Source: an optimization exercise on an open RTL-to-GDS flow (aim: small area and a short achievable clock period). Production flows keep margins and buffers that such runs may drop.
Where RTL was checked, it was by simulation tests only, not by an equivalence proof against the original.
Not every run is shown, and edits may drop behaviour that the tests do not exercise.
Only the layout flow was run in run 11; the RTL was not checked for function there.
Power figures rest on the tool's default switching activity, not on a simulated workload.

**Run 1: the clock network**

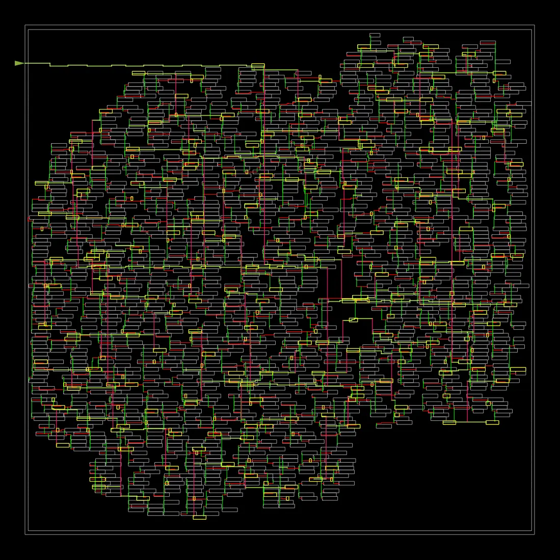
**Run 1: pin placement**

The bar under the picture is 100 um long. Pins as bars across the die edge, other pins in grey.
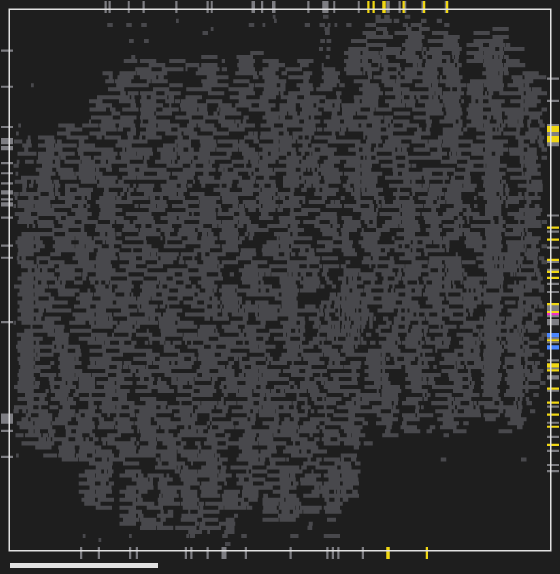
**Run 1: layout detail**

Window x 261 to 286, y 79 to 104 um. Cells in grey, sequential cells in the stronger grey; small squares are vias.
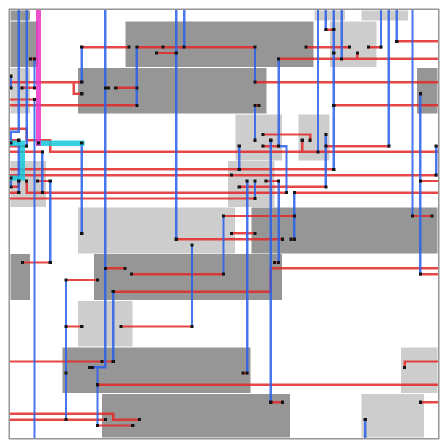
===== config.mk =====
export PLATFORM = sky130hd
export DESIGN_NAME = tcam
export DESIGN_NICKNAME = tcam
export VERILOG_FILES = /design/flow/design.v
export SDC_FILE = /design/flow/constraint.sdc
export NUM_CORES = 4
export LEC_CHECK = 0
export CAP_MARGIN = 20
export CORE_MARGIN = 2
export CORE_UTILIZATION = 45
export PLACE_DENSITY = 0.6
export SLEW_MARGIN = 20

===== constraint.sdc =====
create_clock -name core_clock -period 5.0 [get_ports {clk}]
set_input_delay 1.0000 -clock core_clock [delete_from_list [all_inputs] [get_ports {clk}]]
set_output_delay 1.0000 -clock core_clock [all_outputs]
set_load 0.01 [all_outputs]

===== design.v =====
module tcam #
	(
		parameter WORD_WIDTH = 32,
		parameter ADDR_WIDTH = 4,
		parameter DATA_WIDTH = 32,
		parameter DATA_SIZE_PER_ENTRY = 4
	)
	(
		clk,
		rst_n,
		ack,
		opcode,  
		req,
		clr,
		word,
		mask_in,
		addr_in,
		data_in,
		valid,
		data_out
	);
localparam N = 2 ** ADDR_WIDTH;
input wire clk;
input wire rst_n;
input wire ack;
input wire opcode;
input wire req;
input wire clr;
input wire [WORD_WIDTH - 1 : 0] word;
input wire [WORD_WIDTH - 1 : 0] mask_in;
input wire [ADDR_WIDTH - 1 : 0] addr_in;
input wire [DATA_WIDTH - 1 : 0] data_in;
output wire valid;
output wire [DATA_WIDTH - 1 : 0] data_out;
reg [WORD_WIDTH - 1 : 0] mz [0 : N - 1];
reg [WORD_WIDTH - 1 : 0] mo [0 : N - 1];
reg [DATA_WIDTH - 1 : 0] dat [0 : N - 1];
reg [N - 1 : 0] entry_valid;
reg [N - 1 : 0] line_reg;
reg valid_reg;
reg [DATA_WIDTH - 1 : 0] data_reg;
wire wr = req & ~opcode;
wire srch = req & opcode;
wire [WORD_WIDTH - 1 : 0] mo_in = word ^ mask_in;
assign valid = ~ack & valid_reg;
assign data_out = data_reg;
integer e;
always @(posedge clk) begin
	for (e = 0; e < N; e = e + 1) begin
		if (wr && addr_in == e) begin
			mz[e] <= word;
			mo[e] <= mo_in;
			dat[e] <= data_in;
		end
	end
end
always @(posedge clk) begin
	if (!rst_n)
		entry_valid <= {N{1'b0}};
	else if (wr)
		entry_valid[addr_in] <= ~clr;
end
reg [N - 1 : 0] match;
always @(*) begin
	for (e = 0; e < N; e = e + 1)
		match[e] = entry_valid[e] & ~|((word & mo[e]) | (~word & mz[e]));
end
always @(posedge clk) begin
	if (!rst_n)
		line_reg <= {N{1'b0}};
	else if (srch)
		line_reg <= match;
end
reg [N - 1 : 0] first;
reg [N - 1 : 0] below;
reg [DATA_WIDTH - 1 : 0] sel_data;
always @(*) begin
	below[0] = 1'b0;
	for (e = 1; e < N; e = e + 1)
		below[e] = below[e - 1] | line_reg[e - 1];
	first = line_reg & ~below;
	sel_data = {DATA_WIDTH{1'b0}};
	for (e = 0; e < N; e = e + 1)
		sel_data = sel_data | ({DATA_WIDTH{first[e]}} & dat[e]);
end
always @(posedge clk) begin
	valid_reg <= rst_n & |line_reg;
	data_reg <= sel_data;
end
endmodule

===== run.sh =====
#!/bin/bash
# synth_recipe.tcl (not shown) runs the flow's synth.tcl, then flattens the netlist and writes it again
# the make line also repeats each setting of config.mk as NAME=value (left out here)
make -C /OpenROAD-flow-scripts/flow DESIGN_CONFIG=/design/flow/config.mk WORK_HOME=/design/flow/orfs CLKGATE_MAP_FILE= SYNTH_SCRIPT=/design/flow/synth_recipe.tcl finish

==> summary.txt, run 1 <==
Detailed routing
  – Drt pass-1 iters: 8
  – DR iter-0 viols: 3,599
  – Vias: 31,050
  – Routed Wire Length: 163,900 um
  – Avg WL per Cell: 31.09 um
  – Post-route ant nets: 1
  – DRC violations left: 0
  – Met3 Routed Length: 11,660 um

Logic synthesis
  – Avg Inst Size Synth: 18.88 um^2
  – Post-synth EDFFs: 1,536
  – Mapped Nets: 3,218
  – Simple-gate area share of the yosys netlist: 3.620%
  – Most frequent cell after synthesis: edfxtp_1
  – Sequential cell area fraction in the yosys report: 80.86%
  – Synthesized flop and latch total: 1,601
  – Netlist cell types: 41
  – Complex-gate fraction of the synthesized area: 5.064%
  – Yosys top cell area share: 78.64%
  – YS warnings: 4
  – Main synth FF type: edfxtp_1

Global routing
  – Met3 Usage GRT: 3.912%
  – Tot GR Track Use: 24.59%
  – Largest net degree at the start of global routing: 97
  – GRT overflow: 0
  – Busiest metal layer after global routing: met2

STA
  – Setup TNS: 0 ns
  – Setup WS post-layout: 1.747 ns
  – Pins Over Slew Limit: 0
  – Worst Max-Slew Pin Slew: 1.075 ns
  – Final hold vios: 0
  – WHS: 0.4918 ns
  – Layout Skew: 0.02845 ns
  – Setup-failing EPs final: 0
  – Relative slew slack: 28.35%
  – Fmax: 0.3074 GHz

Critical path
  – Crit-path max cell delay: 0.69 ns
  – Internal reg-to-reg setup slack: 1.75 ns
  – Worst path cell trace: clkdlybuf4s50_1 > nor2b_1 > nand2_1 > nor2_4 > buf_4
  – R2R depth: 6
  – CP endpoint: mz[15][3]$_DFFE_PP_
  – Worst flop-to-flop path startpoint: line_reg[2]$_SDFFE_PN0P_
  – CP Launch Type: input port
  – Slowest CP cell: buf_4
  – Crit. End Element: flip-flop
  – Worst Setup Path Type: input port to flip-flop
  – Arr. time, crit path: 3.65 ns
  – Top Family by Delay on Critical Path: simple AND/OR/NAND/NOR gates
  – Crit Reg-Reg Endpoint: data_reg[18]$_DFF_P_
  – CP Buf/Inv Count: 2
  – Stages on the worst setup path: 5
  – Crit path from: req

Finish
  – Final clock-cell share: 7.547%
  – Seq/total area: 69.60%
  – Filler cells: 10,240
  – Final Non-Filler Cells: 5,273
  – CLK BUF: 217
  – Dominant kind of cell: sequential cells
  – Layout area overhead: 16.19%
  – Leading cell type in the layout, fill and taps excluded: edfxtp_1
  – NonClk Buf Share: 3.705%

Clock network
  – Cts bufs inserted: 160
  – CTS Hold Bufs: 0
  – Clock Pin Slew Worst Setup and Hold Paths: 0.06 ns
  – Clock sink count: 1,601
  – Clock Tree Buf Depth: 3
  – CTS tree: done
  – Clock root buffer: clkbuf_16

Min path
  – Hold Path Depth: 2
  – Hold Path Sink: data_reg[13]$_DFF_P_

Placement
  – Dpl cells: 4,972
  – Placer Congestion: 0.8377

Status
  – Status: finished with violations
  – Fail Reasons: antenna violations

Power and ir drop
  – Leakage: 22.45 nW
  – P_int: 0.02209 W
  – Tot Pwr: 0.02789 W
  – Comb pwr: 0.00117 W
  – Peak VDD IR: 0.3839 mV
  – Flop pwr share: 53.7%
  – Cell Pwr Density: 409.2 mW/mm^2

Floorplanning
  – Row cnt: 132
  – Die ar.: 0.1332 mm^2
  – Tapcell count: 1,742

Job
  – Max cap viols: 0
-- 'the clock network' (at the start) --
worst-skew pair later-pin latency: 0.79 ns
clk pwr: 0.0118 W
Seq cells: 1,601

-- 'pin placement' (at the start) --
Key: `data_in` = yellow [pins 32, direction input, edge 22 east, 7 north, 3 south]; `clr` = magenta [pins 1, direction input, edge east]; `addr_in` = blue [pins 4, direction input, edge east]
All pins by edge: 61 east, 32 north, 27 west, 19 south.
Die Wd: 365.0 um
IO Port Bufs: 138
die height: 365.0 um

-- 'layout detail' (at the start) --
Key: met3 = cyan; met2 = blue; met1 = red; met4 = magenta
Netlist names of flops here include `dat` (6). Most frequent: edfxtp_1 (6), a22oi_1 (4), clkdlybuf4s50_1 (2). 15 logic cells have their middle in the window. Sequential cells in the window: 6.

==> run 2: changes to the inputs <==
--- a/config.mk
+++ b/config.mk
@@ -9,4 +9,5 @@
 export CORE_MARGIN = 2
 export CORE_UTILIZATION = 45
 export PLACE_DENSITY = 0.6
+export SETUP_SLACK_MARGIN = 2.6
 export SLEW_MARGIN = 20
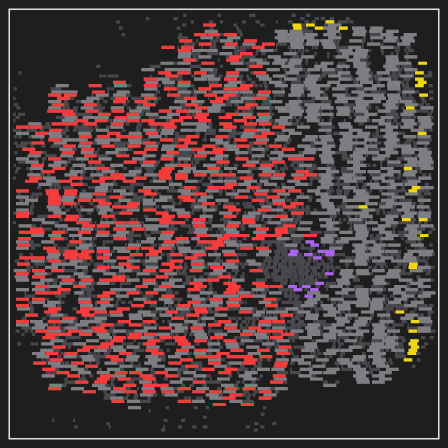
**Above:** run 2 (register map, names as in the netlist).
Other sequential cells in the stronger grey, the rest of the logic in the fainter grey.
Key: `mo` = red [flops 512]; `data_reg` = yellow [flops 32, where a column on the right]; `entry_valid` = purple [flops 16]
Seq/total area: 68.66%
Final Util: 53.37%
P_seq: 0.0150 W
register area: 0.04745 mm^2

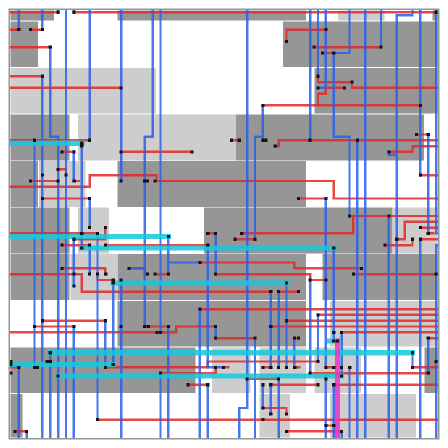
**Above:** run 2 (layout detail).
Window x 261 to 286, y 79 to 104 um. Cells in grey, sequential cells in the stronger grey; small squares are vias.

==> summary.txt, run 2 <==
Clock network
  – CTS tree: done
  – Worst-skew pair later-pin latency: 0.79 ns (about the same)
  – Clock root buffer: clkbuf_16
  – Clock sink count: 1,601 (unchanged)
  – Clock Tree Buf Depth: 3 (unchanged)
  – Clock Pin Slew Worst Setup and Hold Paths: 0.06 ns (about the same)

Critical path
  – Arr. time, crit path: 3.20 ns (-0.45 ns)
  – CP Buf/Inv Count: 4 (+2)
  – Crit path from: line_reg[1]$_SDFFE_PN0P_
  – Top Family by Delay on Critical Path: simple AND/OR/NAND/NOR gates
  – Stages on the worst setup path: 9 (+4)
  – Worst path cell trace: or4_4 > or4b_4 > nor4_4 > buf_6 > buf_6 > buf_12 > buf_16 > a22oi_2 > nand3_1
  – CP Launch Type: flip-flop
  – Crit. End Element: flip-flop
  – R2R depth: 9 (+3)
  – Crit-path max cell delay: 0.59 ns (-0.10 ns)
  – CP endpoint: data_reg[30]$_DFF_P_
  – Slowest CP cell: or4b_4

STA
  – Setup TNS: 0 ns (unchanged)
  – Fmax: 0.4010 GHz (+30%)
  – Worst Max-Slew Pin Slew: 1.079 ns (+0.004585 ns)
  – WHS: 0.5040 ns (+0.01214 ns)
  – Setup-failing EPs final: 0 (unchanged)
  – Pins Over Slew Limit: 0 (unchanged)
  – Setup WS post-layout: 2.506 ns (+0.7597 ns)
  – Layout Skew: 0.03114 ns (+0.002695 ns)
  – Relative slew slack: 27.89% (-0.46 points)

Finish
  – Filler cells: 10,060 (-1.8%)
  – Dominant kind of cell: sequential cells
  – Layout area overhead: 17.82%
  – NonClk Buf Share: 4.606% (+0.90 points)
  – CLK BUF: 218 (+0.46%)
  – Final clock-cell share: 7.355% (-0.19 points)
  – Final Non-Filler Cells: 5,317 (+0.83%)
  – Leading cell type in the layout, fill and taps excluded: edfxtp_1

Global routing
  – Tot GR Track Use: 24.53% (-0.058 points)
  – Largest net degree at the start of global routing: 67 (-31%)
  – Busiest metal layer after global routing: met2
  – Met3 Usage GRT: 4.673% (+0.76 points)
  – GRT overflow: 0 (unchanged)

Logic synthesis
  – Main synth FF type: edfxtp_1
  – Netlist cell types: 41 (unchanged)
  – Avg Inst Size Synth: 18.88 um^2 (unchanged)
  – Simple-gate area share of the yosys netlist: 3.620% (unchanged)
  – Sequential cell area fraction in the yosys report: 80.86% (unchanged)
  – YS warnings: 4 (unchanged)
  – Complex-gate fraction of the synthesized area: 5.064% (unchanged)
  – Yosys top cell area share: 78.64% (unchanged)
  – Post-synth EDFFs: 1,536 (unchanged)

Power and ir drop
  – P_int: 0.02169 W (-1.8%)
  – Leakage: 22.97 nW (+2.3%)
  – Tot Pwr: 0.02761 W (-0.99%)
  – Flop pwr share: 54.2% (+0.5 points)
  – Clk pwr: 0.0115 W (about the same)

Placement
  – Placer Congestion: 0.8475 (+1.2%)
  – Dpl cells: 4,966 (-0.12%)
  – IO Port Bufs: 138 (unchanged)

Detailed routing
  – DRC violations left: 0 (unchanged)
  – Avg WL per Cell: 30.82 um (-0.85%)
  – Met3 Routed Length: 13,770 um (+18%)
  – Drt pass-1 iters: 6 (-2)

Floorplanning
  – Die Wd: 365.0 um (unchanged)
  – Tapcell count: 1,742 (unchanged)
  – Die ar.: 0.1332 mm^2 (unchanged)

Status
  – Status: finished clean

Min path
  – Hold Path Depth: 1 (-1)
  – Hold Path Sink: mz[11][3]$_DFFE_PP_
==> run 3: changes to the inputs <==
--- a/config.mk
+++ b/config.mk
@@ -8,6 +8,9 @@
 export CAP_MARGIN = 20
 export CORE_MARGIN = 2
 export CORE_UTILIZATION = 45
+export CTS_BUF_LIST = sky130_fd_sc_hd__clkbuf_16
+export CTS_CLUSTER_DIAMETER = 100
+export CTS_CLUSTER_SIZE = 30
 export PLACE_DENSITY = 0.6
 export SETUP_SLACK_MARGIN = 2.6
 export SLEW_MARGIN = 20
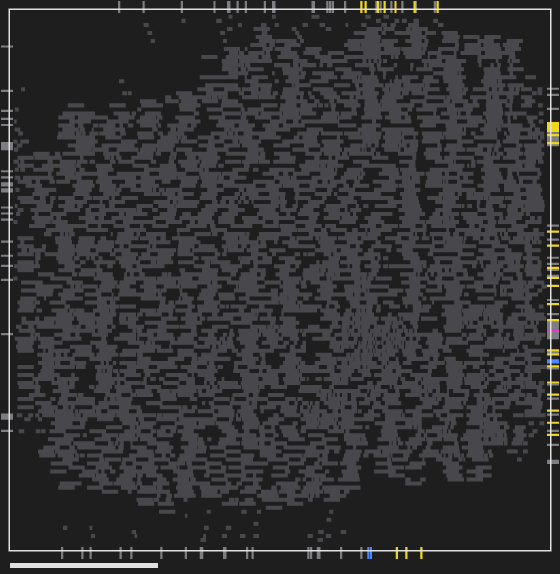
**Above:** run 3 (pin placement).
The bar under the picture is 100 um long. Pins as bars across the die edge, other pins in grey.
Key: `addr_in` = blue [pins 4, direction input, edge 2 east, 2 south]; `data_in` = yellow [pins 32, direction input, edge 22 east, 7 north, 3 south]; `clr` = magenta [pins 1, direction input, edge east]

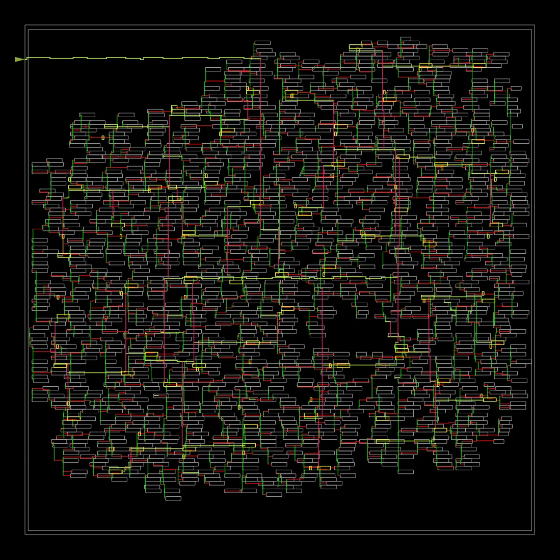
**Above:** run 3 (the clock network).
Layout Skew: 0.03250 ns
worst-skew pair later-pin latency: 0.73 ns
CLK BUF: 60
clock sink count: 1,601
cts bufs inserted: 59

==> summary.txt, run 3 <==
Power and ir drop
  – Peak VDD IR: 0.2553 mV
  – Leakage: 21.55 nW (-6.2%)
  – Flop pwr share: 67.4% (+13 points)
  – P_seq: 0.0149 W (about the same)
  – Clk pwr: 0.00608 W (-47%)
  – Tot Pwr: 0.02217 W (-20%)
  – P_int: 0.01743 W (-20%)

STA
  – Setup TNS: 0 ns (unchanged)
  – Relative slew slack: 21.99% (-5.9 points)
  – Setup WS post-layout: 2.594 ns (+0.08810 ns)
  – Setup-failing EPs final: 0 (unchanged)
  – Fmax: 0.4157 GHz (+3.7%)
  – WHS: 0.5242 ns (+0.02020 ns)
  – Pins Over Slew Limit: 0 (unchanged)
  – Worst Max-Slew Pin Slew: 1.170 ns (+0.09069 ns)

Finish
  – # nets final: 3,440
  – Final Non-Filler Cells: 5,124 (-3.6%)
  – Filler cells: 10,360 (+3.0%)
  – Final clock-cell share: 2.627% (-4.7 points)
  – Leading cell type in the layout, fill and taps excluded: edfxtp_1
  – Dominant kind of cell: sequential cells
  – Final Util: 50.76% (-2.6 points)
  – Layout area overhead: 12.05%
  – NonClk Buf Share: 4.763% (+0.16 points)
  – Register area: 0.04744 mm^2 (about the same)

Clock network
  – Clock Tree Buf Depth: 3 (unchanged)
  – Clock root buffer: clkbuf_16
  – Clock Pin Slew Worst Setup and Hold Paths: 0.11 ns (+0.05 ns)
  – CTS tree: done

Global routing
  – Busiest metal layer after global routing: met2
  – Largest net degree at the start of global routing: 67 (unchanged)
  – GRT overflow: 0 (unchanged)
  – Tot GR Track Use: 23.98% (-0.55 points)
  – Met3 Usage GRT: 3.366% (-1.3 points)

Placement
  – IO Port Bufs: 138 (unchanged)
  – Placer Congestion: 0.8475 (unchanged)
  – Dpl cells: 4,966 (unchanged)

Floorplanning
  – Boundary pin count: 139
  – Die ar.: 0.1332 mm^2 (unchanged)
  – Tapcell count: 1,742 (unchanged)
  – Die Wd: 365.0 um (unchanged)

Detailed routing
  – Drt pass-1 iters: 5 (-1)
  – Avg WL per Cell: 31.52 um (+2.3%)
  – DRT met1 WL: 66,440 um
  – DRC violations left: 0 (unchanged)

Logic synthesis
  – YS warnings: 4 (unchanged)
  – Avg Inst Size Synth: 18.88 um^2 (unchanged)
  – Mapped Area: 0.05865 mm^2
  – Post-Synth XOR/XNOR Area: 0.4778%
  – Main synth FF type: edfxtp_1
  – Netlist cell types: 41 (unchanged)
  – Complex-gate fraction of the synthesized area: 5.064% (unchanged)
  – Simple-gate area share of the yosys netlist: 3.620% (unchanged)
  – Largest family of logic cells by synthesized area: multiplexers
  – Post-synth EDFFs: 1,536 (unchanged)

Critical path
  – Stages on the worst setup path: 8 (-1)
  – Crit. End Element: flip-flop
  – CP endpoint: data_reg[20]$_DFF_P_
  – Worst path cell trace: or4_4 > or4b_4 > nor4_4 > buf_6 > buf_12 > buf_16 > a22oi_2 > nand3_1
  – Arr. time, crit path: 3.07 ns (-0.13 ns)
  – R2R depth: 8 (-1)
  – Crit-path max cell delay: 0.59 ns (about the same)
  – Crit path from: line_reg[0]$_SDFFE_PN0P_
  – CP Launch Type: flip-flop
  – CP Buf/Inv Count: 3 (-1)

Min path
  – Hold Path Depth: 2 (+1)
  – Hold Path Sink: data_reg[8]$_DFF_P_

Status
  – Status: finished clean
==> run 4: changes to the inputs <==
--- a/design.v
+++ b/design.v
@@ -37,12 +37,12 @@
 reg [DATA_WIDTH - 1 : 0] dat [0 : N - 1];
 reg [N - 1 : 0] entry_valid;
 reg [N - 1 : 0] line_reg;
-reg valid_reg;
+reg valid_n_reg;  
 reg [DATA_WIDTH - 1 : 0] data_reg;
 wire wr = req & ~opcode;
 wire srch = req & opcode;
 wire [WORD_WIDTH - 1 : 0] mo_in = word ^ mask_in;
-assign valid = ~ack & valid_reg;
+assign valid = ~(ack | valid_n_reg);
 assign data_out = data_reg;
 integer e;
 always @(posedge clk) begin
@@ -72,19 +72,29 @@
 		line_reg <= match;
 end
 reg [N - 1 : 0] first;
+reg [N / 4 - 1 : 0] gany;
+reg [N / 4 - 1 : 0] gbelow;
 reg [N - 1 : 0] below;
 reg [DATA_WIDTH - 1 : 0] sel_data;
+integer g;
 always @(*) begin
-	below[0] = 1'b0;
-	for (e = 1; e < N; e = e + 1)
-		below[e] = below[e - 1] | line_reg[e - 1];
+	for (g = 0; g < N / 4; g = g + 1)
+		gany[g] = |line_reg[4 * g +: 4];
+	gbelow[0] = 1'b0;
+	for (g = 1; g < N / 4; g = g + 1)
+		gbelow[g] = gbelow[g - 1] | gany[g - 1];
+	for (e = 0; e < N; e = e + 1) begin
+		below[e] = gbelow[e / 4];
+		for (g = 4 * (e / 4); g < e; g = g + 1)
+			below[e] = below[e] | line_reg[g];
+	end
 	first = line_reg & ~below;
 	sel_data = {DATA_WIDTH{1'b0}};
 	for (e = 0; e < N; e = e + 1)
 		sel_data = sel_data | ({DATA_WIDTH{first[e]}} & dat[e]);
 end
 always @(posedge clk) begin
-	valid_reg <= rst_n & |line_reg;
+	valid_n_reg <= ~(rst_n & |gany);
 	data_reg <= sel_data;
 end
 endmodule
--- a/config.mk
+++ b/config.mk
@@ -12,5 +12,5 @@
 export CTS_CLUSTER_DIAMETER = 100
 export CTS_CLUSTER_SIZE = 30
 export PLACE_DENSITY = 0.6
-export SETUP_SLACK_MARGIN = 2.6
+export SETUP_SLACK_MARGIN = 2.8
 export SLEW_MARGIN = 20
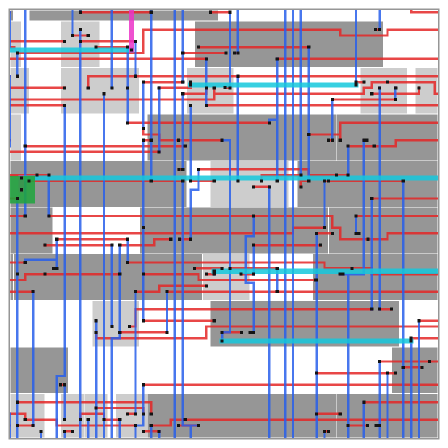
**Above:** run 4 (layout detail).
Window x 262 to 287, y 79 to 104 um. Cells in grey, sequential cells in the stronger grey; small squares are vias.

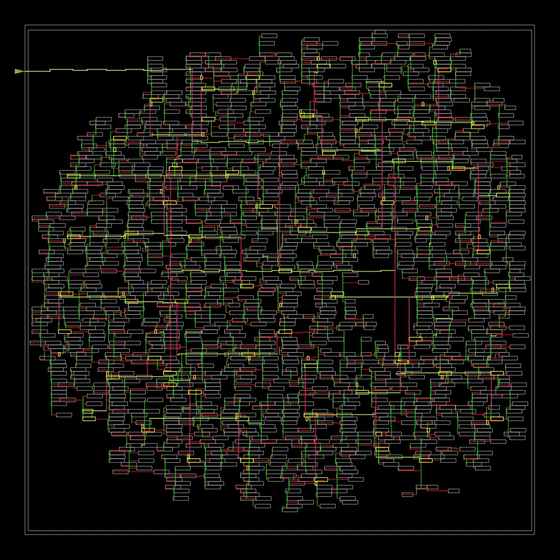
**Above:** run 4 (the clock network).
cts bufs inserted: 60
worst-skew pair later-pin latency: 0.72 ns

==> summary.txt, run 4 <==
Finish
  – Final Non-Filler Cells: 5,165 (+0.80%)
  – Layout area overhead: 13.20%
  – Filler cells: 10,210 (-1.5%)
  – NonClk Buf Share: 5.511% (+0.75 points)
  – Final clock-cell share: 2.657% (+0.030 points)
  – CLK BUF: 61 (+1.7%)
  – Register area: 0.04747 mm^2 (about the same)
  – # nets final: 3,481 (+1.2%)
  – Dominant kind of cell: sequential cells

Detailed routing
  – Avg WL per Cell: 29.99 um (-4.9%)
  – DRC violations left: 0 (unchanged)
  – Drt pass-1 iters: 6 (+1)
  – DRT met1 WL: 64,640 um (-2.7%)

Global routing
  – Tot GR Track Use: 22.81% (-1.2 points)
  – Met3 Usage GRT: 2.693% (-0.67 points)
  – Busiest metal layer after global routing: met2
  – GRT overflow: 0 (unchanged)
  – Largest net degree at the start of global routing: 67 (unchanged)

Critical path
  – Crit path from: ack
  – CP Buf/Inv Count: 2 (-1)
  – Crit. End Element: output pin
  – Crit-path max cell delay: 0.13 ns (-0.46 ns)
  – CP endpoint: valid
  – Arr. time, crit path: 1.29 ns (-1.78 ns)
  – CP Launch Type: input port
  – R2R depth: 6 (-2)

Power and ir drop
  – Peak VDD IR: 0.2551 mV (about the same)
  – P_seq: 0.0149 W (about the same)
  – Clk pwr: 0.00613 W (+0.8%)
  – P_int: 0.01749 W (+0.34%)
  – Leakage: 22.10 nW (+2.6%)
  – Flop pwr share: 67.4% (about the same)

STA
  – WHS: 0.4820 ns (-0.04214 ns)
  – Relative slew slack: 28.15% (+6.2 points)
  – Fmax: 0.4367 GHz (+5.1%)
  – Setup WS post-layout: 2.710 ns (+0.1158 ns)
  – Setup TNS: 0 ns (unchanged)
  – Pins Over Slew Limit: 0 (unchanged)
  – Worst Max-Slew Pin Slew: 1.073 ns (-0.09717 ns)
  – Layout Skew: 0.02666 ns (-0.005833 ns)
  – Setup-failing EPs final: 0 (unchanged)

Min path
  – Hold Path Depth: 2 (unchanged)

Placement
  – Dpl cells: 4,986 (+0.40%)
  – IO Port Bufs: 138 (unchanged)

Logic synthesis
  – Netlist cell types: 48 (+17%)
  – Largest family of logic cells by synthesized area: multiplexers
  – Post-Synth XOR/XNOR Area: 0.4768% (-0.0011 points)
  – Main synth FF type: edfxtp_1
  – Avg Inst Size Synth: 18.85 um^2 (-0.13%)
  – Simple-gate area share of the yosys netlist: 3.608% (-0.012 points)
  – Mapped Area: 0.05878 mm^2 (+0.22%)
  – Complex-gate fraction of the synthesized area: 5.225% (+0.16 points)
  – YS warnings: 4 (unchanged)

Floorplanning
  – Die Wd: 365.4 um (+0.11%)
  – Boundary pin count: 139 (unchanged)

Clock network
  – Clock sink count: 1,601 (unchanged)
  – CTS tree: done
  – Clock root buffer: clkbuf_16

Status
  – Status: finished clean
==> run 5: changes to the inputs <==
--- a/design.v
+++ b/design.v
@@ -32,10 +32,11 @@
 input wire [DATA_WIDTH - 1 : 0] data_in;
 output wire valid;
 output wire [DATA_WIDTH - 1 : 0] data_out;
-reg [WORD_WIDTH - 1 : 0] mz [0 : N - 1];
-reg [WORD_WIDTH - 1 : 0] mo [0 : N - 1];
+reg [WORD_WIDTH - 1 : 1] mz [0 : N - 1];
+reg [WORD_WIDTH - 1 : 1] mo [0 : N - 1];
+reg [N - 1 : 0] mz0;
+reg [N - 1 : 0] mo0;
 reg [DATA_WIDTH - 1 : 0] dat [0 : N - 1];
-reg [N - 1 : 0] entry_valid;
 reg [N - 1 : 0] line_reg;
 reg valid_n_reg;  
 reg [DATA_WIDTH - 1 : 0] data_reg;
@@ -48,22 +49,27 @@
 always @(posedge clk) begin
 	for (e = 0; e < N; e = e + 1) begin
 		if (wr && addr_in == e) begin
-			mz[e] <= word;
-			mo[e] <= mo_in;
+			mz[e] <= word[WORD_WIDTH - 1 : 1];
+			mo[e] <= mo_in[WORD_WIDTH - 1 : 1];
 			dat[e] <= data_in;
 		end
 	end
 end
 always @(posedge clk) begin
-	if (!rst_n)
-		entry_valid <= {N{1'b0}};
-	else if (wr)
-		entry_valid[addr_in] <= ~clr;
+	for (e = 0; e < N; e = e + 1) begin
+		if (!rst_n) begin
+			mz0[e] <= 1'b1;
+			mo0[e] <= 1'b1;
+		end else if (wr && addr_in == e) begin
+			mz0[e] <= clr | word[0];
+			mo0[e] <= clr | mo_in[0];
+		end
+	end
 end
 reg [N - 1 : 0] match;
 always @(*) begin
 	for (e = 0; e < N; e = e + 1)
-		match[e] = entry_valid[e] & ~|((word & mo[e]) | (~word & mz[e]));
+		match[e] = ~|((word & {mo[e], mo0[e]}) | (~word & {mz[e], mz0[e]}));
 end
 always @(posedge clk) begin
 	if (!rst_n)
==> flow/run.sh (new file) <==
#!/bin/bash
# The standard layout, with plain buffers (instead of the default delay
# buffers) on the input and output ports.
set -euo pipefail
export BUFFER_PORTS_ARGS="-buffer_cell sky130_fd_sc_hd__buf_2"
bash standard.sh > standard.log 2>&1
==> standard.sh (new file) <==
#!/bin/bash
# synth_recipe.tcl (not shown) runs the flow's synth.tcl, then flattens the netlist and writes it again
# the make line also repeats each setting of config.mk as NAME=value (left out here)
make -C /OpenROAD-flow-scripts/flow DESIGN_CONFIG=/design/flow/config.mk WORK_HOME=/design/flow/orfs CLKGATE_MAP_FILE= SYNTH_SCRIPT=/design/flow/synth_recipe.tcl "${@:-finish}"
removed: run.sh
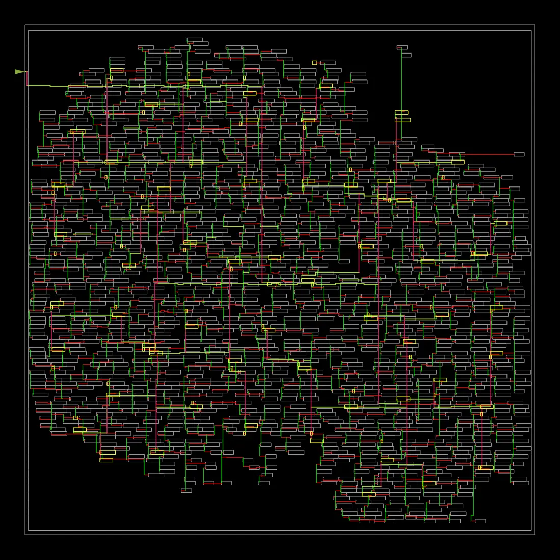
**Above:** run 5 (the clock network).
Layout Skew: 0.07026 ns
Seq cells: 1,585
worst-skew pair later-pin latency: 0.76 ns
clock sink count: 1,585
clk pwr: 0.00623 W

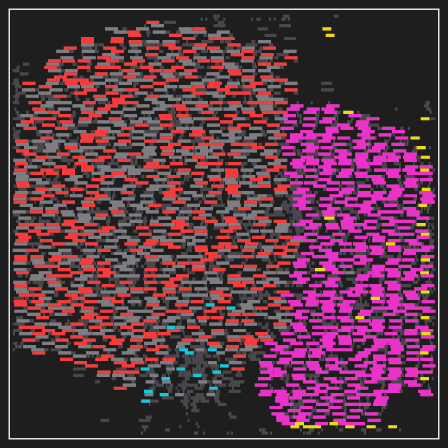
**Above:** run 5 (register map, names as in the netlist).
Other sequential cells in the stronger grey, the rest of the logic in the fainter grey.
Key: `mz0` = cyan [flops 16, where south]; `dat` = magenta [flops 512]; `data_reg` = yellow [flops 32]; `mo` = red [flops 496]
Final Util: 51.36%
P_seq: 0.0148 W
Seq/total area: 71.41%
register area: 0.04683 mm^2

==> summary.txt, run 5 <==
Status
  – Status: finished clean

Floorplanning
  – Boundary pin count: 139 (unchanged)
  – Die Wd: 362.8 um (-0.72%)

Detailed routing
  – DRC violations left: 0 (unchanged)
  – Drt pass-1 iters: 6 (unchanged)
  – Top Layer Used: met4
  – Avg WL per Cell: 34.10 um (+14%)
  – DRT met1 WL: 69,800 um (+8.0%)

Global routing
  – M1 GR Usage: 36.32%
  – Met3 Usage GRT: 3.253% (+0.56 points)
  – GRT overflow: 0 (unchanged)
  – Busiest metal layer after global routing: met2
  – Tot GR Track Use: 26.21% (+3.4 points)
  – Largest net degree at the start of global routing: 97 (+45%)

Critical path
  – Worst Setup Path Type: input port to flip-flop
  – Arr. time, crit path: 3.09 ns (+1.80 ns)
  – CP endpoint: line_reg[9]$_SDFFE_PN0P_
  – Crit-path max cell delay: 0.54 ns (+0.41 ns)
  – Stages on the worst setup path: 7
  – CP Buf/Inv Count: 2 (unchanged)
  – Top Family by Delay on Critical Path: simple AND/OR/NAND/NOR gates
  – CP Launch Type: input port
  – R2R depth: 7 (+1)
  – Crit. End Element: flip-flop
  – Slowest CP cell: a2111oi_2
  – Crit path from: word[4]

STA
  – Final hold vios: 0
  – Fmax: 0.4200 GHz (-3.8%)
  – Setup WS post-layout: 2.619 ns (-0.09137 ns)
  – WHS: 0.4543 ns (-0.02770 ns)
  – Tcrit/Tclk final: 47.62%
  – Worst Max-Slew Pin Slew: 1.198 ns (+0.1251 ns)
  – Pins Over Slew Limit: 0 (unchanged)
  – Setup-failing EPs final: 0 (unchanged)
  – Setup TNS: 0 ns (unchanged)
  – Relative slew slack: 20.01% (-8.1 points)

Logic synthesis
  – Mux contribution to synthesized area: 5.781%
  – YS warnings: 4 (unchanged)
  – Simple-gate area share of the yosys netlist: 4.727% (+1.1 points)
  – Avg Inst Size Synth: 18.06 um^2 (-4.2%)
  – Mapped Area: 0.05794 mm^2 (-1.4%)
  – Largest family of logic cells by synthesized area: compound AO/OA/AOI/OAI gates
  – Adder-cell share of the synthesized area: 0%
  – Cell count after synthesis: 3,208
  – Main synth FF type: edfxtp_1
  – Complex-gate fraction of the synthesized area: 6.889% (+1.7 points)
  – Netlist cell types: 47 (-2.1%)
  – Mapped Nets: 3,314
  – Post-Synth XOR/XNOR Area: 0.4838% (+0.0070 points)

Finish
  – Max reg flops: 512
  – Area of the multi-input gates: 0.01147 mm^2
  – CLK BUF: 60 (-1.6%)
  – NonClk Buf Share: 4.793% (-0.72 points)
  – Antenna diodes: 0
  – Signal buffers: 305
  – Dominant kind of cell: sequential cells
  – Final Non-Filler Cells: 5,136 (-0.56%)
  – # nets final: 3,529 (+1.4%)
  – Layout area overhead: 13.18% (about the same)
  – Filler cells: 10,250 (+0.40%)
  – Final clock-cell share: 2.715% (+0.058 points)

Min path
  – Hold Path Depth: 2 (unchanged)
  – Hold path start: dat[15][15]$_DFFE_PP_

Power and ir drop
  – Leakage: 21.42 nW (-3.1%)
  – Comb pwr: 0.00122 W
  – Power share of the combinational group: 5.5%
  – Flop pwr share: 66.5% (-0.9 points)
  – Peak VDD IR: 0.3017 mV (+18%)
  – P_int: 0.01729 W (-1.1%)

Clock network
  – Post-CTS Setup Inserts: 22
  – Clock root buffer: clkbuf_16
  – Cts bufs inserted: 60 (unchanged)
  – CTS tree: done

Placement
  – IO Port Bufs: 138 (unchanged)
  – Dpl cells: 4,978 (-0.16%)
==> run 6: changes to the inputs <==
--- a/config.mk
+++ b/config.mk
@@ -7,10 +7,10 @@
 export LEC_CHECK = 0
 export CAP_MARGIN = 20
 export CORE_MARGIN = 2
-export CORE_UTILIZATION = 45
+export CORE_UTILIZATION = 60
 export CTS_BUF_LIST = sky130_fd_sc_hd__clkbuf_16
 export CTS_CLUSTER_DIAMETER = 100
 export CTS_CLUSTER_SIZE = 30
-export PLACE_DENSITY = 0.6
+export PLACE_DENSITY = 0.75
 export SETUP_SLACK_MARGIN = 2.8
 export SLEW_MARGIN = 20
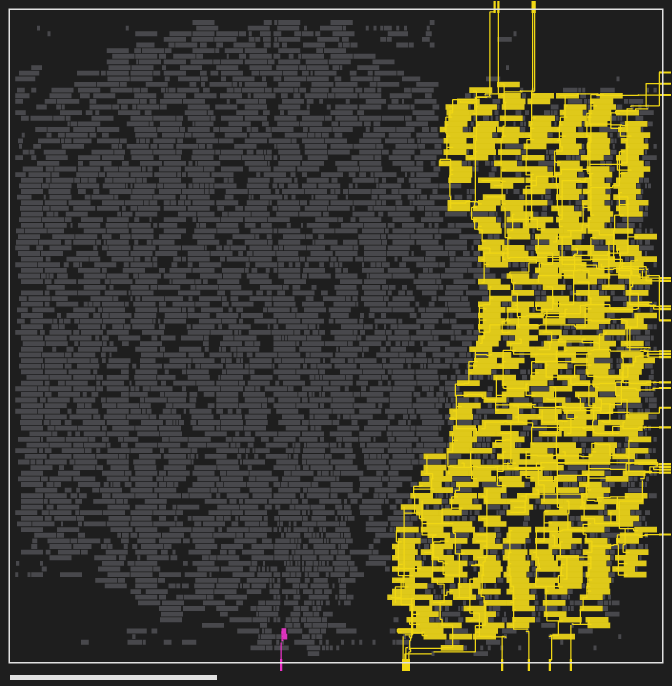
**Above:** run 6 (wires at chosen ports, followed through buffers).
The bar under the picture is 100 um long.
Key: `clr` = magenta [direction input, edge south, end cells 2, buffers 1, wire 14.3 um]; `data_in` = yellow [direction input, edge 20 east, 8 south, 4 north, end cells 512, buffers 32, wire 5,360 um]
boundary pin count: 139

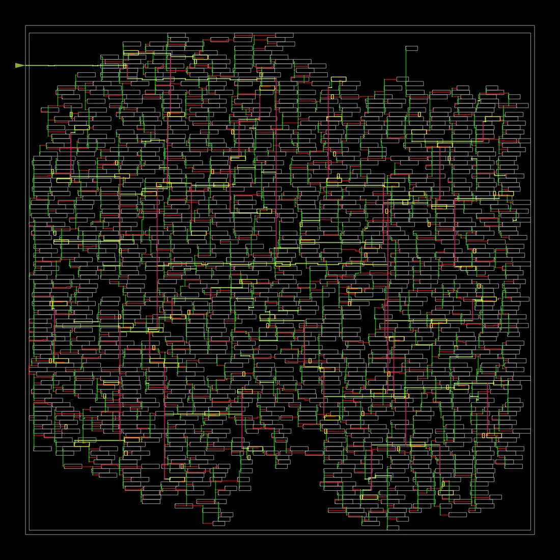
**Above:** run 6 (the clock network).
CLK BUF: 59
clk pwr: 0.00590 W
worst-skew pair later-pin latency: 0.71 ns
cts bufs inserted: 58

==> summary.txt, run 6 <==
Logic synthesis
  – Simple-gate area share of the yosys netlist: 4.727% (unchanged)
  – Adder-cell share of the synthesized area: 0% (unchanged)
  – Complex-gate fraction of the synthesized area: 6.889% (unchanged)
  – Post-Synth XOR/XNOR Area: 0.4838% (unchanged)
  – YS warnings: 4 (unchanged)
  – Mapped Area: 0.05794 mm^2 (unchanged)
  – Mapped Nets: 3,314 (unchanged)
  – Largest family of logic cells by synthesized area: compound AO/OA/AOI/OAI gates
  – Main synth FF type: edfxtp_1
  – Netlist cell types: 47 (unchanged)
  – Cell count after synthesis: 3,208 (unchanged)

Clock network
  – Clock sink count: 1,585 (unchanged)
  – Clock root buffer: clkbuf_16
  – CTS tree: done
  – Post-CTS Setup Inserts: 29 (+32%)

Critical path
  – CP Buf/Inv Count: 1 (-1)
  – Arr. time, crit path: 3.00 ns (-0.09 ns)
  – Slowest CP cell: or4_1
  – Crit path from: word[9]
  – Top Family by Delay on Critical Path: simple AND/OR/NAND/NOR gates
  – CP Launch Type: input port
  – Worst Setup Path Type: input port to flip-flop
  – R2R depth: 5 (-2)
  – Crit. End Element: flip-flop
  – CP endpoint: line_reg[14]$_SDFFE_PN0P_

Global routing
  – Tot GR Track Use: 32.55% (+6.3 points)
  – GRT overflow: 0 (unchanged)
  – Busiest metal layer after global routing: met2
  – Met3 Usage GRT: 5.164% (+1.9 points)
  – Largest net degree at the start of global routing: 97 (unchanged)

Status
  – Status: finished clean

STA
  – Setup-failing EPs final: 0 (unchanged)
  – Pins Over Slew Limit: 0 (unchanged)
  – Setup TNS: 0 ns (unchanged)
  – Worst Max-Slew Pin Slew: 1.150 ns (-0.04814 ns)
  – Final hold vios: 0 (unchanged)
  – Setup WS post-layout: 2.644 ns (+0.02538 ns)

Finish
  – Filler cells: 5,979 (-42%)
  – Seq/total area: 72.08% (+0.67 points)
  – Final Util: 68.15% (+17 points)
  – Multi-input gates: 1,424
  – Antenna diodes: 7 (+7)
  – Seq cells: 1,585 (unchanged)
  – Final clock-cell share: 2.561% (-0.15 points)
  – Final Non-Filler Cells: 4,737 (-7.8%)
  – NonClk Buf Share: 4.986% (+0.19 points)
  – Area of the multi-input gates: 0.01135 mm^2 (-1.0%)
  – Register area: 0.04681 mm^2 (about the same)
  – # nets final: 3,524 (-0.14%)
  – Signal buffers: 306 (+0.33%)
  – Dominant kind of cell: sequential cells

Min path
  – Hold Path Depth: 2 (unchanged)
  – Hold path start: mz0[5]$_SDFFE_PN1P_

Detailed routing
  – Met2 Routed Length: 78,260 um
  – DRT met1 WL: 58,480 um (-16%)
  – DRC violations left: 0 (unchanged)
  – Top Layer Used: met5
  – Drt pass-1 iters: 6 (unchanged)
  – Avg WL per Cell: 34.83 um (+2.2%)

Placement
  – IO Port Bufs: 138 (unchanged)
  – Dpl cells: 4,565 (-8.3%)

Floorplanning
  – Die Wd: 314.7 um (-13%)

Power and ir drop
  – P_int: 0.01722 W (-0.39%)
  – Leakage: 21.46 nW (+0.19%)
  – Comb pwr: 0.00121 W (about the same)
  – Power share of the combinational group: 5.5% (about the same)
  – P_seq: 0.0148 W (about the same)
  – Peak VDD IR: 0.3526 mV (+17%)
  – Flop pwr share: 67.5% (+1.0 points)
==> run 7: changes to the inputs <==
--- a/design.v
+++ b/design.v
@@ -32,25 +32,26 @@
 input wire [DATA_WIDTH - 1 : 0] data_in;
 output wire valid;
 output wire [DATA_WIDTH - 1 : 0] data_out;
-reg [WORD_WIDTH - 1 : 1] mz [0 : N - 1];
-reg [WORD_WIDTH - 1 : 1] mo [0 : N - 1];
-reg [N - 1 : 0] mz0;
-reg [N - 1 : 0] mo0;
+reg [WORD_WIDTH - 1 : 1] mzn [0 : N - 1];
+reg [WORD_WIDTH - 1 : 1] mon [0 : N - 1];
+reg [N - 1 : 0] mzn0;
+reg [N - 1 : 0] mon0;
 reg [DATA_WIDTH - 1 : 0] dat [0 : N - 1];
 reg [N - 1 : 0] line_reg;
 reg valid_n_reg;  
 reg [DATA_WIDTH - 1 : 0] data_reg;
 wire wr = req & ~opcode;
 wire srch = req & opcode;
-wire [WORD_WIDTH - 1 : 0] mo_in = word ^ mask_in;
+wire [WORD_WIDTH - 1 : 0] mzn_in = ~word;
+wire [WORD_WIDTH - 1 : 0] mon_in = ~(word ^ mask_in);
 assign valid = ~(ack | valid_n_reg);
 assign data_out = data_reg;
 integer e;
 always @(posedge clk) begin
 	for (e = 0; e < N; e = e + 1) begin
 		if (wr && addr_in == e) begin
-			mz[e] <= word[WORD_WIDTH - 1 : 1];
-			mo[e] <= mo_in[WORD_WIDTH - 1 : 1];
+			mzn[e] <= mzn_in[WORD_WIDTH - 1 : 1];
+			mon[e] <= mon_in[WORD_WIDTH - 1 : 1];
 			dat[e] <= data_in;
 		end
 	end
@@ -58,18 +59,34 @@
 always @(posedge clk) begin
 	for (e = 0; e < N; e = e + 1) begin
 		if (!rst_n) begin
-			mz0[e] <= 1'b1;
-			mo0[e] <= 1'b1;
+			mzn0[e] <= 1'b0;
+			mon0[e] <= 1'b0;
 		end else if (wr && addr_in == e) begin
-			mz0[e] <= clr | word[0];
-			mo0[e] <= clr | mo_in[0];
+			mzn0[e] <= ~clr & mzn_in[0];
+			mon0[e] <= ~clr & mon_in[0];
 		end
 	end
 end
+wire [WORD_WIDTH - 1 : 0] word_n = ~word;
+wire [WORD_WIDTH - 1 : 0] mis [0 : N - 1];
 reg [N - 1 : 0] match;
+genvar ge, gb;
+generate
+	for (ge = 0; ge < N; ge = ge + 1) begin : g_entry
+		for (gb = 0; gb < WORD_WIDTH; gb = gb + 1) begin : g_bit
+			tcam_mismatch u_mis (
+				.w(word[gb]),
+				.wn(word_n[gb]),
+				.on(gb == 0 ? mon0[ge] : mon[ge][gb]),
+				.zn(gb == 0 ? mzn0[ge] : mzn[ge][gb]),
+				.mis(mis[ge][gb])
+			);
+		end
+	end
+endgenerate
 always @(*) begin
 	for (e = 0; e < N; e = e + 1)
-		match[e] = ~|((word & {mo[e], mo0[e]}) | (~word & {mz[e], mz0[e]}));
+		match[e] = ~|mis[e];
 end
 always @(posedge clk) begin
 	if (!rst_n)
@@ -104,3 +121,12 @@
 	data_reg <= sel_data;
 end
 endmodule
+module tcam_mismatch (
+	input wire w,
+	input wire wn,
+	input wire on,
+	input wire zn,
+	output wire mis
+);
+assign mis = ~((wn | on) & (w | zn));
+endmodule
--- a/config.mk
+++ b/config.mk
@@ -14,3 +14,5 @@
 export PLACE_DENSITY = 0.75
 export SETUP_SLACK_MARGIN = 2.8
 export SLEW_MARGIN = 20
+export SYNTH_HIERARCHICAL = 1
+export SYNTH_MINIMUM_KEEP_SIZE = 0
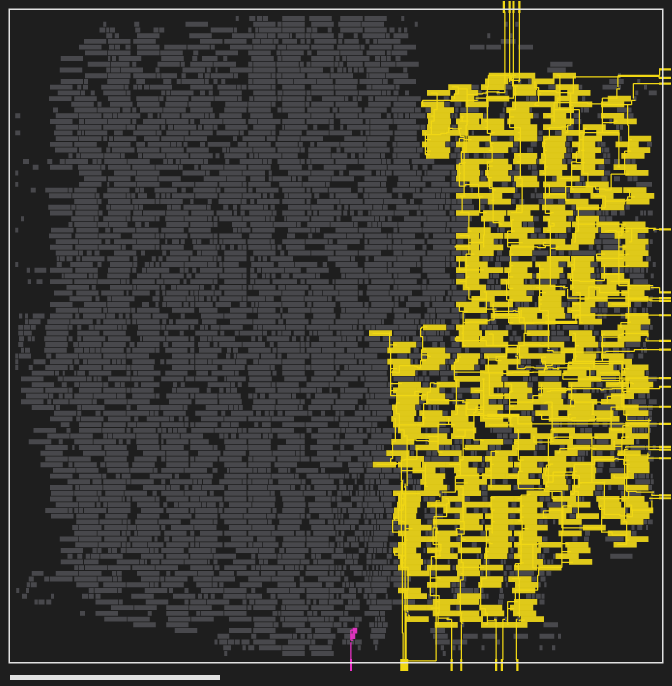
**Above:** run 7 (wires at chosen ports, followed through buffers).
The bar under the picture is 100 um long.

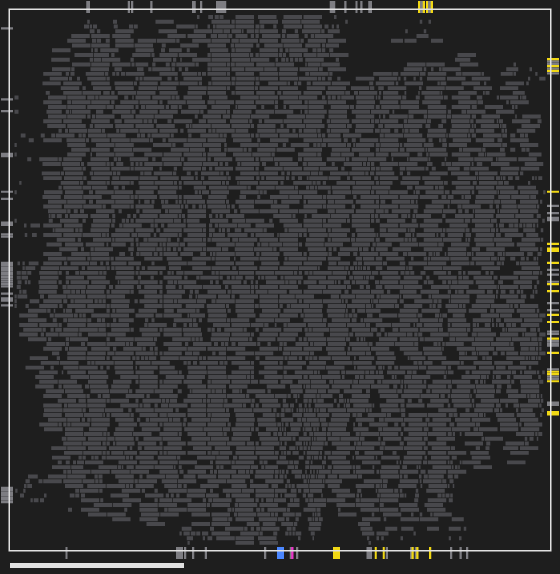
**Above:** run 7 (pin placement).
The bar under the picture is 100 um long. Pins as bars across the die edge, other pins in grey.
Key: `data_in` = yellow [pins 32, direction input, edge 19 east, 9 south, 4 north]; `addr_in` = blue [pins 4, direction input, edge south]; `clr` = magenta [pins 1, direction input, edge south]
Die Wd: 310.1 um
die height: 310.1 um

==> summary.txt, run 7 <==
Logic synthesis
  – Mapped Nets: 3,214 (-3.0%)
  – Simple-gate area share of the yosys netlist: 4.615% (-0.11 points)
  – Largest family of logic cells by synthesized area: compound AO/OA/AOI/OAI gates
  – Mux contribution to synthesized area: 0.1425%
  – Cell count after synthesis: 3,108 (-3.1%)
  – YS warnings: 13 (+9)
  – Netlist cell types: 46 (-2.1%)
  – Avg Inst Size Synth: 18.08 um^2
  – Post-Synth XOR/XNOR Area: 0.4987% (+0.015 points)
  – Mapped Area: 0.05620 mm^2 (-3.0%)
  – Complex-gate fraction of the synthesized area: 10.60% (+3.7 points)
  – Main synth FF type: edfxtp_1
  – Adder-cell share of the synthesized area: 0% (unchanged)

Finish
  – Seq cells: 1,585 (unchanged)
  – Multi-input gates: 1,400 (-1.7%)
  – Seq/total area: 72.80% (+0.72 points)
  – Final Non-Filler Cells: 4,769 (+0.68%)
  – Signal buffers: 354 (+16%)
  – Dominant kind of cell: sequential cells
  – Filler cells: 5,695 (-4.7%)
  – Final Util: 69.11% (+0.97 points)
  – CLK BUF: 61 (+3.4%)
  – Most frequent cells in the layout: edfxtp_1, o22ai_1, buf_4
  – Antenna diodes: 7 (unchanged)
  – Final clock-cell share: 2.755% (+0.19 points)
  – NonClk Buf Share: 5.072% (+0.086 points)
  – Area of the multi-input gates: 0.01038 mm^2 (-8.6%)
  – Biggest register: dat
  – # nets final: 3,564 (+1.1%)
  – Multi-input gate share of total cell area: 16.13%
  – Register area: 0.04682 mm^2 (about the same)

Clock network
  – Clock Pin Slew Worst Setup and Hold Paths: 0.11 ns
  – CTS tree: done
  – Clock root buffer: clkbuf_16
  – Post-CTS Setup Inserts: 67 (+130%)
  – Cts bufs inserted: 59 (+1.7%)
  – Clock sink count: 1,585 (unchanged)
  – CTS Hold Bufs: 0
  – H-tree depth: 2
  – Worst-skew pair later-pin latency: 0.69 ns (-0.02 ns)
  – Clock Tree Buf Depth: 3

Job
  – Max cap viols: 0

Critical path
  – R2R depth: 7 (+2)
  – CP endpoint: line_reg[0]$_SDFFE_PN0P_
  – Arr. time, crit path: 2.94 ns (-0.06 ns)
  – Crit Reg-Reg Endpoint: data_reg[16]$_DFF_P_
  – Data required time at the worst endpoint: 5.63 ns
  – Crit path from: word[23]
  – Top Family by Delay on Critical Path: simple AND/OR/NAND/NOR gates
  – CP Buf/Inv Count: 3 (+2)
  – Largest fanout on the critical path: 19
  – Slowest CP cell: nor4_4
  – CP Launch Type: input port
  – Worst Setup Path Type: input port to flip-flop
  – Crit. End Element: flip-flop

Global routing
  – Tot GR Track Use: 29.80% (-2.8 points)
  – GRT overflow: 0 (unchanged)
  – Met3 Usage GRT: 5.217% (+0.053 points)
  – Initial antenna violation count: 7
  – Largest net degree at the start of global routing: 74 (-24%)
  – Busiest metal layer after global routing: met2
  – M1 GR Usage: 41.90%

Detailed routing
  – Met2 Routed Length: 71,240 um (-9.0%)
  – Avg WL per Cell: 31.03 um (-11%)
  – Drt pass-1 iters: 9 (+3)
  – Post-route ant nets: 0
  – Top Layer Used: met5
  – DRC violations left: 0 (unchanged)
  – DRT met1 WL: 53,280 um (-8.9%)

STA
  – Setup TNS: 0 ns (unchanged)
  – Final hold vios: 0 (unchanged)
  – Layout Skew: 0.03208 ns
  – Worst Max-Slew Pin Slew: 1.134 ns (-0.01559 ns)
  – Pins Over Slew Limit: 0 (unchanged)
  – Fmax: 0.4318 GHz
  – Setup WS post-layout: 2.684 ns (+0.03970 ns)
  – Setup-failing EPs final: 0 (unchanged)

Placement
  – Dpl cells: 4,526 (-0.85%)
  – IO Port Bufs: 138 (unchanged)
  – Placed cell area: 0.05937 mm^2

Min path
  – Hold Path Depth: 2 (unchanged)
  – Hold path start: mon0[1]$_SDFFE_PN0P_

Power and ir drop
  – Peak VDD IR: 0.2917 mV (-17%)
  – P_int: 0.01734 W (+0.66%)
  – Clock power share: 27.6%
  – Leakage: 19.60 nW (-8.7%)
  – P_seq: 0.0148 W (about the same)
  – Comb pwr: 0.00108 W (-11%)
  – Flop pwr share: 67.4% (about the same)
  – Top power group: registers
  – Power share of the combinational group: 5.0% (-0.5 points)
  – Clk pwr: 0.00605 W (+3%)

Floorplanning
  – Boundary pin count: 139 (unchanged)

Status
  – Status: finished clean
==> run 8: changes to the inputs <==
--- a/design.v
+++ b/design.v
@@ -37,7 +37,7 @@
 reg [N - 1 : 0] mzn0;
 reg [N - 1 : 0] mon0;
 reg [DATA_WIDTH - 1 : 0] dat [0 : N - 1];
-reg [N - 1 : 0] line_reg;
+reg [N - 1 : 0] line_n_reg;  
 reg valid_n_reg;  
 reg [DATA_WIDTH - 1 : 0] data_reg;
 wire wr = req & ~opcode;
@@ -69,7 +69,6 @@
 end
 wire [WORD_WIDTH - 1 : 0] word_n = ~word;
 wire [WORD_WIDTH - 1 : 0] mis [0 : N - 1];
-reg [N - 1 : 0] match;
 genvar ge, gb;
 generate
 	for (ge = 0; ge < N; ge = ge + 1) begin : g_entry
@@ -84,16 +83,34 @@
 		end
 	end
 endgenerate
-always @(*) begin
-	for (e = 0; e < N; e = e + 1)
-		match[e] = ~|mis[e];
-end
-always @(posedge clk) begin
-	if (!rst_n)
-		line_reg <= {N{1'b0}};
-	else if (srch)
-		line_reg <= match;
-end
+wire srch_n = ~srch;
+wire [N - 1 : 0] line_reg = ~line_n_reg;
+wire [N - 1 : 0] keep_n = {N{rst_n}} & ({N{srch}} | line_reg);
+wire [N - 1 : 0] line_n_next;
+generate
+	for (ge = 0; ge < N; ge = ge + 1) begin : g_red
+		wire [15 : 0] ok2;
+		wire [3 : 0] bad8;
+		wire [1 : 0] ok16;
+		for (gb = 0; gb < 16; gb = gb + 1) begin : g_ok2
+			tcam_nor2 u_ok2 (.a(mis[ge][2 * gb]), .b(mis[ge][2 * gb + 1]), .y(ok2[gb]));
+		end
+		for (gb = 0; gb < 4; gb = gb + 1) begin : g_bad8
+			tcam_nand4 u_bad8 (.a(ok2[4 * gb +: 4]), .y(bad8[gb]));
+		end
+		tcam_nor2 u_ok16_0 (.a(bad8[0]), .b(bad8[1]), .y(ok16[0]));
+		tcam_nor2 u_ok16_1 (.a(bad8[2]), .b(bad8[3]), .y(ok16[1]));
+		tcam_line_next u_next (
+			.sn(srch_n),
+			.ok0(ok16[0]),
+			.ok1(ok16[1]),
+			.cn(keep_n[ge]),
+			.y(line_n_next[ge])
+		);
+	end
+endgenerate
+always @(posedge clk)
+	line_n_reg <= line_n_next;
 reg [N - 1 : 0] first;
 reg [N / 4 - 1 : 0] gany;
 reg [N / 4 - 1 : 0] gbelow;
@@ -130,3 +147,18 @@
 );
 assign mis = ~((wn | on) & (w | zn));
 endmodule
+module tcam_nor2 (input wire a, input wire b, output wire y);
+assign y = ~(a | b);
+endmodule
+module tcam_nand4 (input wire [3 : 0] a, output wire y);
+assign y = ~&a;
+endmodule
+module tcam_line_next (
+	input wire sn,
+	input wire ok0,
+	input wire ok1,
+	input wire cn,
+	output wire y
+);
+assign y = ~((sn | ok0) & (sn | ok1) & cn);
+endmodule
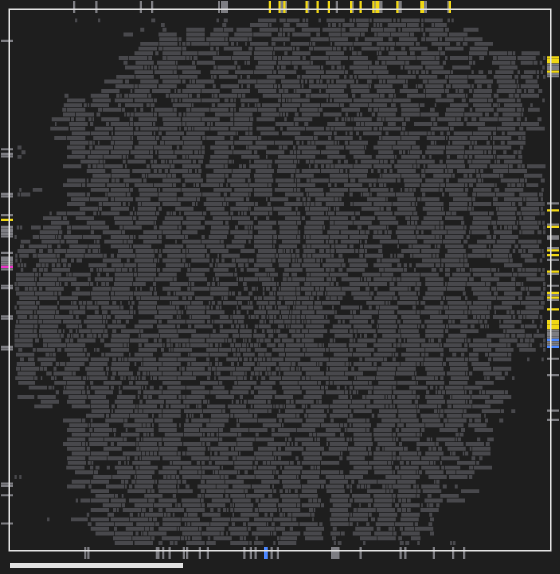
**Above:** run 8 (pin placement).
The bar under the picture is 100 um long. Pins as bars across the die edge, other pins in grey.
Key: `clr` = magenta [pins 1, direction input, edge west]; `data_in` = yellow [pins 32, direction input, edge 16 east, 15 north, 1 west]; `addr_in` = blue [pins 4, direction input, edge 2 east, 2 south]
Die Wd: 312.0 um
die height: 312.0 um

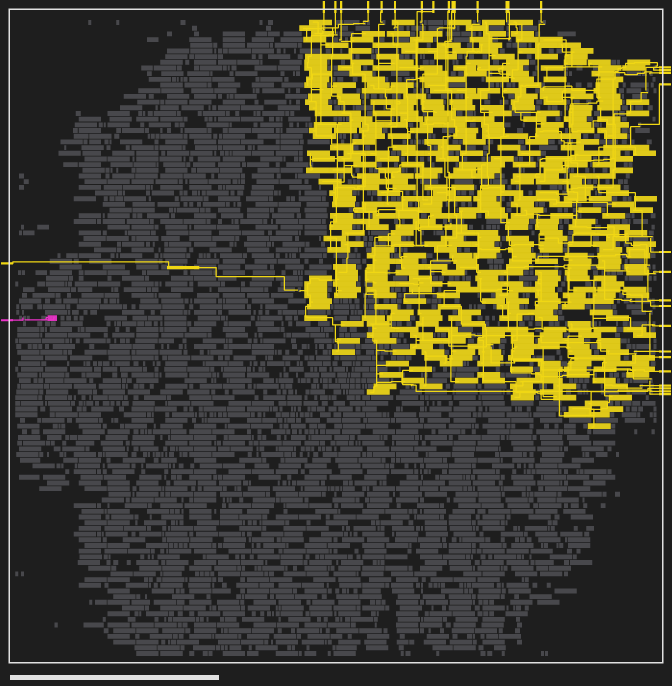
**Above:** run 8 (wires at chosen ports, followed through buffers).
The bar under the picture is 100 um long.

==> summary.txt, run 8 <==
Power and ir drop
  – Comb pwr: 0.00166 W (+54%)
  – Top power group: registers
  – P_int: 0.01753 W (+1.1%)
  – Flop pwr share: 66.0% (-1.4 points)
  – Clk pwr: 0.00600 W (-0.8%)
  – Peak VDD IR: 0.3292 mV (+13%)
  – Leakage: 19.66 nW (+0.31%)
  – Clock power share: 26.6% (-1.0 points)

Finish
  – Most frequent cells in the layout: edfxtp_1, o22ai_1, nor2_1
  – Final Non-Filler Cells: 4,964 (+4.1%)
  – NonClk Buf Share: 4.003% (-1.1 points)
  – Final Util: 67.71% (-1.4 points)
  – # nets final: 3,762 (+5.6%)
  – CLK BUF: 60 (-1.6%)
  – Filler cells: 6,046 (+6.2%)
  – Signal buffers: 315 (-11%)
  – Biggest register: dat
  – Area of the multi-input gates: 0.01034 mm^2 (-0.35%)
  – Dominant kind of cell: sequential cells
  – Final clock-cell share: 2.752% (-0.0032 points)
  – Antenna diodes: 3 (-4)
  – Seq/total area: 73.88% (+1.1 points)

Critical path
  – Largest fanout on the critical path: 1 (-18)
  – R2R depth: 6 (-1)
  – Slowest CP cell: dfxtp_4
  – Arr. time, crit path: 1.31 ns (-1.63 ns)
  – Crit path from: valid_n_reg$_DFF_P_
  – Worst Setup Path Type: flip-flop to output pin
  – Top Family by Delay on Critical Path: flip-flops
  – CP endpoint: valid
  – Crit. End Element: output pin
  – Crit Reg-Reg Endpoint: data_reg[16]$_DFF_P_
  – Data required time at the worst endpoint: 4.00 ns (-1.63 ns)

Min path
  – Hold Path Depth: 2 (unchanged)
  – Hold path start: dat[15][12]$_DFFE_PP_

Logic synthesis
  – YS warnings: 13 (unchanged)
  – Mux contribution to synthesized area: 0.3166% (+0.17 points)
  – Mapped Nets: 3,443 (+7.1%)
  – Post-Synth XOR/XNOR Area: 0.4924% (-0.0063 points)
  – Mapped Area: 0.05691 mm^2 (+1.3%)
  – Main synth FF type: edfxtp_1
  – Avg Inst Size Synth: 17.06 um^2 (-5.7%)

Clock network
  – Clock sink count: 1,585 (unchanged)
  – CTS Hold Bufs: 0 (unchanged)
  – Clock root buffer: clkbuf_16
  – Cts bufs inserted: 59 (unchanged)
  – CTS tree: done
  – Clock Tree Buf Depth: 3 (unchanged)
  – H-tree depth: 2 (unchanged)

Global routing
  – Tot GR Track Use: 28.78% (-1.0 points)
  – Met3 Usage GRT: 5.401% (+0.18 points)
  – Largest net degree at the start of global routing: 97 (+31%)
  – Initial antenna violation count: 8 (+1)
  – M1 GR Usage: 41.40% (-0.50 points)

STA
  – Final hold vios: 0 (unchanged)
  – Layout Skew: 0.02283 ns (-0.009256 ns)
  – Pins Over Slew Limit: 0 (unchanged)
  – Fmax: 0.4330 GHz (+0.28%)
  – Worst Max-Slew Pin Slew: 1.173 ns (+0.03850 ns)
  – Setup TNS: 0 ns (unchanged)

Detailed routing
  – DRC violations left: 0 (unchanged)
  – Met2 Routed Length: 67,730 um (-4.9%)
  – Avg WL per Cell: 28.69 um (-7.5%)
  – Drt pass-1 iters: 6 (-3)
  – DRT met1 WL: 53,350 um (+0.14%)
  – Top Layer Used: met5

Job
  – Max cap viols: 0 (unchanged)

Floorplanning
  – Boundary pin count: 139 (unchanged)

Placement
  – Dpl cells: 4,709 (+4.0%)
  – Placed cell area: 0.05986 mm^2 (+0.81%)
  – IO Port Bufs: 138 (unchanged)

Status
  – Status: finished clean
==> run 9: changes to the inputs <==
==> flow/run.sh (replaced) <==
#!/bin/bash
# The standard layout, with plain buffers (instead of the default delay
# buffers) on the input and output ports.
set -euo pipefail
export BUFFER_PORTS_ARGS="-buffer_cell sky130_fd_sc_hd__buf_1"
bash standard.sh > standard.log 2>&1
--- a/config.mk
+++ b/config.mk
@@ -7,11 +7,11 @@
 export LEC_CHECK = 0
 export CAP_MARGIN = 20
 export CORE_MARGIN = 2
-export CORE_UTILIZATION = 60
+export CORE_UTILIZATION = 65
 export CTS_BUF_LIST = sky130_fd_sc_hd__clkbuf_16
 export CTS_CLUSTER_DIAMETER = 100
 export CTS_CLUSTER_SIZE = 30
-export PLACE_DENSITY = 0.75
+export PLACE_DENSITY = 0.8
 export SETUP_SLACK_MARGIN = 2.8
 export SLEW_MARGIN = 20
 export SYNTH_HIERARCHICAL = 1
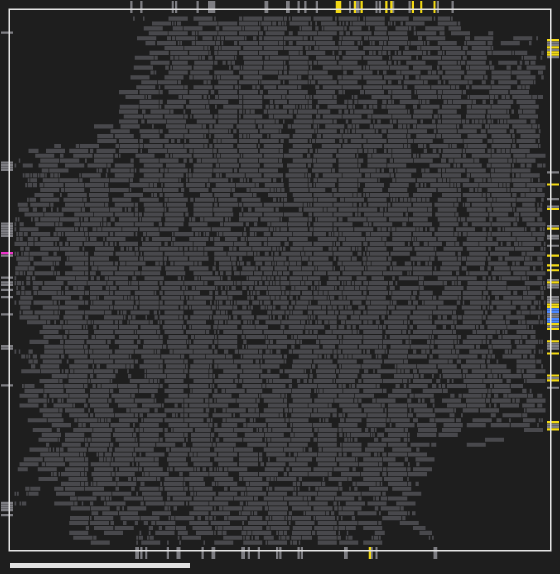
**Above:** run 9 (pin placement).
The bar under the picture is 100 um long. Pins as bars across the die edge, other pins in grey.
Key: `clr` = magenta [pins 1, direction input, edge west]; `data_in` = yellow [pins 32, direction input, edge 21 east, 10 north, 1 south]; `addr_in` = blue [pins 4, direction input, edge east]
Die Wd: 299.9 um
die height: 299.9 um

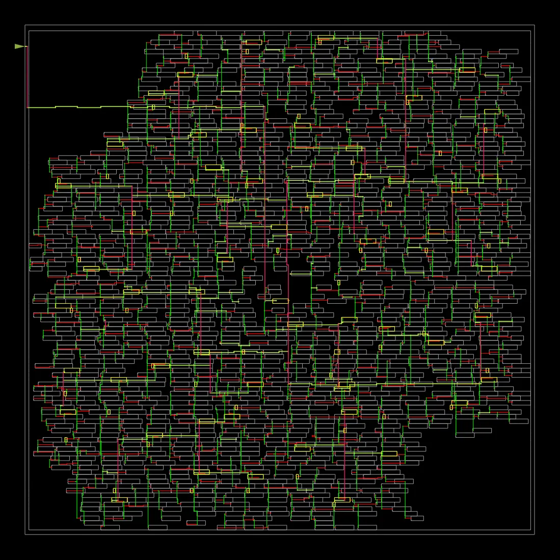
**Above:** run 9 (the clock network).
Layout Skew: 0.03192 ns
clk pwr: 0.00582 W
worst-skew pair later-pin latency: 0.69 ns

==> summary.txt, run 9 <==
Detailed routing
  – Drt pass-1 iters: 8 (+2)
  – DRT met1 WL: 49,360 um (-7.5%)
  – Met2 Routed Length: 67,790 um (about the same)
  – Avg WL per Cell: 28.66 um (-0.11%)
  – DRC violations left: 0 (unchanged)
  – Top Layer Used: met5

STA
  – Worst Max-Slew Pin Slew: 1.182 ns (+0.009145 ns)
  – Min cycle time layout: 2.271 ns
  – Setup TNS: 0 ns (unchanged)
  – Final hold vios: 0 (unchanged)
  – Pins Over Slew Limit: 0 (unchanged)
  – WHS: 0.4792 ns
  – Fmax: 0.4403 GHz (+1.7%)

Global routing
  – Met3 Usage GRT: 4.899% (-0.50 points)
  – Initial antenna violation count: 5 (-3)
  – Tot GR Track Use: 30.22% (+1.4 points)
  – Largest net degree at the start of global routing: 97 (unchanged)
  – M1 GR Usage: 42.47% (+1.1 points)

Finish
  – # nets final: 3,741 (-0.56%)
  – Antenna diodes: 2 (-1)
  – Area of the multi-input gates: 0.01027 mm^2 (-0.64%)
  – Post-layout instance area: 0.06290 mm^2
  – Final Non-Filler Cells: 4,840 (-2.5%)
  – Dominant kind of cell: sequential cells
  – Biggest register: dat
  – NonClk Buf Share: 3.982% (-0.021 points)
  – Filler cells: 4,943 (-18%)
  – Final Util: 72.51% (+4.8 points)
  – CLK BUF: 59 (-1.7%)
  – Seq/total area: 74.43% (+0.55 points)
  – Seq cells: 1,585
  – Final clock-cell share: 2.647% (-0.10 points)
  – Signal buffers: 313 (-0.63%)
  – Leading cell type in the layout, fill and taps excluded: edfxtp_1
  – Register area: 0.04682 mm^2

Critical path
  – Largest fanout on the critical path: 1 (unchanged)
  – Internal reg-to-reg setup slack: 2.76 ns
  – Crit-path max cell delay: 0.13 ns
  – R2R depth: 5 (-1)
  – CP Buf/Inv Count: 2
  – Data required time at the worst endpoint: 4.00 ns (about the same)
  – CP endpoint: valid
  – Crit path from: ack
  – Arr. time, crit path: 1.27 ns (-0.04 ns)
  – Slowest CP cell: buf_2
  – Top Family by Delay on Critical Path: buffers and inverters
  – Crit. End Element: output pin

Power and ir drop
  – P_int: 0.01744 W (-0.51%)
  – Leakage: 19.41 nW (-1.3%)
  – Comb pwr: 0.00158 W (-5%)
  – Flop pwr share: 66.8% (+0.8 points)
  – Top power group: registers
  – Peak VDD IR: 0.3008 mV (-8.7%)
  – Clock power share: 26.1% (-0.5 points)
  – Power share of the combinational group: 7.1%

Logic synthesis
  – Largest family of logic cells by synthesized area: compound AO/OA/AOI/OAI gates
  – Mux contribution to synthesized area: 0.3166% (unchanged)
  – Mapped Nets: 3,443 (unchanged)
  – YS warnings: 13 (unchanged)
  – Post-Synth XOR/XNOR Area: 0.4924% (unchanged)
  – Avg Inst Size Synth: 17.06 um^2 (unchanged)
  – Main synth FF type: edfxtp_1
  – Mapped Area: 0.05691 mm^2 (unchanged)

Clock network
  – Clock root buffer: clkbuf_16
  – Clock Tree Buf Depth: 3 (unchanged)
  – Cts bufs inserted: 58 (-1.7%)
  – CTS Hold Bufs: 0 (unchanged)
  – H-tree depth: 2 (unchanged)
  – CTS tree: done

Floorplanning
  – Row cnt: 108
  – Boundary pin count: 139 (unchanged)

Status
  – Status: finished clean

Placement
  – Dpl cells: 4,677 (-0.68%)
  – IO Port Bufs: 138 (unchanged)
  – Placed cell area: 0.06009 mm^2 (+0.39%)

Min path
  – Hold path start: dat[15][21]$_DFFE_PP_
  – Hold Path Depth: 2 (unchanged)
==> run 10: changes to the inputs <==
--- a/config.mk
+++ b/config.mk
@@ -9,7 +9,7 @@
 export CORE_MARGIN = 2
 export CORE_UTILIZATION = 65
 export CTS_BUF_LIST = sky130_fd_sc_hd__clkbuf_16
-export CTS_CLUSTER_DIAMETER = 100
+export CTS_CLUSTER_DIAMETER = 80
 export CTS_CLUSTER_SIZE = 30
 export PLACE_DENSITY = 0.8
 export SETUP_SLACK_MARGIN = 2.8
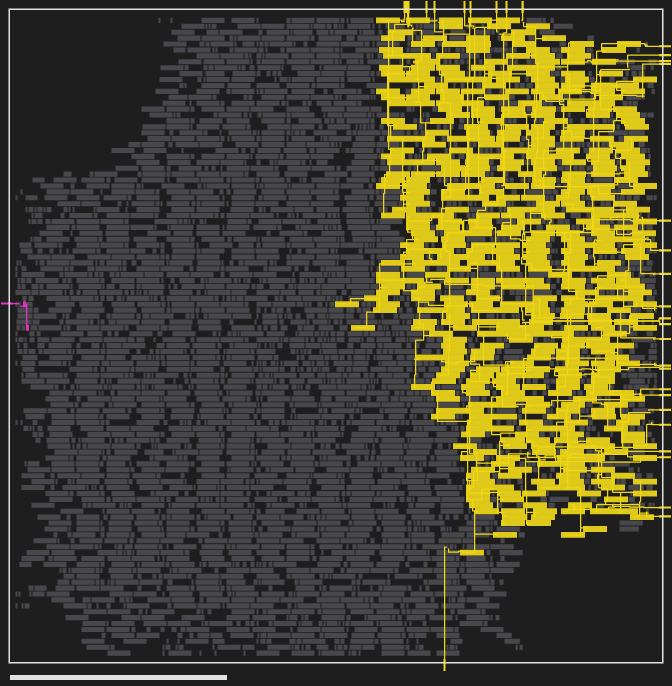
**Above:** run 10 (wires at chosen ports, followed through buffers).
The bar under the picture is 100 um long.
Key: `data_in` = yellow [direction input, edge 21 east, 10 north, 1 south, end cells 512, buffers 32, wire 5,880 um]; `clr` = magenta [direction input, edge west, end cells 2, buffers 1, wire 17.7 um]

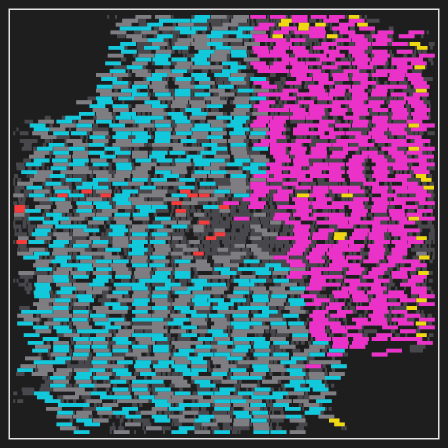
**Above:** run 10 (register map, names as in the netlist).
Other sequential cells in the stronger grey, the rest of the logic in the fainter grey.
Key: `mon0` = red [flops 16]; `mzn` = cyan [flops 496]; `dat` = magenta [flops 512]; `data_reg` = yellow [flops 32]
Seq/total area: 74.47%
register area: 0.04682 mm^2
Final Util: 72.48%

==> summary.txt, run 10 <==
Status
  – Status: finished clean

Logic synthesis
  – Mux contribution to synthesized area: 0.3166% (unchanged)
  – Post-Synth XOR/XNOR Area: 0.4924% (unchanged)
  – Mapped Area: 0.05691 mm^2 (unchanged)
  – Largest family of logic cells by synthesized area: compound AO/OA/AOI/OAI gates
  – Main synth FF type: edfxtp_1
  – Mapped Nets: 3,443 (unchanged)
  – Avg Inst Size Synth: 17.06 um^2 (unchanged)

Critical path
  – Crit-path max cell delay: 0.13 ns (about the same)
  – Crit. End Element: output pin
  – Largest fanout on the critical path: 1 (unchanged)
  – Data required time at the worst endpoint: 4.00 ns (about the same)
  – Slowest CP cell: buf_2
  – Arr. time, crit path: 1.27 ns (about the same)
  – Top Family by Delay on Critical Path: buffers and inverters
  – CP Launch Type: input port
  – CP endpoint: valid
  – R2R depth: 5 (unchanged)
  – Internal reg-to-reg setup slack: 2.82 ns (+0.06 ns)
  – Crit path from: ack

Finish
  – NonClk Buf Share: 3.723% (-0.26 points)
  – Signal buffers: 300 (-4.2%)
  – CLK BUF: 62 (+5.1%)
  – Leading cell type in the layout, fill and taps excluded: edfxtp_1
  – Final Non-Filler Cells: 4,835 (-0.10%)
  – Antenna diodes: 4 (+2)
  – Biggest register: dat
  – Multi-input gates: 1,639
  – Area of the multi-input gates: 0.01025 mm^2 (-0.27%)
  – # nets final: 3,730 (-0.29%)
  – Filler cells: 4,954 (+0.22%)
  – Seq cells: 1,585 (unchanged)
  – Post-layout instance area: 0.06288 mm^2 (about the same)
  – Dominant kind of cell: sequential cells

Global routing
  – Tot GR Track Use: 30.22% (about the same)
  – Largest net degree at the start of global routing: 97 (unchanged)
  – M1 GR Usage: 42.54% (+0.069 points)
  – Met3 Usage GRT: 4.603% (-0.30 points)

Placement
  – Placed cell area: 0.06009 mm^2 (unchanged)
  – IO Port Bufs: 138 (unchanged)
  – Dpl cells: 4,677 (unchanged)

Power and ir drop
  – Leakage: 19.44 nW (+0.16%)
  – Clock power share: 27.1% (+1.0 points)
  – Peak VDD IR: 0.3628 mV (+21%)
  – Comb pwr: 0.00156 W (about the same)
  – Flop pwr share: 66.0% (-0.8 points)
  – Top power group: registers
  – Switching power: 0.004959 W
  – Power share of the combinational group: 6.9% (-0.2 points)
  – P_int: 0.01759 W (+0.82%)

Detailed routing
  – DRC violations left: 0 (unchanged)
  – Post-route ant nets: 0
  – Top Layer Used: met5
  – Drt pass-1 iters: 6 (-2)
  – DRT met1 WL: 50,400 um (+2.1%)
  – Avg WL per Cell: 28.41 um (-0.88%)

Min path
  – Hold Path Depth: 2 (unchanged)
  – Hold path start: dat[14][14]$_DFFE_PP_
  – Hold Path Sink: data_reg[14]$_DFF_P_

Clock network
  – Worst-skew pair later-pin latency: 0.70 ns (about the same)
  – H-tree depth: 2 (unchanged)
  – CTS Hold Bufs: 0 (unchanged)
  – Clock root buffer: clkbuf_16
  – Clock Tree Buf Depth: 3 (unchanged)
  – Cts bufs inserted: 60 (+3.4%)
  – Post-CTS Setup Inserts: 22
  – CTS tree: done

Floorplanning
  – Die height: 299.9 um (unchanged)
  – Die Wd: 299.9 um (unchanged)
  – Row cnt: 108 (unchanged)
  – Boundary pin count: 139 (unchanged)

STA
  – Pins Over Slew Limit: 0 (unchanged)
  – WHS: 0.4768 ns (-0.002404 ns)
  – Min cycle time layout: 2.269 ns (-0.002240 ns)
  – Setup TNS: 0 ns (unchanged)
  – Final hold vios: 0 (unchanged)
  – Fmax: 0.4407 GHz (about the same)
  – Tcrit/Tclk final: 45.38%
--- run 11 (changed files replaced; the others as in run 10) ---
removed: flow/run.sh
removed: standard.sh
==> design.v <==
`timescale 1ns / 1ps
  module priority_encoder#
	(
		N = 8  
	)
	(
		in,
		idx,
		vld
	);
input wire [N - 1 : 0] in;
output wire [$clog2(N) - 1 : 0] idx;
output wire vld;
localparam N_K = N / 2;  
generate
    if (N == 2) begin   
		assign vld = in[0] | in[1];
		assign idx = in[0] ? (1'b0) : (in[1] ? (1'b1) : (1'bX));
	end else begin  
		wire [$clog2(N_K) - 1 : 0] idx0, idx1;
		wire vld0, vld1;
		priority_encoder#
		(
			.N(N_K)
		)
		priority_encoder_0
		(
			.in(in[N_K - 1 : 0]),
			.vld(vld0),
			.idx(idx0)
		);
		priority_encoder#
		(
			.N(N_K)
		)
		priority_encoder_1
		(
			.in(in[N - 1 : N_K]),
			.vld(vld1),
			.idx(idx1)
		);
		assign vld = vld0 | vld1;
		assign idx = vld ? (vld0 ? {1'b0, idx0} : {1'b1, idx1}) : (1'bX); 
	end
endgenerate
endmodule
`timescale 1ns / 1ps
 module mem_arr#
	(
		WORD_WIDTH = 8,
		WORD_NUM = 8
	)
	(
		clk,
		rst_n,
		word,
		mask,
		addr,
		opcode,  
		req,
		clr,
		line
	);
input wire clk;
input wire rst_n;
input wire [WORD_WIDTH - 1 : 0] word;
input wire [WORD_WIDTH - 1 : 0] mask;
input wire [$clog2(WORD_NUM) - 1 : 0] addr;
input wire opcode;
input wire req;
input wire clr;
output wire [WORD_NUM - 1 : 0] line;
 reg [2 * WORD_WIDTH - 1 : 0] mem_entries[WORD_NUM - 1 : 0];
reg [WORD_NUM - 1 : 0] entry_valid;
reg [WORD_NUM - 1 : 0] line_reg;
assign line = line_reg;
integer i, j;
always @(posedge clk) begin
	if (rst_n == 1'b0) begin
		entry_valid <= {WORD_NUM{1'b0}};
		for (j = 0; j < WORD_NUM; j = j + 1) begin
			mem_entries[j] <= {2 * WORD_WIDTH{1'b0}};
		end
	end else begin
		if (req == 1'b1 && opcode == 1'b0) begin
			entry_valid[addr] <= ~clr;
			mem_entries[addr][2 * WORD_WIDTH - 1 : WORD_WIDTH] <= word;
			mem_entries[addr][WORD_WIDTH - 1 : 0] <= mask;
		end
	end
end
always @(posedge clk) begin
	if (rst_n == 1'b0) begin
        line_reg <= {WORD_WIDTH{1'b0}};
	end else begin
		if (req == 1'b1 && opcode == 1'b1) begin
			for (i = 0; i < WORD_NUM; i = i + 1) begin
				line_reg[i] <= entry_valid[i] &
				                ((word & mem_entries[i][WORD_WIDTH - 1 : 0]) ==
						mem_entries[i][2 * WORD_WIDTH - 1 : WORD_WIDTH]);
			end
		end
	end
end
endmodule
`timescale 1ns / 1ps
module ram#
	(
		DATA_WIDTH = 8, 
		ADDR_WIDTH = 8
	)
	(
		clk,
		rst_n,
		wr_addr,
		wr_en,
		wr_data,
		rd_addr,
		rd_data
	);
input wire clk;
input wire rst_n;
input wire [ADDR_WIDTH - 1 : 0] wr_addr;
input wire wr_en;
input wire [DATA_WIDTH - 1 : 0] wr_data;
input wire [ADDR_WIDTH - 1 : 0] rd_addr;
output wire [DATA_WIDTH - 1 : 0] rd_data;
(* ram_style="block" *)reg [DATA_WIDTH - 1 : 0] mem[2 ** ADDR_WIDTH - 1 : 0];
reg [DATA_WIDTH - 1 : 0] rd_data_reg;
assign rd_data = rd_data_reg;
integer i;
always @(posedge clk) begin
	if (rst_n == 1'b0) begin
		for (i = 0; i < 2 ** ADDR_WIDTH; i = i + 1) begin
			mem[i] <= {DATA_WIDTH{1'b0}};
		end
	end else begin
		if (wr_en == 1'b1) begin
			mem[wr_addr] <= wr_data; 
		end
		rd_data_reg <= mem[rd_addr];
	end
end
endmodule
`timescale 1ns / 1ps
module tcam#
	(
		WORD_WIDTH = 32,
		ADDR_WIDTH = 4,
		DATA_WIDTH = 32,
		DATA_SIZE_PER_ENTRY = 4
	)
	(
		clk,
		rst_n,
		ack,
		opcode,  
		req,
		clr,
		word,
		mask_in,
		addr_in,
		data_in,
		valid,
		data_out
	);
input wire clk;
input wire rst_n;
input wire ack;
input wire opcode;
input wire req;
input wire clr;
input wire [WORD_WIDTH - 1 : 0] word;
input wire [WORD_WIDTH - 1 : 0] mask_in;
input wire [ADDR_WIDTH - 1 : 0] addr_in;
input wire [DATA_WIDTH - 1 : 0] data_in;
output wire valid;
output wire [DATA_WIDTH - 1 : 0] data_out;
reg valid_reg;
wire valid_wire;
wire vld;
assign valid = ack ? 1'b0 : valid_reg;
wire [2 ** ADDR_WIDTH - 1 : 0] line;
wire [ADDR_WIDTH - 1 : 0] encoded_addr;
assign valid_wire = vld; 
always @(posedge clk) begin
    if (rst_n == 1'b0) begin
        valid_reg <= 1'b0;
    end else begin
        valid_reg <= valid_wire;
    end
end
mem_arr#
	(
		.WORD_WIDTH(WORD_WIDTH),
		.WORD_NUM(2 **ADDR_WIDTH)
	)
mem_arr_0	
	(
		.clk(clk),
		.rst_n(rst_n),
		.opcode(opcode),
		.req(req),
		.clr(clr),
		.word(word),
		.mask(mask_in),
		.addr(addr_in),
		.line(line)
	);
priority_encoder#
	(
		.N(2 ** ADDR_WIDTH)
	)
priority_encoder_0
	(
		.in(line),
		.vld(vld),
		.idx(encoded_addr)
	);
ram#
	(
		.DATA_WIDTH(DATA_WIDTH),
		.ADDR_WIDTH(ADDR_WIDTH)
	)
ram_0
	(
		.clk(clk),
		.rst_n(rst_n),
		.wr_addr(addr_in),
		.wr_en(req & ~opcode),
		.wr_data(data_in),
		.rd_addr(encoded_addr),
		.rd_data(data_out)
	);
endmodule
==> run.sh <==
#!/bin/bash
# synth_recipe.tcl (not shown) runs the flow's synth.tcl, then flattens the netlist and writes it again
# the make line also repeats each setting of config.mk as NAME=value (left out here)
make -C /OpenROAD-flow-scripts/flow DESIGN_CONFIG=/design/flow/config.mk WORK_HOME=/design/flow/orfs CLKGATE_MAP_FILE= SYNTH_SCRIPT=/design/flow/synth_recipe.tcl finish
==> config.mk <==
export PLATFORM = sky130hd
export DESIGN_NAME = tcam
export DESIGN_NICKNAME = tcam
export VERILOG_FILES = /design/flow/design.v
export SDC_FILE = /design/flow/constraint.sdc
export NUM_CORES = 4
export LEC_CHECK = 0
export CAP_MARGIN = 20
export CORE_MARGIN = 2
export CORE_UTILIZATION = 45
export PLACE_DENSITY = 0.6
export SLEW_MARGIN = 20
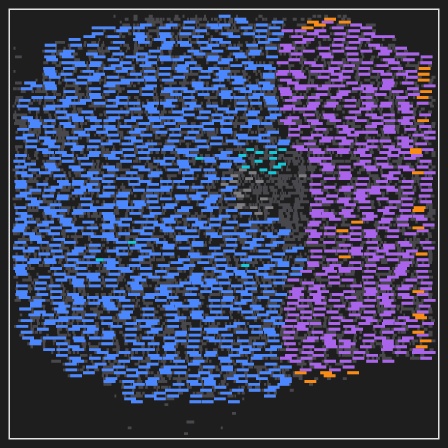
**Above:** run 11 (register map, names as in the netlist).
Other sequential cells in the stronger grey, the rest of the logic in the fainter grey.
Seq/total area: 58.86%
register area: 0.04775 mm^2
P_seq: 0.0156 W
Final Util: 51.81%

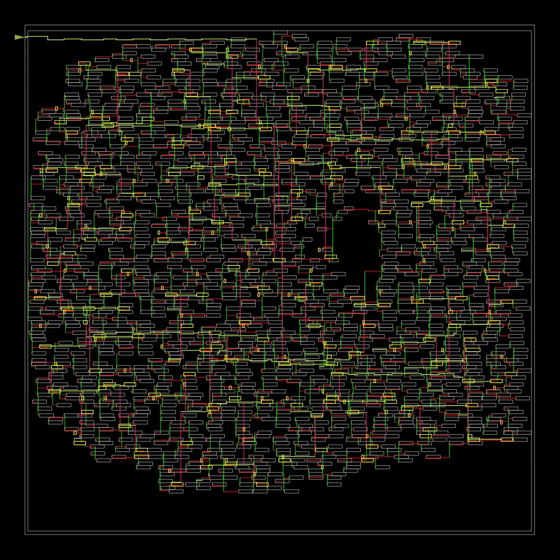
**Above:** run 11 (the clock network).
cts bufs inserted: 169
Seq cells: 1,601
clock sink count: 1,601
clk pwr: 0.0119 W
CLK BUF: 241

==> summary.txt, run 11 <==
Clock network
  – CTS tree: done
  – Clock Tree Buf Depth: 3 (unchanged)
  – Clock root buffer: clkbuf_16
  – H-tree depth: 4 (+2)
  – Post-CTS Setup Inserts: 0 (-100%)
  – CTS Hold Bufs: 0 (unchanged)
  – Worst-skew pair later-pin latency: 0.79 ns (+0.09 ns)
  – Clock Pin Slew Worst Setup and Hold Paths: 0.06 ns

Global routing
  – First-pass GRT wire length: 297,000 um
  – Largest net degree at the start of global routing: 97 (unchanged)
  – Busiest metal layer after global routing: met2
  – M1 GR Usage: 33.93% (-8.6 points)
  – Met3 Usage GRT: 3.442% (-1.2 points)
  – Tot GR Track Use: 25.68% (-4.5 points)

Critical path
  – Internal reg-to-reg setup slack: 0.92 ns (-1.90 ns)
  – CP endpoint: ram_0.rd_data_reg[17]$_DFFE_PP_
  – Crit path from: mem_arr_0.line_reg[8]$_SDFFE_PN0P_
  – CP Launch Type: flip-flop
  – Crit-path max cell delay: 0.91 ns (+0.78 ns)
  – Arr. time, crit path: 4.59 ns (+3.32 ns)
  – Crit. End Element: flip-flop
  – R2R depth: 7 (+2)
  – Data required time at the worst endpoint: 5.50 ns (+1.50 ns)
  – Largest fanout on the critical path: 76 (+75)
  – Slowest CP cell: nor2_4
  – Top Family by Delay on Critical Path: simple AND/OR/NAND/NOR gates

STA
  – Fmax: 0.2450 GHz (-44%)
  – Pins Over Slew Limit: 0 (unchanged)
  – WHS: 0.4899 ns (+0.01316 ns)
  – Setup TNS: 0 ns (unchanged)
  – Min cycle time layout: 4.082 ns (+1.813 ns)
  – Final hold vios: 0 (unchanged)
  – Tcrit/Tclk final: 81.64% (+36 points)

Power and ir drop
  – Flop pwr share: 53.1% (-13 points)
  – Switching power: 0.006711 W (+35%)
  – Comb pwr: 0.00191 W (+22%)
  – Power share of the combinational group: 6.5% (-0.4 points)
  – Tot Pwr: 0.02946 W
  – Clock power share: 40.4% (+13 points)
  – P_int: 0.02275 W (+29%)
  – Leakage: 29.77 nW (+53%)
  – Peak VDD IR: 0.3500 mV (-3.5%)
  – Top power group: registers

Logic synthesis
  – Mapped Nets: 5,485 (+59%)
  – Mapped Area: 0.07117 mm^2 (+25%)
  – Main synth FF type: edfxtp_1
  – Avg Inst Size Synth: 13.25 um^2 (-22%)
  – Cell count after synthesis: 5,373
  – Netlist cell types: 51
  – Largest family of logic cells by synthesized area: simple AND/OR/NAND/NOR gates
  – Post-Synth XOR/XNOR Area: 6.042% (+5.5 points)
  – Mux contribution to synthesized area: 3.442% (+3.1 points)
  – Most common library cells after synthesis: edfxtp_1, and2_1, nand2_1
  – Post-synth ARST share: 0%

Floorplanning
  – Die height: 401.7 um (+34%)
  – Die Wd: 401.7 um (+34%)
  – Boundary pin count: 139 (unchanged)
  – Row cnt: 145 (+34%)

Placement
  – Placed cell area: 0.07595 mm^2 (+26%)
  – IO Port Bufs: 138 (unchanged)
  – Dpl cells: 7,395 (+58%)

Min path
  – Hold Path Sink: mem_arr_0.entry_valid[12]$_SDFFE_PN0P_
  – Hold path start: mem_arr_0.entry_valid[12]$_SDFFE_PN0P_
  – Hold Path Depth: 2 (unchanged)

Detailed routing
  – Drt pass-1 iters: 5 (-1)
  – Top Layer Used: met5
  – Post-route ant nets: 0 (unchanged)
  – Met2 Routed Length: 103,100 um
  – DRT met1 WL: 85,400 um (+69%)
  – DR iter-0 viols: 4,204
  – DRC violations left: 0 (unchanged)
  – Met3 Routed Length: 12,760 um
  – Avg WL per Cell: 26.92 um (-5.2%)

Finish
  – # nets final: 5,621 (+51%)
  – NonClk Buf Share: 4.272% (+0.55 points)
  – Area of the multi-input gates: 0.02217 mm^2 (+120%)
  – Signal buffers: 352 (+17%)
  – Multi-input gates: 3,379 (+110%)
  – Dominant kind of cell: sequential cells
  – Final Non-Filler Cells: 7,716 (+60%)
  – Leading cell type in the layout, fill and taps excluded: edfxtp_1
  – Antenna diodes: 10 (+6)
  – Post-layout instance area: 0.08112 mm^2 (+29%)

Job
  – Max cap viols: 0

Status
  – Status: finished clean

what the ideal ports hide:
No port has a modelled driver above. Below, the same layouts with a new extraction and two added sets of constraints. Step 1: set_driving_cell puts a clkbuf_16 on clk and a buf_2 on each other input, an assumption about the parent block. Step 2 times the ports against the registers' clock, not the clock port: input delays grow and output delays shrink by t, the midpoint of the rising clock arrivals with the driver on. Slacks: no drivers / after step 1 / after step 2; pairs: no drivers / after step 1.
run	t, ns	slack for setup (ns)	worst hold slack (ns)
run 1	0.847	1.747 / 1.688 / 0.841	0.492 / 0.492 / 0.492
run 2	0.849	2.506 / 2.506 / 1.746	0.504 / 0.459 / 0.509
run 3	0.788	2.594 / 2.578 / 1.817	0.524 / 0.517 / 0.524
run 4	0.788	2.710 / 2.650 / 2.013	0.482 / 0.482 / 0.482
run 5	0.802	2.619 / 2.616 / 1.870	0.454 / 0.454 / 0.454
run 6	0.764	2.644 / 2.632 / 1.868	0.486 / 0.486 / 0.486
run 7	0.753	2.684 / 2.662 / 1.970	0.482 / 0.482 / 0.482
run 8	0.766	2.690 / 2.623 / 1.972	0.461 / 0.461 / 0.461
run 9	0.746	2.729 / 2.702 / 1.987	0.479 / 0.479 / 0.479
run 10	0.754	2.731 / 2.700 / 2.084	0.477 / 0.477 / 0.477
run 11	0.865	0.918 / 0.918 / 0.703	0.490 / 0.490 / 0.490
The setup slack of run 1, which loses most, moves by -0.059 ns with the drivers and by -0.906 ns with both steps.
